This is an optimization exercise on Yosys and OpenROAD, whose aim is small area, a short achievable clock period and few clock cycles, not a production implementation.
RTL that was checked went through simulation tests only; none was proved equivalent to the original.
The series may have gaps, and a smaller design here may also do less where the tests do not look.
For runs 5 and 6, only the layout was checked, not whether the RTL still works.

## flow/design.v in outline (module list and top-level ports)
// module reg_file: 37 lines
// module mul32lo: 856 lines
// module mips_core: 138 lines
module mips_core(
    input         clk,
    input         rst_n,
    output [31:0] imem_addr,
    input  [31:0] imem_data,
    output [31:0] dmem_addr,
    output [31:0] dmem_wdata,
    output        dmem_we,
    input  [31:0] dmem_rdata
);
  // ...
==> flow/flow/run.sh <==
#!/bin/bash
set -euo pipefail
MARGIN=$(cat flow/margin.txt)
CTS=$(cat flow/cts_args.txt)
bash standard.sh SETUP_SLACK_MARGIN="$MARGIN" "CTS_ARGS=$CTS" finish > make_finish.log 2>&1
==> flow/flow/cts_args.txt <==
-sink_clustering_enable -repair_clock_nets -sink_clustering_size 22 -sink_clustering_max_diameter 110 -dont_use_dummy_load
==> flow/flow/margin.txt <==
13.75
==> flow/standard.sh <==
#!/bin/bash
# synth_recipe.tcl (not shown) runs the flow's synth.tcl, then flattens the netlist and writes it again
# the make line also repeats each setting of config.mk as NAME=value (left out here)
make -C /OpenROAD-flow-scripts/flow DESIGN_CONFIG=/design/flow/config.mk WORK_HOME=/design/flow/orfs CLKGATE_MAP_FILE= SYNTH_SCRIPT=/design/flow/synth_recipe.tcl "${@:-finish}"
==> flow/config.mk <==
export PLATFORM = sky130hd
export DESIGN_NAME = mips_core
export DESIGN_NICKNAME = mips_core
export VERILOG_FILES = /design/flow/design.v
export SDC_FILE = /design/flow/constraint.sdc
export NUM_CORES = 4
export LEC_CHECK = 0
export CAP_MARGIN = 20
export CORE_MARGIN = 2
export CORE_UTILIZATION = 45
export SLEW_MARGIN = 20
==> flow/constraint.sdc <==
create_clock -name core_clock -period 19.0 [get_ports {clk}]
set_input_delay 3.8000 -clock core_clock [delete_from_list [all_inputs] [get_ports {clk}]]
set_output_delay 3.8000 -clock core_clock [all_outputs]
set_load 0.01 [all_outputs]
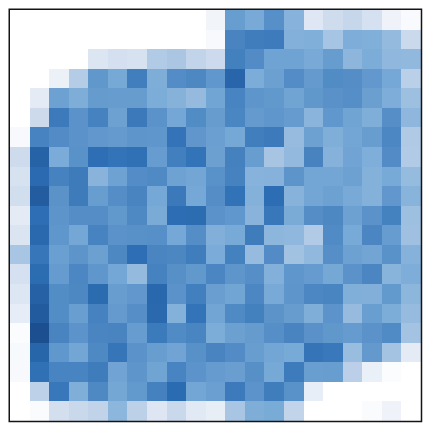
*Cell density map, run 1*
(1 px per um) 21 x 21 tiles, from white (low) to dark blue (high), 0 to 100% covered.
The mean over all tiles is 48%. 4.3% of the tiles are over 75% full. The emptiest ninth of the die: upper left. 9.3% of the tiles are nearly empty.

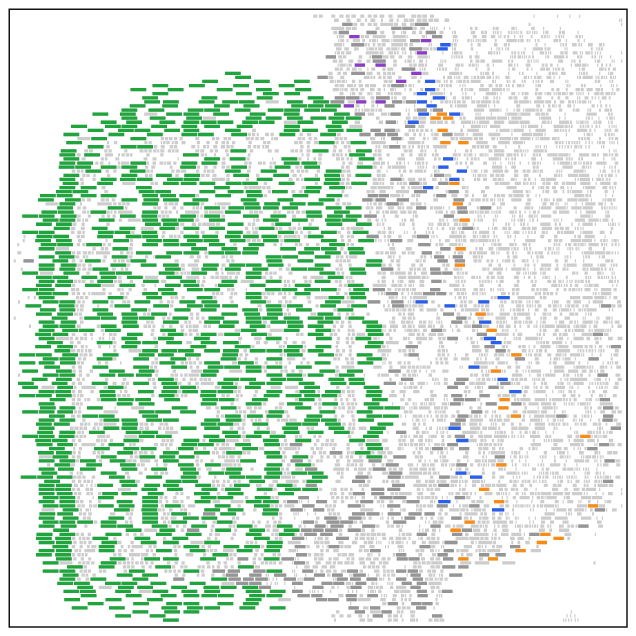
*Sequential cells coloured by netlist name, run 1*
(1.5 px per um) Other sequential cells in the stronger grey, the rest of the logic in the fainter grey.
Green marks `rf.REG`, flops 1024. Orange marks `wc4`, flops 31, where a column on the right. Purple marks `pc2`, flops 10, where top centre. Blue marks `mb3`, flops 32, where a column on the right.
Reg area: 38400 um2
sequential cell area share: 46.3%

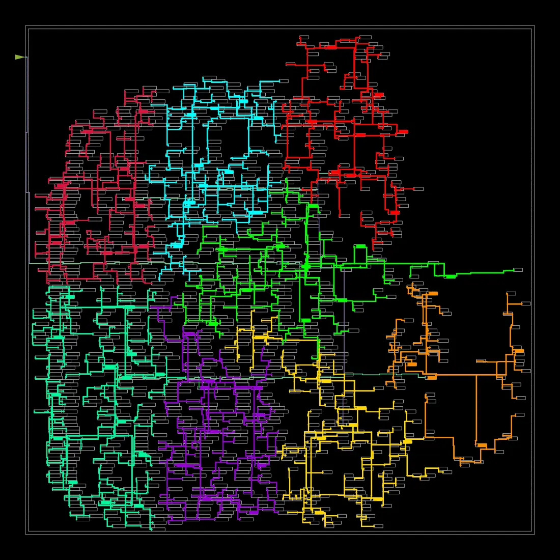
*CTS result over the die, run 1*
root buf cell: clkbuf_16
clk sinks: 1381

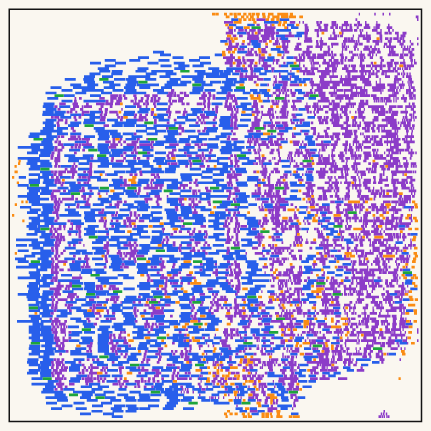
*Cells coloured by class, run 1*
(1 px per um)
Purple marks combinational and other logic, cells 4968. Green marks clock drivers, cells 75. Orange marks remaining buffers and delay cells, cells 463. Blue marks sequential cells, cells 1381.

==> results.toml, run 1 <==
[die]
row_count = 149
io_pins = 163
start_util_pct = 45.2
dieHeight_um = 411
die_w_um = 411

[placed_design]
numPortBuffers = 140
placedCellCount = 8891

[worst_setup_path]
crit_type = "reg2reg"
cp_num_buf_inv = 1
cp.required_ns = 19.63
ff2ff_setup_slack_ns = 13.55
cp-start-kind = "flop"
crit_cells = 12
cp_top_family = "simple AND/OR/NAND/NOR gates"
end_kind = "flop"
worst_path_max_delay_cell = "nor4_1"

[detailed_routing]
routed_wl_um = 358000
drc = 0
viasPerCell = 7.33
ant_nets = 0
wl_met1_um = 120000
drt-pass1-iter-count = 13
wl_met3_um = 56700
vias = 66700

[flow_run]
maxCapViolCount = 0

[sta]
slew_viol_final = 0
setup_viol = 0
relSlewSlack_pct = 9.63
finalHoldViolations = 0
fin_skew_ns = 0.140
finalCriticalPeriod_ns = 5.45
tightest_slew_ns = 1.34

[synthesis]
yosysTopAreaCell = "edfxtp_1"
synthMuxAreaShare_pct = 0.773
synth_area_um2 = 74500
synth_common_cells = "edfxtp_1 (1024), a22oi_1 (974), nand2_1 (615)"
synthXorXnorAreaFrac_pct = 3.18
synth_edf_count = 1024
ys_types = 88
synth_top_flop_cell = "edfxtp_1"
ys_seq_elements = 1381
synth_compound_area_share_pct = 21.6
synthTopCellsByArea = "edfxtp_1 (41%), a22oi_1 (9.8%), dfxtp_1 (8.4%)"
synth.avg_cell_area_um2 = 10.7

[cells_and_area]
largest_reg_flops = 1024
drive_gt1_share_pct = 12.2

[clock_tree]
cts_tree = "yes"
cts.htree.levels = 3
clockBufferDepth = 3
cts_buffers = 75
clk_latency_ns = 0.78

[run_status]
outcome = "finished clean"

[grt]
grt_max_degree = 96
antenna_found_initial = 24
grtUsageTotal_pct = 40.8

[hold_path]
min_path_cells = 0
Testbench counts for the RTL of run 1, summed over its fixed seeds: cycles 103,356.
[run 1: per-stage QoR]
stage          area (um2)  hold WS, ns  utilization [%]  setup slack [ns]
2_1_floorplan       74700        0.366                -             13.18
3_3_place_gp        78600        0.382             47.7             12.34
3_5_place_dp        78600        0.385             47.7             12.37
4_1_cts             81700        0.393             49.6             13.49
5_1_grt             83000        0.392             50.4             13.53
6_report            83100        0.384             50.5             13.55
[run 1: final cells by class]
| class | count | area (um2) |
|---|---|---|
| Fill cell | 14600 | 81500 |
| Sequential cell | 1381 | 38400 |
| Multi-Input combinational cell | 4711 | 34700 |
| Timing Repair Buffer | 463 | 4290 |
| Tap cell | 2189 | 2740 |
| Clock buffer | 75 | 1880 |
| Inverter | 257 | 968 |
| Antenna cell | 24 | 60.1 |
[run 1: cells by family (layout without fill, tap and decap cells)]
| kind of cell | after synthesis | count (layout) |
|---|---|---|
| flops | 1381 | 1381 |
| fa+ha+maj | 400 | 400 |
| simple gates | 1641 | 1642 |
| other cells | 1 | 46 |
| buf+inv | 875 | 795 |
| compound gates | 2319 | 2319 |
| mux | 57 | 57 |
| xor+xnor | 270 | 271 |
[run 1: cells in the final DEF (no fill, tap or decap), drive strengths merged, types with 64 or more instances in the layout]
| cell | count |
|---|---|
| and2 | 72 |
| nand2 | 617 |
| a22oi | 974 |
| a221oi | 119 |
| nand3 | 95 |
| a21o | 73 |
| xor2 | 112 |
| dfxtp | 311 |
| a21oi | 329 |
| edfxtp | 1024 |
| ha | 115 |
| xnor2 | 159 |
| fa | 188 |
| buf | 339 |
| clkbuf | 82 |
| o211ai | 64 |
| maj3 | 97 |
| nor2 | 390 |
| a22o | 88 |
| inv | 255 |
| o21ai | 388 |
| nand4 | 208 |
[run 1: routing by layer]
layer,vias to the layer above,GRT usage (%)
met5,-,0.339
met4,28,27.0
met3,1843,17.6
met2,6278,59.7
met1,32400,48.7
li1,26200,-
[run 1: timing repair]
| item | 4_1_cts | 5_1_grt |
|---|---|---|
| resized for setup | 420 | 204 |
| hold buffers | 0 | 0 |
| setup buffers | 46 | 55 |
| setup endpoints to repair | 122 | 38 |
| cloned | 4 | 3 |
| pin swaps | 46 | 61 |
==> inputs of run 2 (changes only) <==
--- a/flow/design.v
+++ b/flow/design.v
@@ -909,7 +909,6 @@
 reg  [31:0] sel_b;        
 reg  [31:0] x3;           
 reg  [31:0] y3;           
-reg  [31:0] ma3, mb3;     
 reg  [4:0]  rd3;
 reg         wr3, st3, ld3, mul3;
 reg         slt3, lt3;    
@@ -960,7 +959,7 @@
 wire stall = v2 & (ld3 | mul3) & ((use_rs & hit3a) | (use_rt & hit3b));
 wire [31:0] imm  = {{16{ir[15]}}, ir[15:0]};
 wire        sub  = is_r & (f_sub | f_slt);
-wire [31:0] bop  = is_r ? b : imm;
+wire [31:0] bop  = ({32{is_r & ~f_mul}} & b) | ({32{~is_r}} & imm);
 wire [33:0] sum  = {1'b0, a, 1'b1} + {1'b0, bop ^ {32{sub}}, sub};
 wire        ltu  = ~sum[33];
 wire [31:0] res  = sum[32:1];
@@ -1007,8 +1006,6 @@
 always @(posedge clk) begin
     x3   <= res;
     y3   <= b;
-    ma3  <= a;
-    mb3  <= b & {32{is_r & f_mul}};
     rd3  <= is_r ? rd : rt;
     ld3  <= is_lw;
     mul3 <= is_r & f_mul;
@@ -1016,7 +1013,7 @@
     lt3  <= ltu;
 end
 wire [31:0] ms, mc;
-mul32lo mul (.a(ma3), .b(mb3), .s(ms), .c(mc));
+mul32lo mul (.a(x3), .b(y3), .s(ms), .c(mc));
 always @(posedge clk or negedge rst_n) begin
     if (!rst_n)
         wr4 <= 1'b0;
==> flow/flow/run.sh (replaced) <==
#!/bin/bash
set -euo pipefail
MARGIN=$(cat flow/margin.txt)
bash standard.sh SETUP_SLACK_MARGIN="$MARGIN" finish > make_finish.log 2>&1
--- a/flow/config.mk
+++ b/flow/config.mk
@@ -8,4 +8,6 @@
 export CAP_MARGIN = 20
 export CORE_MARGIN = 2
 export CORE_UTILIZATION = 45
+export CTS_CLUSTER_DIAMETER = 110
+export CTS_CLUSTER_SIZE = 22
 export SLEW_MARGIN = 20
removed: flow/flow/cts_args.txt
==> run 2 against run 1 <==
Area after synthesis decreased by 5.6%. Worst setup slack got worse by 0.053 ns. Clock-buffer cell count grew 22. Still clean. Synthesized cell count fell by 8.7%. Non-clock buffer count rose by 199. Global-route usage up 3.3 points. Design area decreased by 0.34%. Highest routed layer unchanged. Critical endpoint is now x3[30]. Wire length rose by 1.7%. Sequential cell count shrank 64. Maximum frequency is 0.96% lower.
==> results.toml, run 2 <==
[run_status]
outcome = "finished clean"

[synthesis]
synth.avg_cell_area_um2 = 11.1
yosysSeqAreaShare_pct = 52.4
synth_edf_count = 1024
yosysTopAreaCell = "edfxtp_1"
synthArstFlopShare_pct = 3.49
synth_common_cells = "a22oi_1 (1047), edfxtp_1 (1024), nand2_1 (564)"
synth_top_flop_cell = "edfxtp_1"
ys_types = 108
synth_top_area_share_pct = 43.7
synthCells = 6342
synth_most_common_cell = "a22oi_1"
synthTopCellsByArea = "edfxtp_1 (44%), a22oi_1 (11%), dfxtp_1 (7.0%)"
synth_area_um2 = 70300
ys_seq_elements = 1317

[sta]
min_period_over_period_pct = 29.0
rsz0062_at_grt = "yes"
relSlewSlack_pct = 11.8
tightest_slew_ns = 1.31
slew_viol_final = 0
setup_viol = 0
finalCriticalPeriod_ns = 5.50
fin_skew_ns = 0.0475
finalHoldViolations = 0

[detailed_routing]
viasPerCell = 7.52
ant_nets = 0
drc = 0
drt-pass1-iter-count = 11

[cells_and_area]
drive_gt1_share_pct = 17.0
final_common_cell = "a22oi_1"
final_cell_mix = "a22oi_1 (1033), edfxtp_1 (1024), nand2_1 (553)"
final.fill_count = 13300
largest_reg_flops = 1024
area_delta_synth_final_pct = 17.8

[flow_run]
maxCapViolCount = 0

[worst_setup_path]
cp-start-kind = "flop"
ff2ff_setup_slack_ns = 13.50
worst-r2r-cell-count = 21
path_max_fanout = 17
cp.required_ns = 19.61
crit_type = "reg2reg"
end_kind = "flop"
arrival_ns = 6.11

[die]
io_pins = 163
row_count = 145
dieHeight_um = 399
core_area_um2 = 156000
die_area_um2 = 159000
die_w_um = 399
start_util_pct = 45.2

[grt]
busiest_layer = "met2"
grt_pass1_wl_um = 487000
overflow = 0
grtUsageMet2_pct = 62.5
antenna_found_initial = 16
grt_max_degree = 66
gr-usage-met3_pct = 22.4
grt_use_met1_pct = 50.4

[hold_path]
hp-class = "reg2reg"
min_path_cells = 0

[clock_tree]
cts_setup_buffers = 173
ctsHoldBuffers = 0
postCtsResizedCells = 704
clockBufferDepth = 3
root_buffer = "clkbuf_16"
cts_tree = "yes"
clk_latency_ns = 0.75
path_clk_slew_ns = 0.11

[placed_design]
place.gp.congestion = 0.978
numPortBuffers = 140
Testbench counts for the RTL of run 2, summed over its fixed seeds: cycles 103,356.
==> run 2: cell count changes after synthesis, moves of 32 or more <==
cell / previous run / this run
a211oi_1: 22 / 56
clkbuf_1: 470 / 414
a31oi_1: 42 / 7
o211ai_1: 63 / 11
nor2_1: 389 / 316
nand2_1: 615 / 564
o21ai_0: 383 / 270
maj3_1: 97 / 0
a221oi_1: 116 / 151
dfxtp_1: 311 / 247
a21oi_1: 328 / 296
a22oi_1: 974 / 1047
==> run 2: cells by family after synthesis <==
group	after synthesis	synth area share [%]
xor gates and xnor gates	278	3.46
adders and majority gates	303	7.40
buffers and inverters	787	4.42
AOI/OAI and AO/OA	2165	21.9
muxes	43	0.623
DFF	1317	52.4
and+or+nand+nor	1448	9.77
other	1	0.00533
==> run 2: metal layers <==
layer  share of wire [%]  routed length [um]
met1                  32              115000
met2                  40              147000
met3                  17               62900
met4                  11               39300
met5                0.12                 432
==> run 2: metrics by stage <==
stage                     instances  instance area (um2)  hold slack, ns  utilization, %  setup WS, ns
after global routing           8654                82800           0.404            53.2         13.37
after CTS                      8566                80900           0.392            52.0         13.61
after detailed placement       8247                74400           0.387            47.8         11.82
final                          8670                82800           0.392            53.2         13.50
after global placement         8247                74400           0.378            47.8         11.78
after floorplan                6363                70500           0.373               -         13.23
==> run 2: area by class of cell <==
class / count / area (um2) / area share, %
sequential: 1317 / 37300 / 45.0
multi-input combinational: 4260 / 32300 / 39.0
timing repair buffer: 662 / 7640 / 9.23
tap: 2058 / 2570 / 3.11
clock buffer: 97 / 1940 / 2.34
inverter: 245 / 923 / 1.12
clock inverter: 11 / 158 / 0.190
antenna: 19 / 47.5 / 0.0574
timing repair inverter: 1 / 5.00 / 0.00604
==> run 2: critical path: stages (launching register included) <==
cell and delay [ns]:
dfxtp_4 0.68, buf_6 0.41, a22oi_1 0.13, nand4_1 0.16
nor4_4 0.09, buf_4 0.16, or3_4 0.43, o22ai_1 0.29
ha_2 0.39, a21o_1 0.20, a21oi_1 0.19, o311a_1 0.25
nor4_2 0.08, o21ai_2 0.20, nand4_1 0.19, a311oi_2 0.34
o21ai_1 0.11, a31oi_1 0.23, nor2b_1 0.07, o21a_1 0.20
o41a_1 0.36, xor2_1 0.15
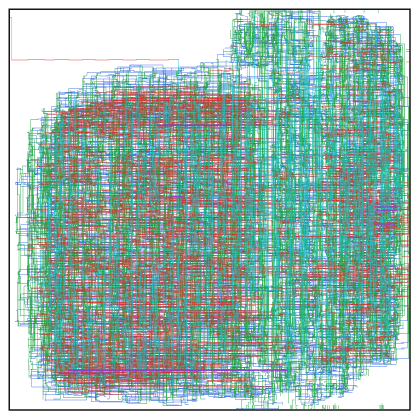
*Routed metal, one colour a layer, run 2*
(1 px per um)
Cyan marks metal 4, wire length 39.3 mm. Blue marks metal 1, wire length 115 mm. Green marks metal 2, wire length 147 mm. Red marks metal 3, wire length 62.9 mm. Purple marks metal 5, wire length 433 um.
routed wire length: 364000 um
via count: 65200
wire length per cell: 42.0 um
total global-route track usage: 44.1%

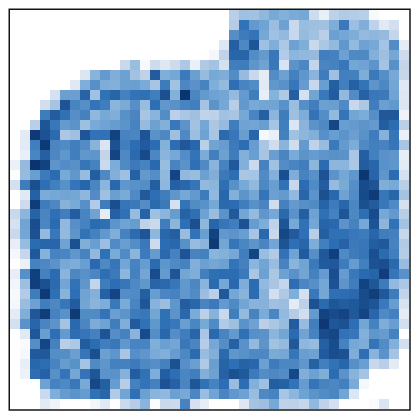
*Cell density map, run 2*
(1 px per um) 40 x 40 tiles, from white (low) to dark blue (high), 0 to 100% covered.
17% of the tiles are over 75% full. 12% of the tiles are nearly empty. The mean over all tiles is 50%. The emptiest ninth of the die: upper left. The fullest tile reaches 99%.

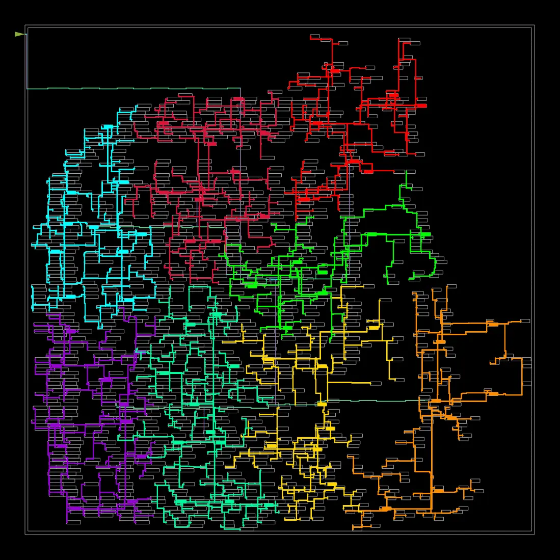
*CTS result over the die, run 2*
H-tree depth reported by CTS: 3
clk sinks: 1317
Seq Cell Count: 1317
CTS Buf Count: 72

==> inputs of run 3 (changes only) <==
--- a/flow/config.mk
+++ b/flow/config.mk
@@ -7,7 +7,7 @@
 export LEC_CHECK = 0
 export CAP_MARGIN = 20
 export CORE_MARGIN = 2
-export CORE_UTILIZATION = 45
+export CORE_UTILIZATION = 40
 export CTS_CLUSTER_DIAMETER = 110
 export CTS_CLUSTER_SIZE = 22
 export SLEW_MARGIN = 20
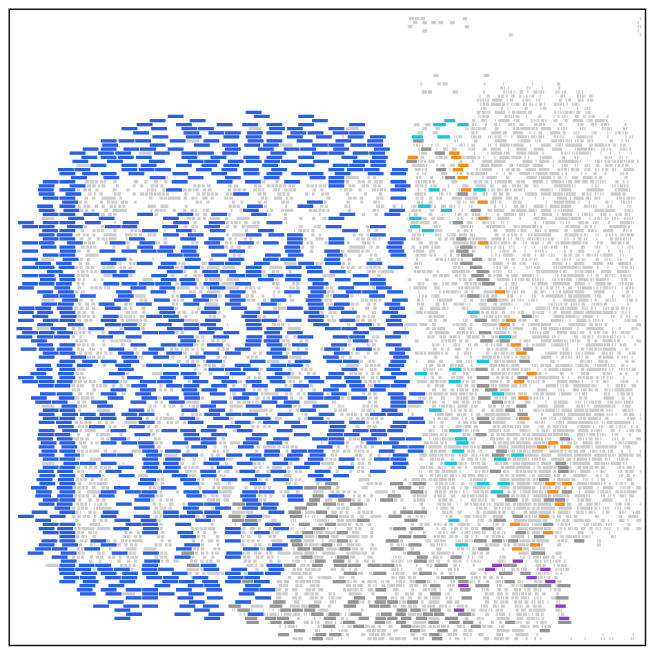
*Sequential cells coloured by netlist name, run 3*
(1.5 px per um) Other sequential cells in the stronger grey, the rest of the logic in the fainter grey.
Purple marks `pc2`, flops 10, where lower right. Blue marks `rf.REG`, flops 1024. Orange marks `wc4`, flops 31. Cyan marks `y3`, flops 32.
Another 220 sequential cells are not coloured.

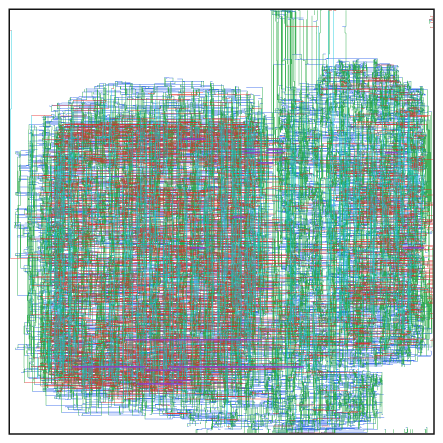
*Routed metal, one colour a layer, run 3*
(1 px per um)
Cyan marks metal 4, wire length 30.9 mm. Purple marks metal 5, wire length 616 um. Green marks metal 2, wire length 146 mm. Red marks metal 3, wire length 55.9 mm. Blue marks metal 1, wire length 117 mm.

==> run 3 against run 2 <==
Core utilization fell by 5.9 points. Clock-buffer cell count is 3 lower. Maximum frequency is 2.5% higher. Largest cell class unchanged. Register-to-register slack better by 0.14 ns. Design area shrank 0.49%. Sequential share of layout area grew 0.19 points. Critical path depth unchanged. Wire length down 3.7%. Non-clock buffer count shrank 44. Worst setup slack improved by 0.14 ns.
==> results.toml, run 3 <==
[synthesis]
yosysTopAreaCell = "edfxtp_1"
synthCells = 6342
ys_seq_elements = 1317
yosysSeqAreaShare_pct = 52.4
synth_common_cells = "a22oi_1 (1047), edfxtp_1 (1024), nand2_1 (564)"
synth_top_area_share_pct = 43.7
synth_top_flop_cell = "edfxtp_1"
synthTopCellsByArea = "edfxtp_1 (44%), a22oi_1 (11%), dfxtp_1 (7.0%)"
ys_types = 108

[sta]
relSlewSlack_pct = 9.00
min_period_over_period_pct = 28.2
finalCriticalPeriod_ns = 5.37
fin_skew_ns = 0.0709
setup_viol = 0
finalHoldViolations = 0

[detailed_routing]
drc = 0
vias = 64200
wl_per_cell_um = 39.5
routed_wl_um = 351000
viasPerCell = 7.22

[cells_and_area]
area_delta_synth_final_pct = 17.2
final.fill_count = 15500

[grt]
antenna_found_initial = 16
overflow = 0
gr-usage-met3_pct = 15.6
grt_pass1_wl_um = 472000

[worst_setup_path]
path_max_fanout = 24
critPathMaxStageDelay_ns = 0.56
cp-start-kind = "flop"
crit_top_cell = "nand4_1"
cp.required_ns = 19.60
crit_type = "reg2reg"
end_kind = "flop"

[die]
io_pins = 163

[clock_tree]
root_buffer = "clkbuf_16"
clk_latency_ns = 0.76
clockBufferDepth = 3

[run_status]
outcome = "finished clean"
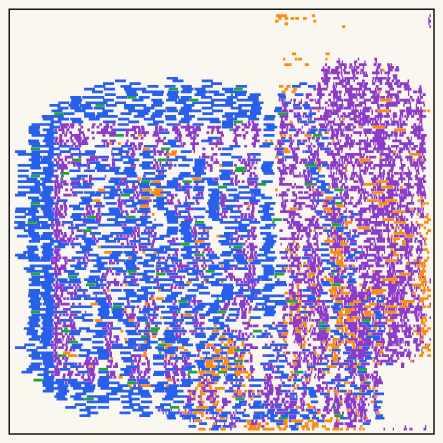
*Cells coloured by class, run 3*
(1 px per um)
Green marks clock drivers and dummy loads, cells 103. Orange marks remaining buffers and delay cells, cells 618. Purple marks combinational and other logic, cells 4510. Blue marks sequential cells, cells 1317.
Util after Layout: 47.3%
area of the core: 174000 um2
# rows: 153
sequential cell area share: 45.2%
final instance area: 82400 um2

## run 3: metal layers
metal | wire length (um) | share of wire (%)
met1 | 117000 | 33
met2 | 146000 | 42
met3 | 55900 | 16
met4 | 30900 | 8.8
met5 | 615 | 0.18
## run 3: layout make-up
| type | instances | area (um2) | share of cell area, % |
|---|---|---|---|
| antenna | 13 | 32.5 | 0.0395 |
| clock buffer | 94 | 1840 | 2.23 |
| clock inverter | 9 | 161 | 0.196 |
| inverter | 245 | 923 | 1.12 |
| multi-input combinational | 4264 | 32500 | 39.4 |
| sequential | 1317 | 37200 | 45.2 |
| tap | 2325 | 2910 | 3.53 |
| timing repair buffer | 618 | 6850 | 8.31 |
| timing repair inverter | 1 | 5.00 | 0.00607 |
## run 3: kinds of logic (layout without fill, tap and decap cells)
kind of cell             after synthesis  in the layout  share of synthesized area (%)
AND/OR/NAND/NOR                     1448           1451                           9.77
buffers and inverters                787            967                           4.42
XOR/XNOR                             278            279                           3.46
multiplexers                          43             43                          0.623
AO/OA/AOI/OAI                       2165           2166                           21.9
flip-flops                          1317           1317                           52.4
adder cells (fa/ha/maj)              303            303                           7.40
other                                  1             35                        0.00533
## run 3: repair_timing
item / in CTS / in global routing
endpoints found under the setup margin: 119 / 41
pin swaps: 70 / 82
cloned: 29 / 18
buffers inserted: 140 / 85
gates resized for setup: 734 / 248
## run 3: stage by stage
stage | utilization, % | setup slack, ns | instances | area [um2]
3_5_place_dp | 42.9 | 12.32 | 8496 | 74700
3_3_place_gp | 42.9 | 12.25 | 8496 | 74700
2_1_floorplan | - | 13.23 | 6363 | 70500
5_1_grt | 47.3 | 13.52 | 8875 | 82400
4_1_cts | 46.1 | 13.68 | 8768 | 80300
6_report | 47.3 | 13.63 | 8886 | 82400
==> inputs of run 4 (changes only) <==
==> flow/flow/margin.txt (replaced) <==
13.85
==> run 4 against run 3 <==
Sequential share of layout area fell by 0.66 points. Wire length rose by 1.9%. Global-route usage rose by 0.70 points. Worst setup slack got worse by 0.0091 ns. Synthesized cell count did not move. Register-to-register slack barely moved. Largest cell class unchanged.
==> results.toml, run 4 <==
[placed_design]
place.gp.congestion = 0.995
dpl-instance-area_um2 = 74700
hpwl_um = 198000
numPortBuffers = 140

[clock_tree]
ctsHoldBuffers = 0
root_buffer = "clkbuf_16"
cts.htree.levels = 3
clk_latency_ns = 0.76
clock-sinks = 1317
path_clk_slew_ns = 0.10
clockBufferDepth = 3
cts_tree = "yes"

[synthesis]
ys_warn_count = 2
synth_edf_count = 1024
synth_top_flop_cell = "edfxtp_1"
synth.avg_cell_area_um2 = 11.1
synthArstFlopShare_pct = 3.49
synth_top_area_share_pct = 43.7
synth_area_um2 = 70300
synth_most_common_cell = "a22oi_1"
ys_types = 108
synthCells = 6342
yosysTopAreaCell = "edfxtp_1"
ys_seq_elements = 1317
synthTopCellsByArea = "edfxtp_1 (44%), a22oi_1 (11%), dfxtp_1 (7.0%)"
yosysSeqAreaShare_pct = 52.4
synth_common_cells = "a22oi_1 (1047), edfxtp_1 (1024), nand2_1 (564)"

[sta]
maxClockFrequency_ghz = 0.186
slew_viol_final = 0
tightest_slew_ns = 1.31
finalCriticalPeriod_ns = 5.37
rsz0062_at_grt = "yes"
fin_skew_ns = 0.0679
relSlewSlack_pct = 11.4
min_period_over_period_pct = 28.3
finalHoldViolations = 0
setup_tns_ns = 0
setup_viol = 0

[cells_and_area]
final_cell_mix = "edfxtp_1 (1024), a22oi_1 (1017), nand2_1 (558)"
final_common_cell = "edfxtp_1"
fin_area_um2 = 83700
largest_reg_flops = 1024
fin_nets = 6950
area_delta_synth_final_pct = 19.1
drive_gt1_share_pct = 18.3
final.fill_count = 15500

[run_status]
outcome = "finished clean"

[grt]
grtUsageMet2_pct = 55.7
busiest_layer = "met2"
grt_max_degree = 67
gr-usage-met3_pct = 16.6
antenna_found_initial = 21
grt_pass1_vias = 60000
grtUsageTotal_pct = 38.0
grt_use_met1_pct = 45.3
overflow = 0
grt_pass1_wl_um = 480000

[detailed_routing]
vias = 65000
viasPerCell = 7.26
routed_wl_um = 357000
drc = 0
ant_nets = 0
wl_per_cell_um = 39.9
drt-pass1-iter-count = 14
drt_iter0_markers = 13700

[worst_setup_path]
cp.required_ns = 19.60
arrival_ns = 5.97
worst-r2r-cell-count = 25
crit_type = "reg2reg"
worst_path_max_delay_cell = "nor4_4"
ff2ff_setup_slack_ns = 13.63
crit_top_cell = "o21ai_1"
critPathMaxStageDelay_ns = 0.48
cp_num_buf_inv = 3
path_max_fanout = 10
cp_top_family = "compound AO/OA/AOI/OAI gates"
end_kind = "flop"
cp-start-kind = "flop"
crit_cells = 25

[flow_run]
maxCapViolCount = 0

[die]
die_w_um = 423
row_count = 153
dieHeight_um = 423
core_area_um2 = 174000
io_pins = 163
start_util_pct = 40.4
die_area_um2 = 179000

[hold_path]
min_path_cells = 0
hp-class = "reg2reg"
-- run 4: cell counts after synthesis --
Identical to the previous run, type by type.
-- run 4: area by class of cell --
type,instances,area (um2),area share [%]
Timing Repair Buffer,683,7810,9.33
Sequential cell,1317,37300,44.5
Tap cell,2325,2910,3.47
Antenna cell,19,47.5,0.0568
Inverter,245,925,1.10
Multi-Input combinational cell,4263,32700,39.1
Clock buffer,97,1920,2.29
Timing Repair inverter,1,5.00,0.00598
Clock inverter,8,123,0.146
-- run 4: logic make-up after synthesis --
| family | after synthesis | share of synthesized area (%) |
|---|---|---|
| buffers and inverters | 787 | 4.42 |
| XOR/XNOR | 278 | 3.46 |
| AND/OR/NAND/NOR | 1448 | 9.77 |
| AO/OA/AOI/OAI | 2165 | 21.9 |
| flip-flops | 1317 | 52.4 |
| multiplexers | 43 | 0.623 |
| other | 1 | 0.00533 |
| adder cells (fa/ha/maj) | 303 | 7.40 |
-- run 4: per-stage QoR --
stage          hold WS (ns)  worst slack (ns)  util [%]  instances
6_report              0.387             13.63      48.1       8958
5_1_grt               0.394             13.49      48.0       8944
4_1_cts               0.378             13.71      46.7       8824
3_5_place_dp          0.381             12.33      42.9       8487
3_3_place_gp          0.380             12.29      42.9       8487
2_1_floorplan         0.373             13.23         -       6363
-- run 4: repair_timing --
action	CTS	global route
gates cloned	36	12
buffers inserted	196	102
gates resized for setup	943	249
endpoints found under the setup margin	132	54
pin swaps	100	114
-- run 4: layer usage --
layer  vias to the layer above  share of wire (%)
met5                         -               0.12
met2                      6823                 41
li1                      24700                  -
met1                     31400                 33
met4                        24                9.4
met3                      2036                 16
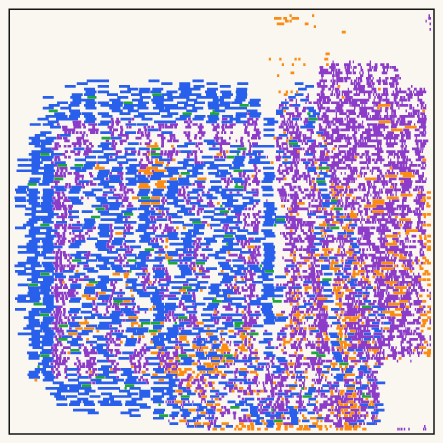
*Cells coloured by class, run 4*
(1 px per um)
Green marks clock drivers and dummy loads, cells 105. Purple marks combinational and other logic, cells 4509. Blue marks sequential cells, cells 1317. Orange marks remaining buffers and delay cells, cells 683.

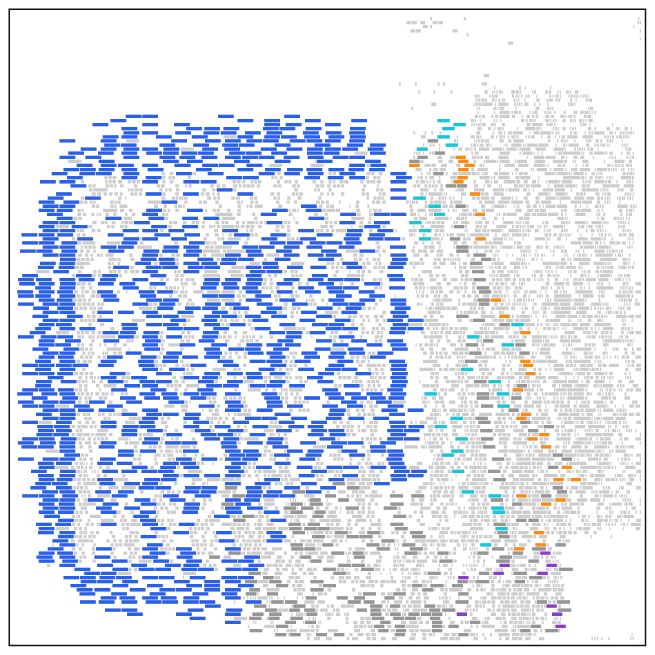
*Sequential cells coloured by netlist name, run 4*
(1.5 px per um) Other sequential cells in the stronger grey, the rest of the logic in the fainter grey.
Purple marks `pc2`, flops 10, where lower right. Orange marks `wc4`, flops 31. Cyan marks `y3`, flops 32. Blue marks `rf.REG`, flops 1024.
Another 220 sequential cells are not coloured.
sequential cell area share: 44.5%
Reg area: 37300 um2

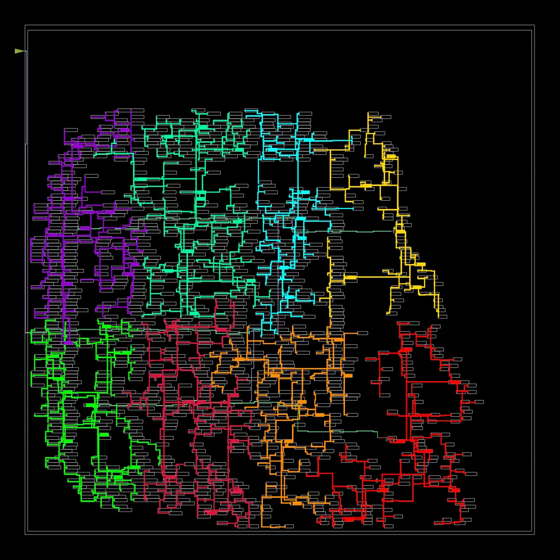
*CTS result over the die, run 4*
CTS Buf Count: 70

### Cell density map, run 4

(1 px per um) 21 x 21 tiles, from white (low) to dark blue (high), 0 to 100% covered.
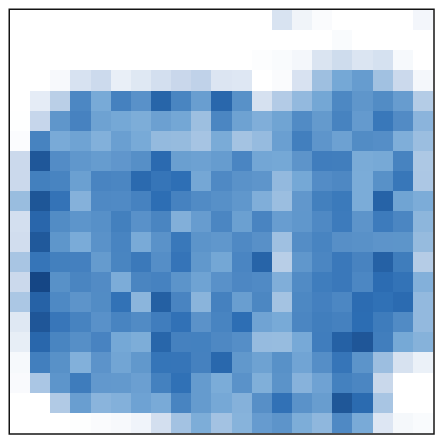

==> inputs of run 5 (changes only) <==
--- a/flow/design.v
+++ b/flow/design.v
@@ -6,10 +6,8 @@
     input         we,
     input  [4:0]  wa,
     input  [31:0] wd,
-    output reg [31:0] qa,
-    output reg [31:0] qb,
-    output        va,
-    output        vb
+    output reg [31:0] da,
+    output reg [31:0] db
 );
 reg [31:0] REG [0:31];
 reg [31:0] valid;
@@ -24,14 +22,14 @@
     if (we)
         REG[wa] <= wd;
 end
-assign va = |(sa & valid);
-assign vb = |(sb & valid);
+wire [31:0] ea = sa & valid;
+wire [31:0] eb = sb & valid;
 always @(*) begin
-    qa = 32'b0;
-    qb = 32'b0;
+    da = 32'b0;
+    db = 32'b0;
     for (i = 0; i < 32; i = i + 1) begin
-        qa = qa | ({32{sa[i]}} & REG[i]);
-        qb = qb | ({32{sb[i]}} & REG[i]);
+        da = da | ({32{ea[i]}} & REG[i]);
+        db = db | ({32{eb[i]}} & REG[i]);
     end
 end
 endmodule
@@ -904,14 +902,13 @@
 reg  [9:0]  pc;           
 reg  [31:0] ir;           
 reg         v2;           
-reg  [9:0]  pc2;          
+reg  [9:0]  pc2n;         
 reg  [31:0] sel_a;        
 reg  [31:0] sel_b;        
 reg  [31:0] x3;           
 reg  [31:0] y3;           
 reg  [4:0]  rd3;
 reg         wr3, st3, ld3, mul3;
-reg         slt3, lt3;    
 reg  [31:0] ws4, wc4;     
 reg  [4:0]  rd4;
 reg         wr4;
@@ -936,37 +933,29 @@
 wire f_slt   = (fn == 6'h2A);
 wire f_mul   = (fn == 6'h1C);
 wire [31:0] rf_a, rf_b;
-wire        rf_va, rf_vb;
 reg_file rf (
     .clk(clk), .rst_n(rst_n),
     .sa(sel_a), .sb(sel_b),
     .we(wr4), .wa(rd4), .wd(w4),
-    .qa(rf_a), .qb(rf_b), .va(rf_va), .vb(rf_vb)
+    .da(rf_a), .db(rf_b)
 );
 wire hit3a = wr3 & (rd3 == rs);
 wire hit3b = wr3 & (rd3 == rt);
 wire hit4a = wr4 & (rd4 == rs);
 wire hit4b = wr4 & (rd4 == rt);
-wire [31:0] r3 = slt3 ? {32{lt3}} : x3;     
-wire        sa3 = hit3a;
-wire        sa4 = ~hit3a & hit4a;
-wire        saf = ~hit3a & ~hit4a & rf_va;
-wire        sb3 = hit3b;
-wire        sb4 = ~hit3b & hit4b;
-wire        sbf = ~hit3b & ~hit4b & rf_vb;
-wire [31:0] a = ({32{sa3}} & r3) | ({32{sa4}} & w4) | ({32{saf}} & rf_a);
-wire [31:0] b = ({32{sb3}} & r3) | ({32{sb4}} & w4) | ({32{sbf}} & rf_b);
+wire [31:0] a = hit3a ? x3 : hit4a ? w4 : rf_a;
+wire [31:0] b = hit3b ? x3 : hit4b ? w4 : rf_b;
 wire stall = v2 & (ld3 | mul3) & ((use_rs & hit3a) | (use_rt & hit3b));
 wire [31:0] imm  = {{16{ir[15]}}, ir[15:0]};
 wire        sub  = is_r & (f_sub | f_slt);
-wire [31:0] bop  = ({32{is_r & ~f_mul}} & b) | ({32{~is_r}} & imm);
+wire [31:0] bop  = is_r ? b : imm;
 wire [33:0] sum  = {1'b0, a, 1'b1} + {1'b0, bop ^ {32{sub}}, sub};
 wire        ltu  = ~sum[33];
-wire [31:0] res  = sum[32:1];
+wire [31:0] res  = (is_r & f_mul) ? a :
+                   (is_r & f_slt) ? {32{ltu}} : sum[32:1];
 wire       taken    = v2 & is_beq & (a == b);
 wire       redirect = taken & ~stall & (rs != rt) & (ir[9:0] != 10'd0);
-wire [10:0] btgt2   = {pc2, 1'b1} + {ir[9:0], 1'b1};    
-wire [9:0] btgt     = btgt2[10:1];
+wire [9:0] btgt     = pc2n + ir[9:0];
 wire [9:0] pc1 = pc + 10'd1;
 wire       f_j = (imem_data[31:26] == 6'h02);
 wire       f_b = (imem_data[31:26] == 6'h04) & (imem_data[25:21] == imem_data[20:16]);
@@ -975,10 +964,7 @@
     if (!rst_n) begin
         pc <= 10'd0;
         v2 <= 1'b0;
-    end else if (stall) begin
-        pc <= pc2;
-        v2 <= 1'b0;
-    end else begin
+    end else if (!stall) begin
         if (redirect) begin
             pc <= btgt;
             v2 <= 1'b0;
@@ -989,10 +975,12 @@
     end
 end
 always @(posedge clk) begin
-    ir    <= imem_data;
-    pc2   <= pc;
-    sel_a <= 32'd1 << imem_data[25:21];
-    sel_b <= 32'd1 << imem_data[20:16];
+    if (!stall) begin
+        ir    <= imem_data;
+        pc2n  <= pc1;
+        sel_a <= 32'd1 << imem_data[25:21];
+        sel_b <= 32'd1 << imem_data[20:16];
+    end
 end
 always @(posedge clk or negedge rst_n) begin
     if (!rst_n) begin
@@ -1009,8 +997,6 @@
     rd3  <= is_r ? rd : rt;
     ld3  <= is_lw;
     mul3 <= is_r & f_mul;
-    slt3 <= is_r & f_slt;
-    lt3  <= ltu;
 end
 wire [31:0] ms, mc;
 mul32lo mul (.a(x3), .b(y3), .s(ms), .c(mc));
@@ -1021,7 +1007,7 @@
         wr4 <= wr3;
 end
 always @(posedge clk) begin
-    ws4 <= ld3 ? dmem_rdata : mul3 ? ms : r3;
+    ws4 <= ld3 ? dmem_rdata : mul3 ? ms : x3;
     wc4 <= (mul3 & ~ld3) ? mc : 32'b0;
     rd4 <= rd3;
 end
==> flow/flow/margin.txt (replaced) <==
13.7
==> flow/config.mk (replaced) <==
export PLATFORM = sky130hd
export DESIGN_NAME = mips_core
export DESIGN_NICKNAME = mips_core
export VERILOG_FILES = /design/flow/design.v
export SDC_FILE = /design/flow/constraint.sdc
export NUM_CORES = 4
export LEC_CHECK = 0
export ABC_CLOCK_PERIOD_IN_PS = 5000
export CAP_MARGIN = 20
export CORE_MARGIN = 2
export CORE_UTILIZATION = 45
export SLEW_MARGIN = 20
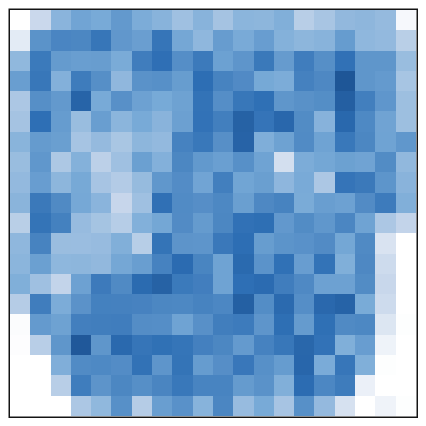
*Cell density map, run 5*
(1 px per um) 20 x 20 tiles, from white (low) to dark blue (high), 0 to 100% covered.
The fullest tile reaches 85%. 5.5% of the tiles are nearly empty. 5.5% of the tiles are over 75% full. The mean over all tiles is 53%.
Initial Utilization: 45.3%
area of the core: 161000 um2
Util after Layout: 55.7%

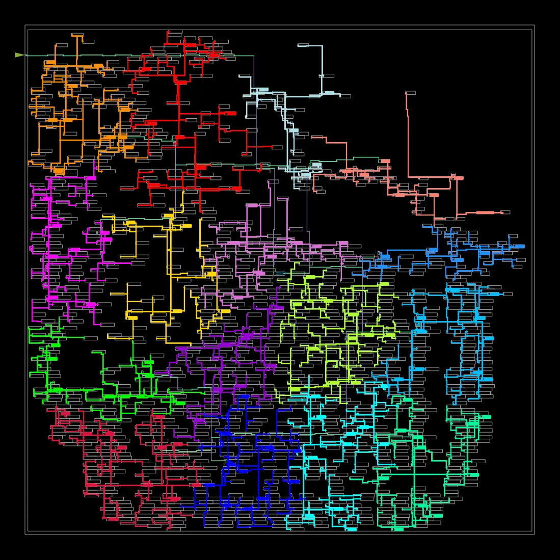
*CTS result over the die, run 5*
CTS Buf Count: 146
Seq Cell Count: 1315

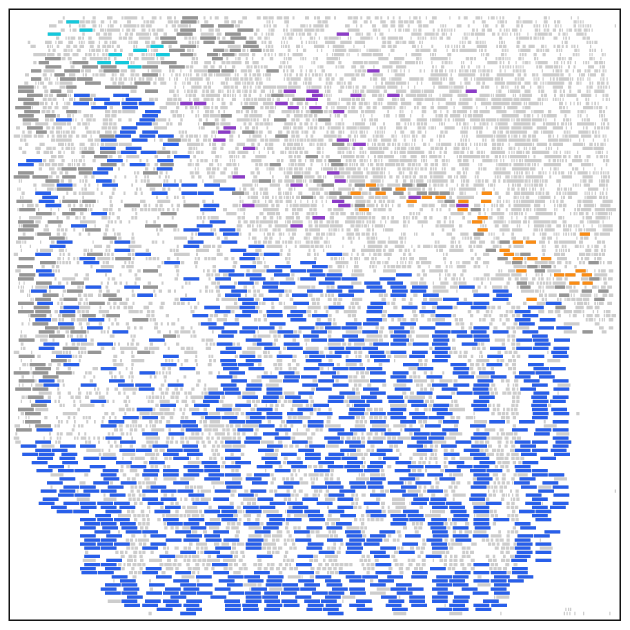
*Sequential cells coloured by netlist name, run 5*
(1.5 px per um) Other sequential cells in the stronger grey, the rest of the logic in the fainter grey.
Blue marks `rf.REG`, flops 1024. Orange marks `wc4`, flops 31. Purple marks `y3`, flops 32, where top centre. Cyan marks `pc`, flops 10, where upper left.

==> run 5 against run 4 <==
Core utilization is 7.6 points higher. Global-route usage increased by 11 points. Area after synthesis increased by 3.7%. Largest cell class unchanged.
==> results.toml, run 5 <==
[worst_setup_path]
end_kind = "flop"
cp.required_ns = 19.70
worst-r2r-cell-count = 24
cp-start-kind = "flop"

[cells_and_area]
fin_area_um2 = 89500
fin_nets = 7452
final_cell_mix = "edfxtp_1 (1130), a22oi_1 (594), nand2_1 (578)"
fin_cells = 9395
area_delta_synth_final_pct = 22.8
largest_reg_flops = 1024

[clock_tree]
root_buffer = "clkbuf_16"
clockBufferDepth = 3
path_clk_slew_ns = 0.06
clock-sinks = 1315
cts.htree.levels = 4
cts_tree = "yes"

[synthesis]
synthTopCellsByArea = "edfxtp_1 (47%), a22oi_1 (6.2%), fa_1 (5.2%)"
yosysTopAreaCell = "edfxtp_1"
synth_edf_count = 1130
synthCells = 6713
synth_common_cells = "edfxtp_1 (1130), a22oi_1 (600), nand2_1 (590)"
ys_warn_count = 2
synth_area_um2 = 72900
synth_most_common_cell = "edfxtp_1"
synth_top_area_share_pct = 46.6
yosysSeqAreaShare_pct = 52.0

[die]
dieHeight_um = 406
row_count = 147

[placed_design]
numPortBuffers = 140
place.gp.congestion = 1.01
dpl-instance-area_um2 = 77400
hpwl_um = 239000

[sta]
fin_skew_ns = 0.0751
finalCriticalPeriod_ns = 5.92
relSlewSlack_pct = 13.2
finalHoldViolations = 0
tightest_slew_ns = 1.29
setup_tns_ns = 0

[run_status]
outcome = "finished clean"

[detailed_routing]
drt-pass1-iter-count = 17
routed_wl_um = 416000

[grt]
grt_pass1_wl_um = 548000
overflow = 0
grtUsageTotal_pct = 48.9

[hold_path]
hp-class = "reg2reg"
-- run 5: changes by cell type after synthesis, sizes merged, moves of 106 or more --
cell	before	now
a221oi	153	268
a22oi	1047	600
edfxtp	1024	1130
a22o	94	208
dfxtp	247	139
nand3	119	355
-- run 5: area by class of cell --
cell class                 instances  area (um2)
inverter                         222         841
clock buffer                     182        3890
clock inverter                    88        1050
timing repair buffer             803        8560
sequential                      1315       38100
tap                             2160        2700
fill                           13700       71300
multi-input combinational       4594       34200
antenna                           31        77.6
-- run 5: kinds of logic after synthesis --
family	synth area share [%]
AO/OA/AOI/OAI	19.6
XOR/XNOR	3.37
adder cells (fa/ha/maj)	7.17
buffers and inverters	4.46
flip-flops	52.0
multiplexers	0.778
other	0.00515
AND/OR/NAND/NOR	12.6
-- run 5: through the flow --
stage          utilization (%)  setup slack (ns)
2_1_floorplan                -             13.21
3_3_place_gp              48.1             11.65
3_5_place_dp              48.1             11.82
4_1_cts                   54.8             13.65
5_1_grt                   55.6             13.12
6_report                  55.7             13.08
-- run 5: critical path, stage by stage (launching register included) --
cell       delay [ns]
edfxtp_1         0.48
and2_4           0.28
buf_12           0.16
buf_4            0.16
clkbuf_16        0.17
a221oi_1         0.30
nand4_1          0.24
nor4_4           1.06
a211oi_2         0.11
a21oi_2          0.27
inv_1            0.11
ha_4             0.25
a21o_1           0.16
a21o_1           0.19
a21oi_2          0.18
o22ai_2          0.09
a311o_1          0.34
nand2_2          0.08
nor3b_2          0.05
o31a_1           0.32
nand4_1          0.14
buf_6            0.14
a31o_4           0.29
a21oi_2          0.05
a21oi_1          0.15
-- run 5: repair_timing --
item                       4_1_cts  5_1_grt
pin swaps                      117       87
buffers inserted               291       65
setup endpoints to repair      144       55
cloned                          41        7
gates resized for setup        920      148
-- run 5: per-layer routing --
metal | track usage [%] | share of wire (%) | vias up
met2 | 65.4 | 38 | 7857
met5 | 0.0595 | 0.12 | -
met1 | 59.8 | 33 | 34200
met4 | 37.2 | 10 | 52
li1 | - | - | 26400
met3 | 24.2 | 18 | 2518
==> inputs of run 6 (changes only) <==
--- a/flow/design.v
+++ b/flow/design.v
@@ -954,12 +954,10 @@
 wire [31:0] res  = (is_r & f_mul) ? a :
                    (is_r & f_slt) ? {32{ltu}} : sum[32:1];
 wire       taken    = v2 & is_beq & (a == b);
-wire       redirect = taken & ~stall & (rs != rt) & (ir[9:0] != 10'd0);
+wire       redirect = taken & ~stall & (ir[9:0] != 10'd0);
 wire [9:0] btgt     = pc2n + ir[9:0];
 wire [9:0] pc1 = pc + 10'd1;
 wire       f_j = (imem_data[31:26] == 6'h02);
-wire       f_b = (imem_data[31:26] == 6'h04) & (imem_data[25:21] == imem_data[20:16]);
-wire [9:0] f_btgt = pc1 + imem_data[9:0];
 always @(posedge clk or negedge rst_n) begin
     if (!rst_n) begin
         pc <= 10'd0;
@@ -969,7 +967,7 @@
             pc <= btgt;
             v2 <= 1'b0;
         end else begin
-            pc <= f_j ? imem_data[9:0] : f_b ? f_btgt : pc1;
+            pc <= f_j ? imem_data[9:0] : pc1;
             v2 <= 1'b1;
         end
     end
--- a/flow/config.mk
+++ b/flow/config.mk
@@ -5,7 +5,6 @@
 export SDC_FILE = /design/flow/constraint.sdc
 export NUM_CORES = 4
 export LEC_CHECK = 0
-export ABC_CLOCK_PERIOD_IN_PS = 5000
 export CAP_MARGIN = 20
 export CORE_MARGIN = 2
 export CORE_UTILIZATION = 45
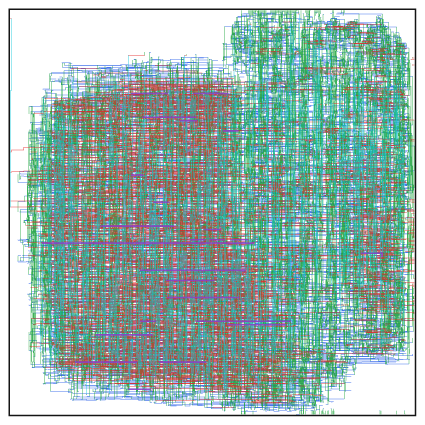
*Routed metal, one colour a layer, run 6*
(1 px per um)
Red marks metal 3, wire length 69.7 mm. Purple marks metal 5, wire length 1110 um. Green marks metal 2, wire length 153 mm. Blue marks metal 1, wire length 125 mm. Cyan marks metal 4, wire length 42.4 mm.

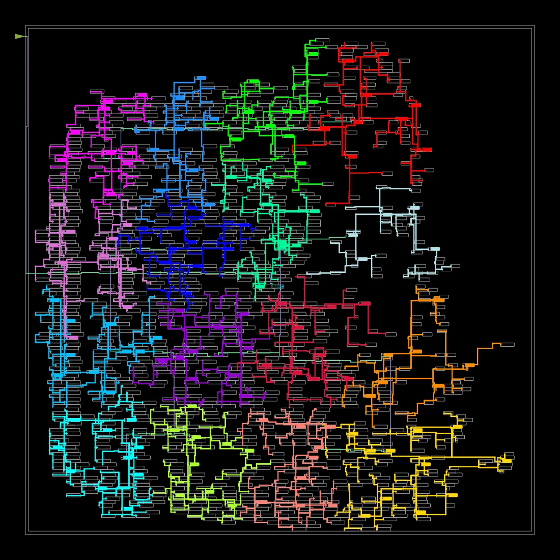
*CTS result over the die, run 6*
CTS Buf Count: 143
clk sinks: 1315

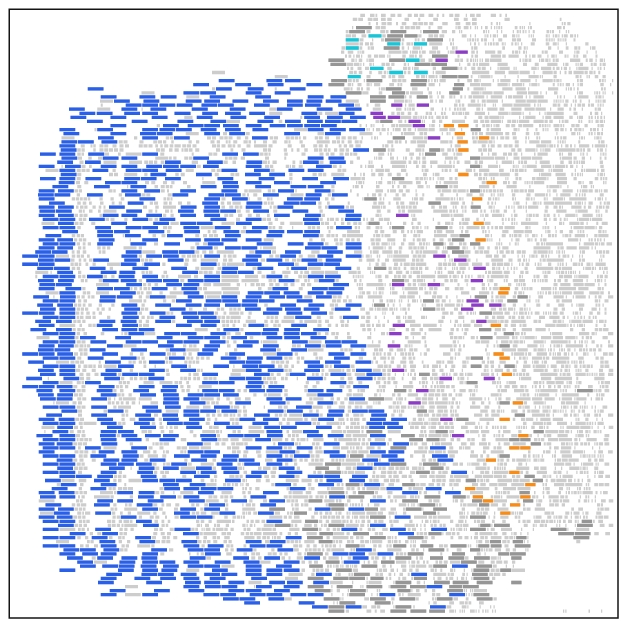
*Sequential cells coloured by netlist name, run 6*
(1.5 px per um) Other sequential cells in the stronger grey, the rest of the logic in the fainter grey.
Cyan marks `pc`, flops 10. Orange marks `wc4`, flops 31. Purple marks `y3`, flops 32. Blue marks `rf.REG`, flops 1024.
Util after Layout: 54.9%
Reg area: 38100 um2
sequential cell area share: 43.4%

==> run 6 against run 5 <==
Still clean on timing, DRC and antenna. Global-route usage is 2.6 points lower. Synthesized cell count is 3.2% lower. Non-clock buffer count is 78 lower. Sequential cell count stayed put. Wire length is 6.0% lower. Via count is 2.4% lower. Clock skew is 0.019 ns lower. Critical endpoint is now x3[23].
==> results.toml, run 6 <==
[worst_setup_path]
crit_type = "reg2reg"
worst-r2r-cell-count = 26
arrival_ns = 6.71
cp-start-kind = "flop"
cp.required_ns = 19.71
end_kind = "flop"
path_max_fanout = 28
ff2ff_setup_slack_ns = 13.00

[die]
die_area_um2 = 164000
row_count = 147
die_w_um = 405
core_area_um2 = 160000
start_util_pct = 45.2
dieHeight_um = 405
io_pins = 163

[grt]
antenna_found_initial = 38
grt_pass1_vias = 63200
grt_max_degree = 79
grt_pass1_wl_um = 521000
grtUsageTotal_pct = 46.2
overflow = 0

[sta]
tightest_slew_ns = 1.30
setup_viol = 0
setup_tns_ns = 0
layout_setup_ws_ns = 13.00
hold_slack_ns = 0.383
maxClockFrequency_ghz = 0.167
slew_viol_final = 0
min_period_over_period_pct = 31.6
finalCriticalPeriod_ns = 6.00
finalHoldViolations = 0
rsz0062_at_grt = "yes"
fin_skew_ns = 0.0560
relSlewSlack_pct = 12.9

[synthesis]
synth_area_um2 = 72300
ys_seq_elements = 1315
synth.avg_cell_area_um2 = 11.1
synth_top_area_share_pct = 46.9
synth_most_common_cell = "edfxtp_1"
synth_common_cells = "edfxtp_1 (1130), a22oi_1 (696), nand2_1 (545)"
ys_warn_count = 2
synth_top_flop_cell = "edfxtp_1"
synthArstFlopShare_pct = 3.50
synthCells = 6498
yosysTopAreaCell = "edfxtp_1"
synth_edf_count = 1130
ys_types = 93
yosysSeqAreaShare_pct = 52.4
synthTopCellsByArea = "edfxtp_1 (47%), a22oi_1 (7.2%), fa_1 (5.2%)"

[cells_and_area]
area_delta_synth_final_pct = 21.5
final_cell_mix = "edfxtp_1 (1130), a22oi_1 (679), nand2_1 (539)"
fin_nets = 7178
largest_reg_flops = 1024
drive_gt1_share_pct = 19.5
final_common_cell = "edfxtp_1"

[detailed_routing]
wl_per_cell_um = 43.1
viasPerCell = 7.66
routed_wl_um = 391000
drt_iter0_markers = 16700
vias = 69400
drc = 0
drt-pass1-iter-count = 14
ant_nets = 0

[clock_tree]
clockBufferDepth = 3
cts_tree = "yes"
ctsHoldBuffers = 0
path_clk_slew_ns = 0.06
cts.htree.levels = 4
clk_latency_ns = 0.83
root_buffer = "clkbuf_16"

[placed_design]
hpwl_um = 215000
numPortBuffers = 140
post-place-ws_ns = 12.19
place.gp.congestion = 1.00

[hold_path]
hp-class = "reg2reg"
min_path_cells = 0

[run_status]
outcome = "finished clean"

[flow_run]
maxCapViolCount = 0
[run 6: changes by cell type after synthesis, moves of 17 or more]
cell	before	now
nand2_1	590	545
a22oi_1	600	696
buf_2	4	32
nand3_1	355	151
nor2_1	370	396
a211oi_1	49	66
nand4_1	221	187
a21oi_1	336	288
clkbuf_1	501	397
o21ai_0	292	320
o22ai_1	11	36
buf_1	76	107
[run 6: per-stage QoR]
step	area, um2	cells
after detailed placement	76300	8384
after global routing	87700	9033
final	87800	9055
after CTS	86500	8961
after global placement	76200	8384
after floorplan	72600	6519
[run 6: kinds of logic after synthesis]
kind of cell / share of synthesized area, %
fa+ha+maj: 7.17
other cells: 0.00519
mux: 0.819
simple gates: 10.8
buf+inv: 4.55
compound gates: 21.0
xor+xnor: 3.25
flops: 52.4
[run 6: worst max-delay path, stage by stage, from the launching register on]
cell and delay [ns]:
edfxtp_1 0.58, and2_2 0.30, buf_8 0.25, a221oi_1 0.35
nand4_1 0.19, nor3_2 0.24, nand4_1 0.41, o21ai_2 0.22
o21ai_0 0.16, ha_1 0.37, o21a_1 0.12, o21a_1 0.19
o211a_1 0.24, o21a_1 0.20, o21ai_2 0.17, o311ai_4 0.15
a21o_1 0.23, nand4_1 0.11, nand3_2 0.12, o211a_1 0.23
o21a_1 0.22, o31ai_4 0.18, buf_6 0.16, buf_12 0.13
buf_16 0.14, a21oi_1 0.05, nor2_1 0.13
[run 6: cell type report]
cell class | count | area [um2]
inverter | 214 | 808
clock buffer | 169 | 3810
sequential | 1315 | 38100
multi-input combinational | 4419 | 33400
timing repair buffer | 725 | 8050
antenna | 34 | 85.1
clock inverter | 93 | 912
fill | 13500 | 72200
tap | 2086 | 2610
[run 6: routing by layer]
metal	vias up	track usage, %	wire length, um
met2	7875	63.4	153000
met1	33200	53.7	125000
met5	-	2.94	1110
met3	2616	24.4	69700
met4	48	36.1	42400
li1	25600	-	-
[run 6: what timing repair did]
action / 4_1_cts / 5_1_grt
resized for setup: 800 / 174
pin swaps: 92 / 96
cloned: 43 / 6
buffers inserted: 272 / 52
endpoints found under the setup margin: 134 / 61
==> run 7: too many edits to list; what changed since run 6 <==
flow/design.v: 1012 -> 1642 lines; modules unchanged: 0
  reg_file: edited, 35 -> 26 lines
  mul32lo: edited, 856 -> 1499 lines
  mips_core: edited, 121 -> 117 lines
==> module reg_file as of run 7 <==
module reg_file(
    input         clk,
    input         rst_n,
    input  [4:0]  ra,
    input  [4:0]  rb,
    input         we,
    input  [4:0]  wa,
    input  [31:0] wd,
    output [31:0] da,
    output [31:0] db
);
reg [31:0] REG [0:31];
reg [31:0] valid;
always @(posedge clk or negedge rst_n) begin
    if (!rst_n)
        valid <= 32'b0;
    else if (we)
        valid[wa] <= 1'b1;
end
always @(posedge clk) begin
    if (we)
        REG[wa] <= wd;
end
assign da = valid[ra] ? REG[ra] : 32'b0;
assign db = valid[rb] ? REG[rb] : 32'b0;
endmodule
==> module mips_core as of run 7 <==
module mips_core(
    input         clk,
    input         rst_n,
    output [31:0] imem_addr,
    input  [31:0] imem_data,
    output [31:0] dmem_addr,
    output [31:0] dmem_wdata,
    output        dmem_we,
    input  [31:0] dmem_rdata
);
reg  [9:0]  pc;           
reg  [31:0] ir;           
reg         v2;           
reg  [9:0]  pc2n;         
reg  [31:0] x3;           
reg  [31:0] y3;           
reg  [4:0]  rd3;
reg         wr3, st3, ld3, mul3;
reg  [31:0] ws4, wc4;     
reg  [4:0]  rd4;
reg         wr4;
assign imem_addr  = {20'b0, pc, 2'b00};
assign dmem_addr  = x3;
assign dmem_wdata = y3;
assign dmem_we    = st3;
wire [31:0] w4 = ws4 + wc4;
wire [5:0] op = ir[31:26];
wire [5:0] fn = ir[5:0];
wire [4:0] rs = ir[25:21];
wire [4:0] rt = ir[20:16];
wire [4:0] rd = ir[15:11];
wire is_r    = (op == 6'h00);
wire is_lw   = (op == 6'h23);
wire is_sw   = (op == 6'h2B);
wire is_addi = (op == 6'h08);
wire is_beq  = (op == 6'h04);
wire use_rs  = is_r | is_lw | is_sw | is_addi | is_beq;
wire use_rt  = is_r | is_sw | is_beq;
wire f_sub   = (fn == 6'h22);
wire f_slt   = (fn == 6'h2A);
wire f_mul   = (fn == 6'h1C);
wire [31:0] rf_a, rf_b;
reg_file rf (
    .clk(clk), .rst_n(rst_n),
    .ra(rs), .rb(rt),
    .we(wr4), .wa(rd4), .wd(w4),
    .da(rf_a), .db(rf_b)
);
wire hit3a = wr3 & (rd3 == rs);
wire hit3b = wr3 & (rd3 == rt);
wire hit4a = wr4 & (rd4 == rs);
wire hit4b = wr4 & (rd4 == rt);
wire [31:0] a = hit3a ? x3 : hit4a ? w4 : rf_a;
wire [31:0] b = hit3b ? x3 : hit4b ? w4 : rf_b;
wire stall = v2 & (ld3 | mul3) & ((use_rs & hit3a) | (use_rt & hit3b));
wire [31:0] imm  = {{16{ir[15]}}, ir[15:0]};
wire        sub  = is_r & (f_sub | f_slt);
wire [31:0] bop  = is_r ? b : imm;
wire [33:0] sum  = {1'b0, a, 1'b1} + {1'b0, bop ^ {32{sub}}, sub};
wire        ltu  = ~sum[33];
wire [31:0] res  = (is_r & f_mul) ? a :
                   (is_r & f_slt) ? {32{ltu}} : sum[32:1];
wire       taken    = v2 & is_beq & (a == b);
wire       redirect = taken & ~stall & (ir[9:0] != 10'd0);
wire [9:0] btgt     = pc2n + ir[9:0];
wire [9:0] pc1 = pc + 10'd1;
wire       f_j = (imem_data[31:26] == 6'h02);
always @(posedge clk or negedge rst_n) begin
    if (!rst_n) begin
        pc <= 10'd0;
        v2 <= 1'b0;
    end else if (!stall) begin
        if (redirect) begin
            pc <= btgt;
            v2 <= 1'b0;
        end else begin
            pc <= f_j ? imem_data[9:0] : pc1;
            v2 <= 1'b1;
        end
    end
end
always @(posedge clk) begin
    if (!stall) begin
        ir   <= imem_data;
        pc2n <= pc1;
    end
end
always @(posedge clk or negedge rst_n) begin
    if (!rst_n) begin
        wr3 <= 1'b0;
        st3 <= 1'b0;
    end else begin
        wr3 <= v2 & ~stall & (is_r | is_lw | is_addi);
        st3 <= v2 & ~stall & is_sw;
    end
end
always @(posedge clk) begin
    x3   <= res;
    y3   <= b;
    rd3  <= is_r ? rd : rt;
    ld3  <= is_lw;
    mul3 <= is_r & f_mul;
end
wire [31:0] ms, mc;
mul32lo mul (.a(x3), .b(y3), .s(ms), .c(mc));
always @(posedge clk or negedge rst_n) begin
    if (!rst_n)
        wr4 <= 1'b0;
    else
        wr4 <= wr3;
end
always @(posedge clk) begin
    ws4 <= ld3 ? dmem_rdata : mul3 ? ms : x3;
    wc4 <= (mul3 & ~ld3) ? mc : 32'b0;
    rd4 <= rd3;
end
endmodule
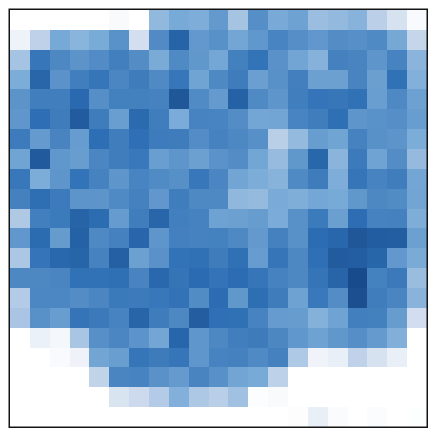
*Cell density map, run 7*
(1 px per um) 21 x 21 tiles, from white (low) to dark blue (high), 0 to 100% covered.
The fullest tile reaches 89%. 12% of the tiles are nearly empty. The mean over all tiles is 52%.
Initial Utilization: 45.2%
Util after Layout: 54.8%
area of the core: 169000 um2

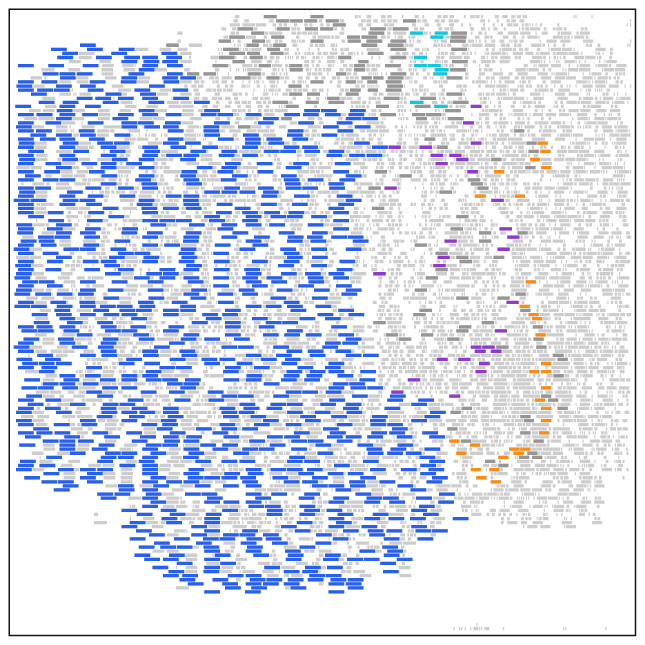
*Sequential cells coloured by netlist name, run 7*
(1.5 px per um) Other sequential cells in the stronger grey, the rest of the logic in the fainter grey.
Blue marks `rf.REG`, flops 1024. Cyan marks `pc`, flops 10. Orange marks `wc4`, flops 31. Purple marks `y3`, flops 32.
Reg area: 36400 um2

==> run 7 against run 6 <==
Synthesized cell count down 9.7%. Die area grew 5.9%. Register-to-register slack gained 0.67 ns. Critical path depth is the same. Maximum frequency increased by 13%. Sequential share of layout area fell by 4.2 points. Critical path type unchanged.
==> results.toml, run 7 <==
[synthesis]
synthTopCellsByArea = "edfxtp_1 (42%), fa_1 (11%), mux4_2 (10%)"
synthSimpleGateAreaFrac_pct = 8.85
synthArstFlopShare_pct = 3.65
yosysTopAreaCell = "edfxtp_1"
yosysSeqAreaShare_pct = 47.2
synth_top_area_share_pct = 41.8
synth_edf_count = 1066
synthXorXnorAreaFrac_pct = 2.42
synth_most_common_cell = "edfxtp_1"
synthMuxAreaShare_pct = 16.8
synth_adder_area_share_pct = 12.4
ys_seq_elements = 1261
synth_top_family_by_area = "multiplexers"
synth_compound_area_share_pct = 7.50
ys_warn_count = 2
synth_common_cells = "edfxtp_1 (1066), mux2i_1 (461), inv_1 (448)"
synth_area_um2 = 76600
synth_top_flop_cell = "edfxtp_1"
synthCells = 5867
synth.avg_cell_area_um2 = 13.1
ys_types = 88

[grt]
overflow = 0
grt_pass1_wl_um = 427000
grt_max_degree = 67
grtUsageTotal_pct = 35.1
antenna_found_initial = 26
grt_pass1_vias = 55800

[clock_tree]
ctsHoldBuffers = 0
clk_latency_ns = 0.83
clockBufferDepth = 3
cts_tree = "yes"
clock-sinks = 1261
path_clk_slew_ns = 0.06
cts.htree.levels = 4
cts_buffers = 141
root_buffer = "clkbuf_16"

[detailed_routing]
viasPerCell = 6.47
drt_iter0_markers = 7569
ant_nets = 0
drt-pass1-iter-count = 6
vias = 56400
routed_wl_um = 310000
wl_per_cell_um = 35.6
drc = 0

[cells_and_area]
fin_area_um2 = 92800
final_cell_mix = "edfxtp_1 (1066), mux2i_1 (454), inv_1 (446)"
final.fill_count = 13900
fin_nets = 6947
drive_gt1_share_pct = 24.4
largest_reg_flops = 1024
final_common_cell = "edfxtp_1"
area_delta_synth_final_pct = 21.2

[sta]
setup_viol = 0
hold_slack_ns = 0.391
finalCriticalPeriod_ns = 5.33
setup_tns_ns = 0
finalHoldViolations = 0
relSlewSlack_pct = 24.9
layout_setup_ws_ns = 13.67
fin_skew_ns = 0.0749
slew_viol_final = 0
min_period_over_period_pct = 28.1
rsz0062_at_grt = "yes"
maxClockFrequency_ghz = 0.187
tightest_slew_ns = 1.10

[placed_design]
numPortBuffers = 140
hpwl_um = 175000
place.gp.congestion = 0.933
dpl-instance-area_um2 = 81000
post-place-ws_ns = 10.78

[worst_setup_path]
cp.required_ns = 19.71
crit_top_cell = "a21o_1"
crit_type = "reg2reg"
arrival_ns = 6.04
path_max_fanout = 14
worst-r2r-cell-count = 26
cp-start-kind = "flop"
ff2ff_setup_slack_ns = 13.67
critPathMaxStageDelay_ns = 0.51
worst_path_max_delay_cell = "mux4_2"
end_kind = "flop"

[die]
row_count = 151
dieHeight_um = 417
die_w_um = 417
io_pins = 163
die_area_um2 = 174000

[hold_path]
hp-class = "reg2reg"
min_path_cells = 0

[flow_run]
maxCapViolCount = 0

[run_status]
outcome = "finished clean"
Testbench counts for the RTL of run 7, summed over its fixed seeds: cycles 104,643.
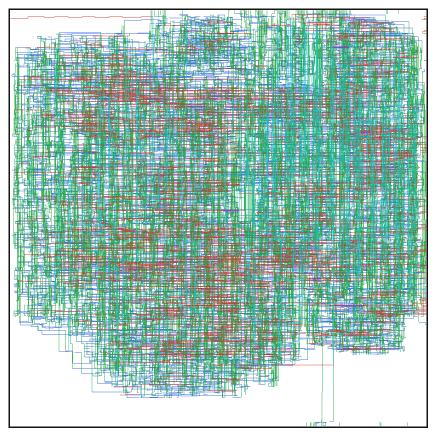
*Routed metal, one colour a layer, run 7*
(1 px per um)
Blue marks metal 1, wire length 108 mm. Purple marks metal 5, wire length 62.6 um. Red marks metal 3, wire length 36.9 mm. Cyan marks metal 4, wire length 23.6 mm. Green marks metal 2, wire length 141 mm.

[run 7: cell types whose count changed in the layout (fill, tap and decap cells not counted), sizes merged, moves of 64 or more]
cell    before   now
a22oi      696   180
nand2      545   414
mux2i       47   462
edfxtp    1130  1066
and2       134   435
mux4         0   355
nand4      187    27
a21oi      288   175
inv        222   456
o21ai      324   151
a22o       192    10
fa         188   408
nor2       397   202
a221oi     263    30
[run 7: timing repair]
action,in CTS,in global routing
buffers inserted,218,113
gates resized for setup,721,213
endpoints found under the setup margin,123,43
cloned,48,10
pin swaps,33,90
[run 7: metrics by stage]
stage	instances	utilization, %
2_1_floorplan	5888	-
3_3_place_gp	8052	47.8
3_5_place_dp	8054	47.9
4_1_cts	8579	53.7
5_1_grt	8702	54.8
6_report	8711	54.8
[run 7: worst max-delay path: cells and delay by family, from the launching register on]
kind                     cells  cell delay, ns
AO/OA/AOI/OAI               13            2.24
AND/OR/NAND/NOR              4            0.55
buffers and inverters        6            1.09
flip-flops                   1            0.42
multiplexers                 1            0.51
XOR/XNOR                     1            0.14
adder cells (fa/ha/maj)      1            0.24
[run 7: final cells by class]
class / count / area, um2 / area share, %
Tap cell: 2218 / 2780 / 2.99
Clock inverter: 78 / 918 / 0.989
Multi-Input combinational cell: 3784 / 38700 / 41.7
Inverter: 451 / 1700 / 1.83
Clock buffer: 181 / 3730 / 4.02
Antenna cell: 9 / 22.5 / 0.0243
Timing Repair Buffer: 729 / 8600 / 9.27
Sequential cell: 1261 / 36400 / 39.2
[run 7: cell families after synthesis]
family,after synthesis
AND/OR/NAND/NOR,1347
other,1
AO/OA/AOI/OAI,851
multiplexers,837
adder cells (fa/ha/maj),513
buffers and inverters,845
flip-flops,1261
XOR/XNOR,212
[run 7: routing by layer]
layer	vias up	wire [um]	GRT usage [%]
li1	22400	-	-
met5	-	62	0
met2	3946	141000	54.4
met3	1011	36900	10.2
met4	10	23600	22.6
met1	29000	108000	43.1

==> afterwards: timing with drivers on the ports <==
In the flow no input, the clock included, has a driving cell. The finished layouts below were timed again as built, in two steps. Step 1 sets driving cells, clkbuf_16 on the clock port and buf_2 on the other inputs (assumed; they add their load-dependent delay and slew). Step 2 times the ports against the registers' clock, not the clock port: input delays grow and output delays shrink by t, the midpoint of the rising clock arrivals with the driver on. Three values: ideal, step 1, step 2; two values: the first two.
run	t, ns	slack for setup (ns)	worst hold slack (ns)	worst data-port slew with drivers (ns)
run 1	0.789	13.551 / 13.551 / 12.875	0.384 / 0.384 / 0.384	0.09
run 2	0.806	13.498 / 13.498 / 12.836	0.392 / 0.392 / 0.392	0.09
run 3	0.805	13.635 / 13.586 / 12.935	0.405 / 0.405 / 0.405	0.09
run 4	0.815	13.626 / 13.626 / 12.920	0.387 / 0.387 / 0.387	0.08
run 5	0.899	13.085 / 13.085 / 12.792	0.386 / 0.386 / 0.386	0.18
run 6	0.888	12.998 / 12.998 / 12.998	0.383 / 0.383 / 0.383	0.12
run 7	0.873	13.666 / 13.627 / 13.076	0.391 / 0.391 / 0.391	0.07
After both steps every run listed still meets setup and hold. For run 4, which loses most, drivers alone change the setup slack by 0.000 ns; drivers and shift together by -0.706 ns.
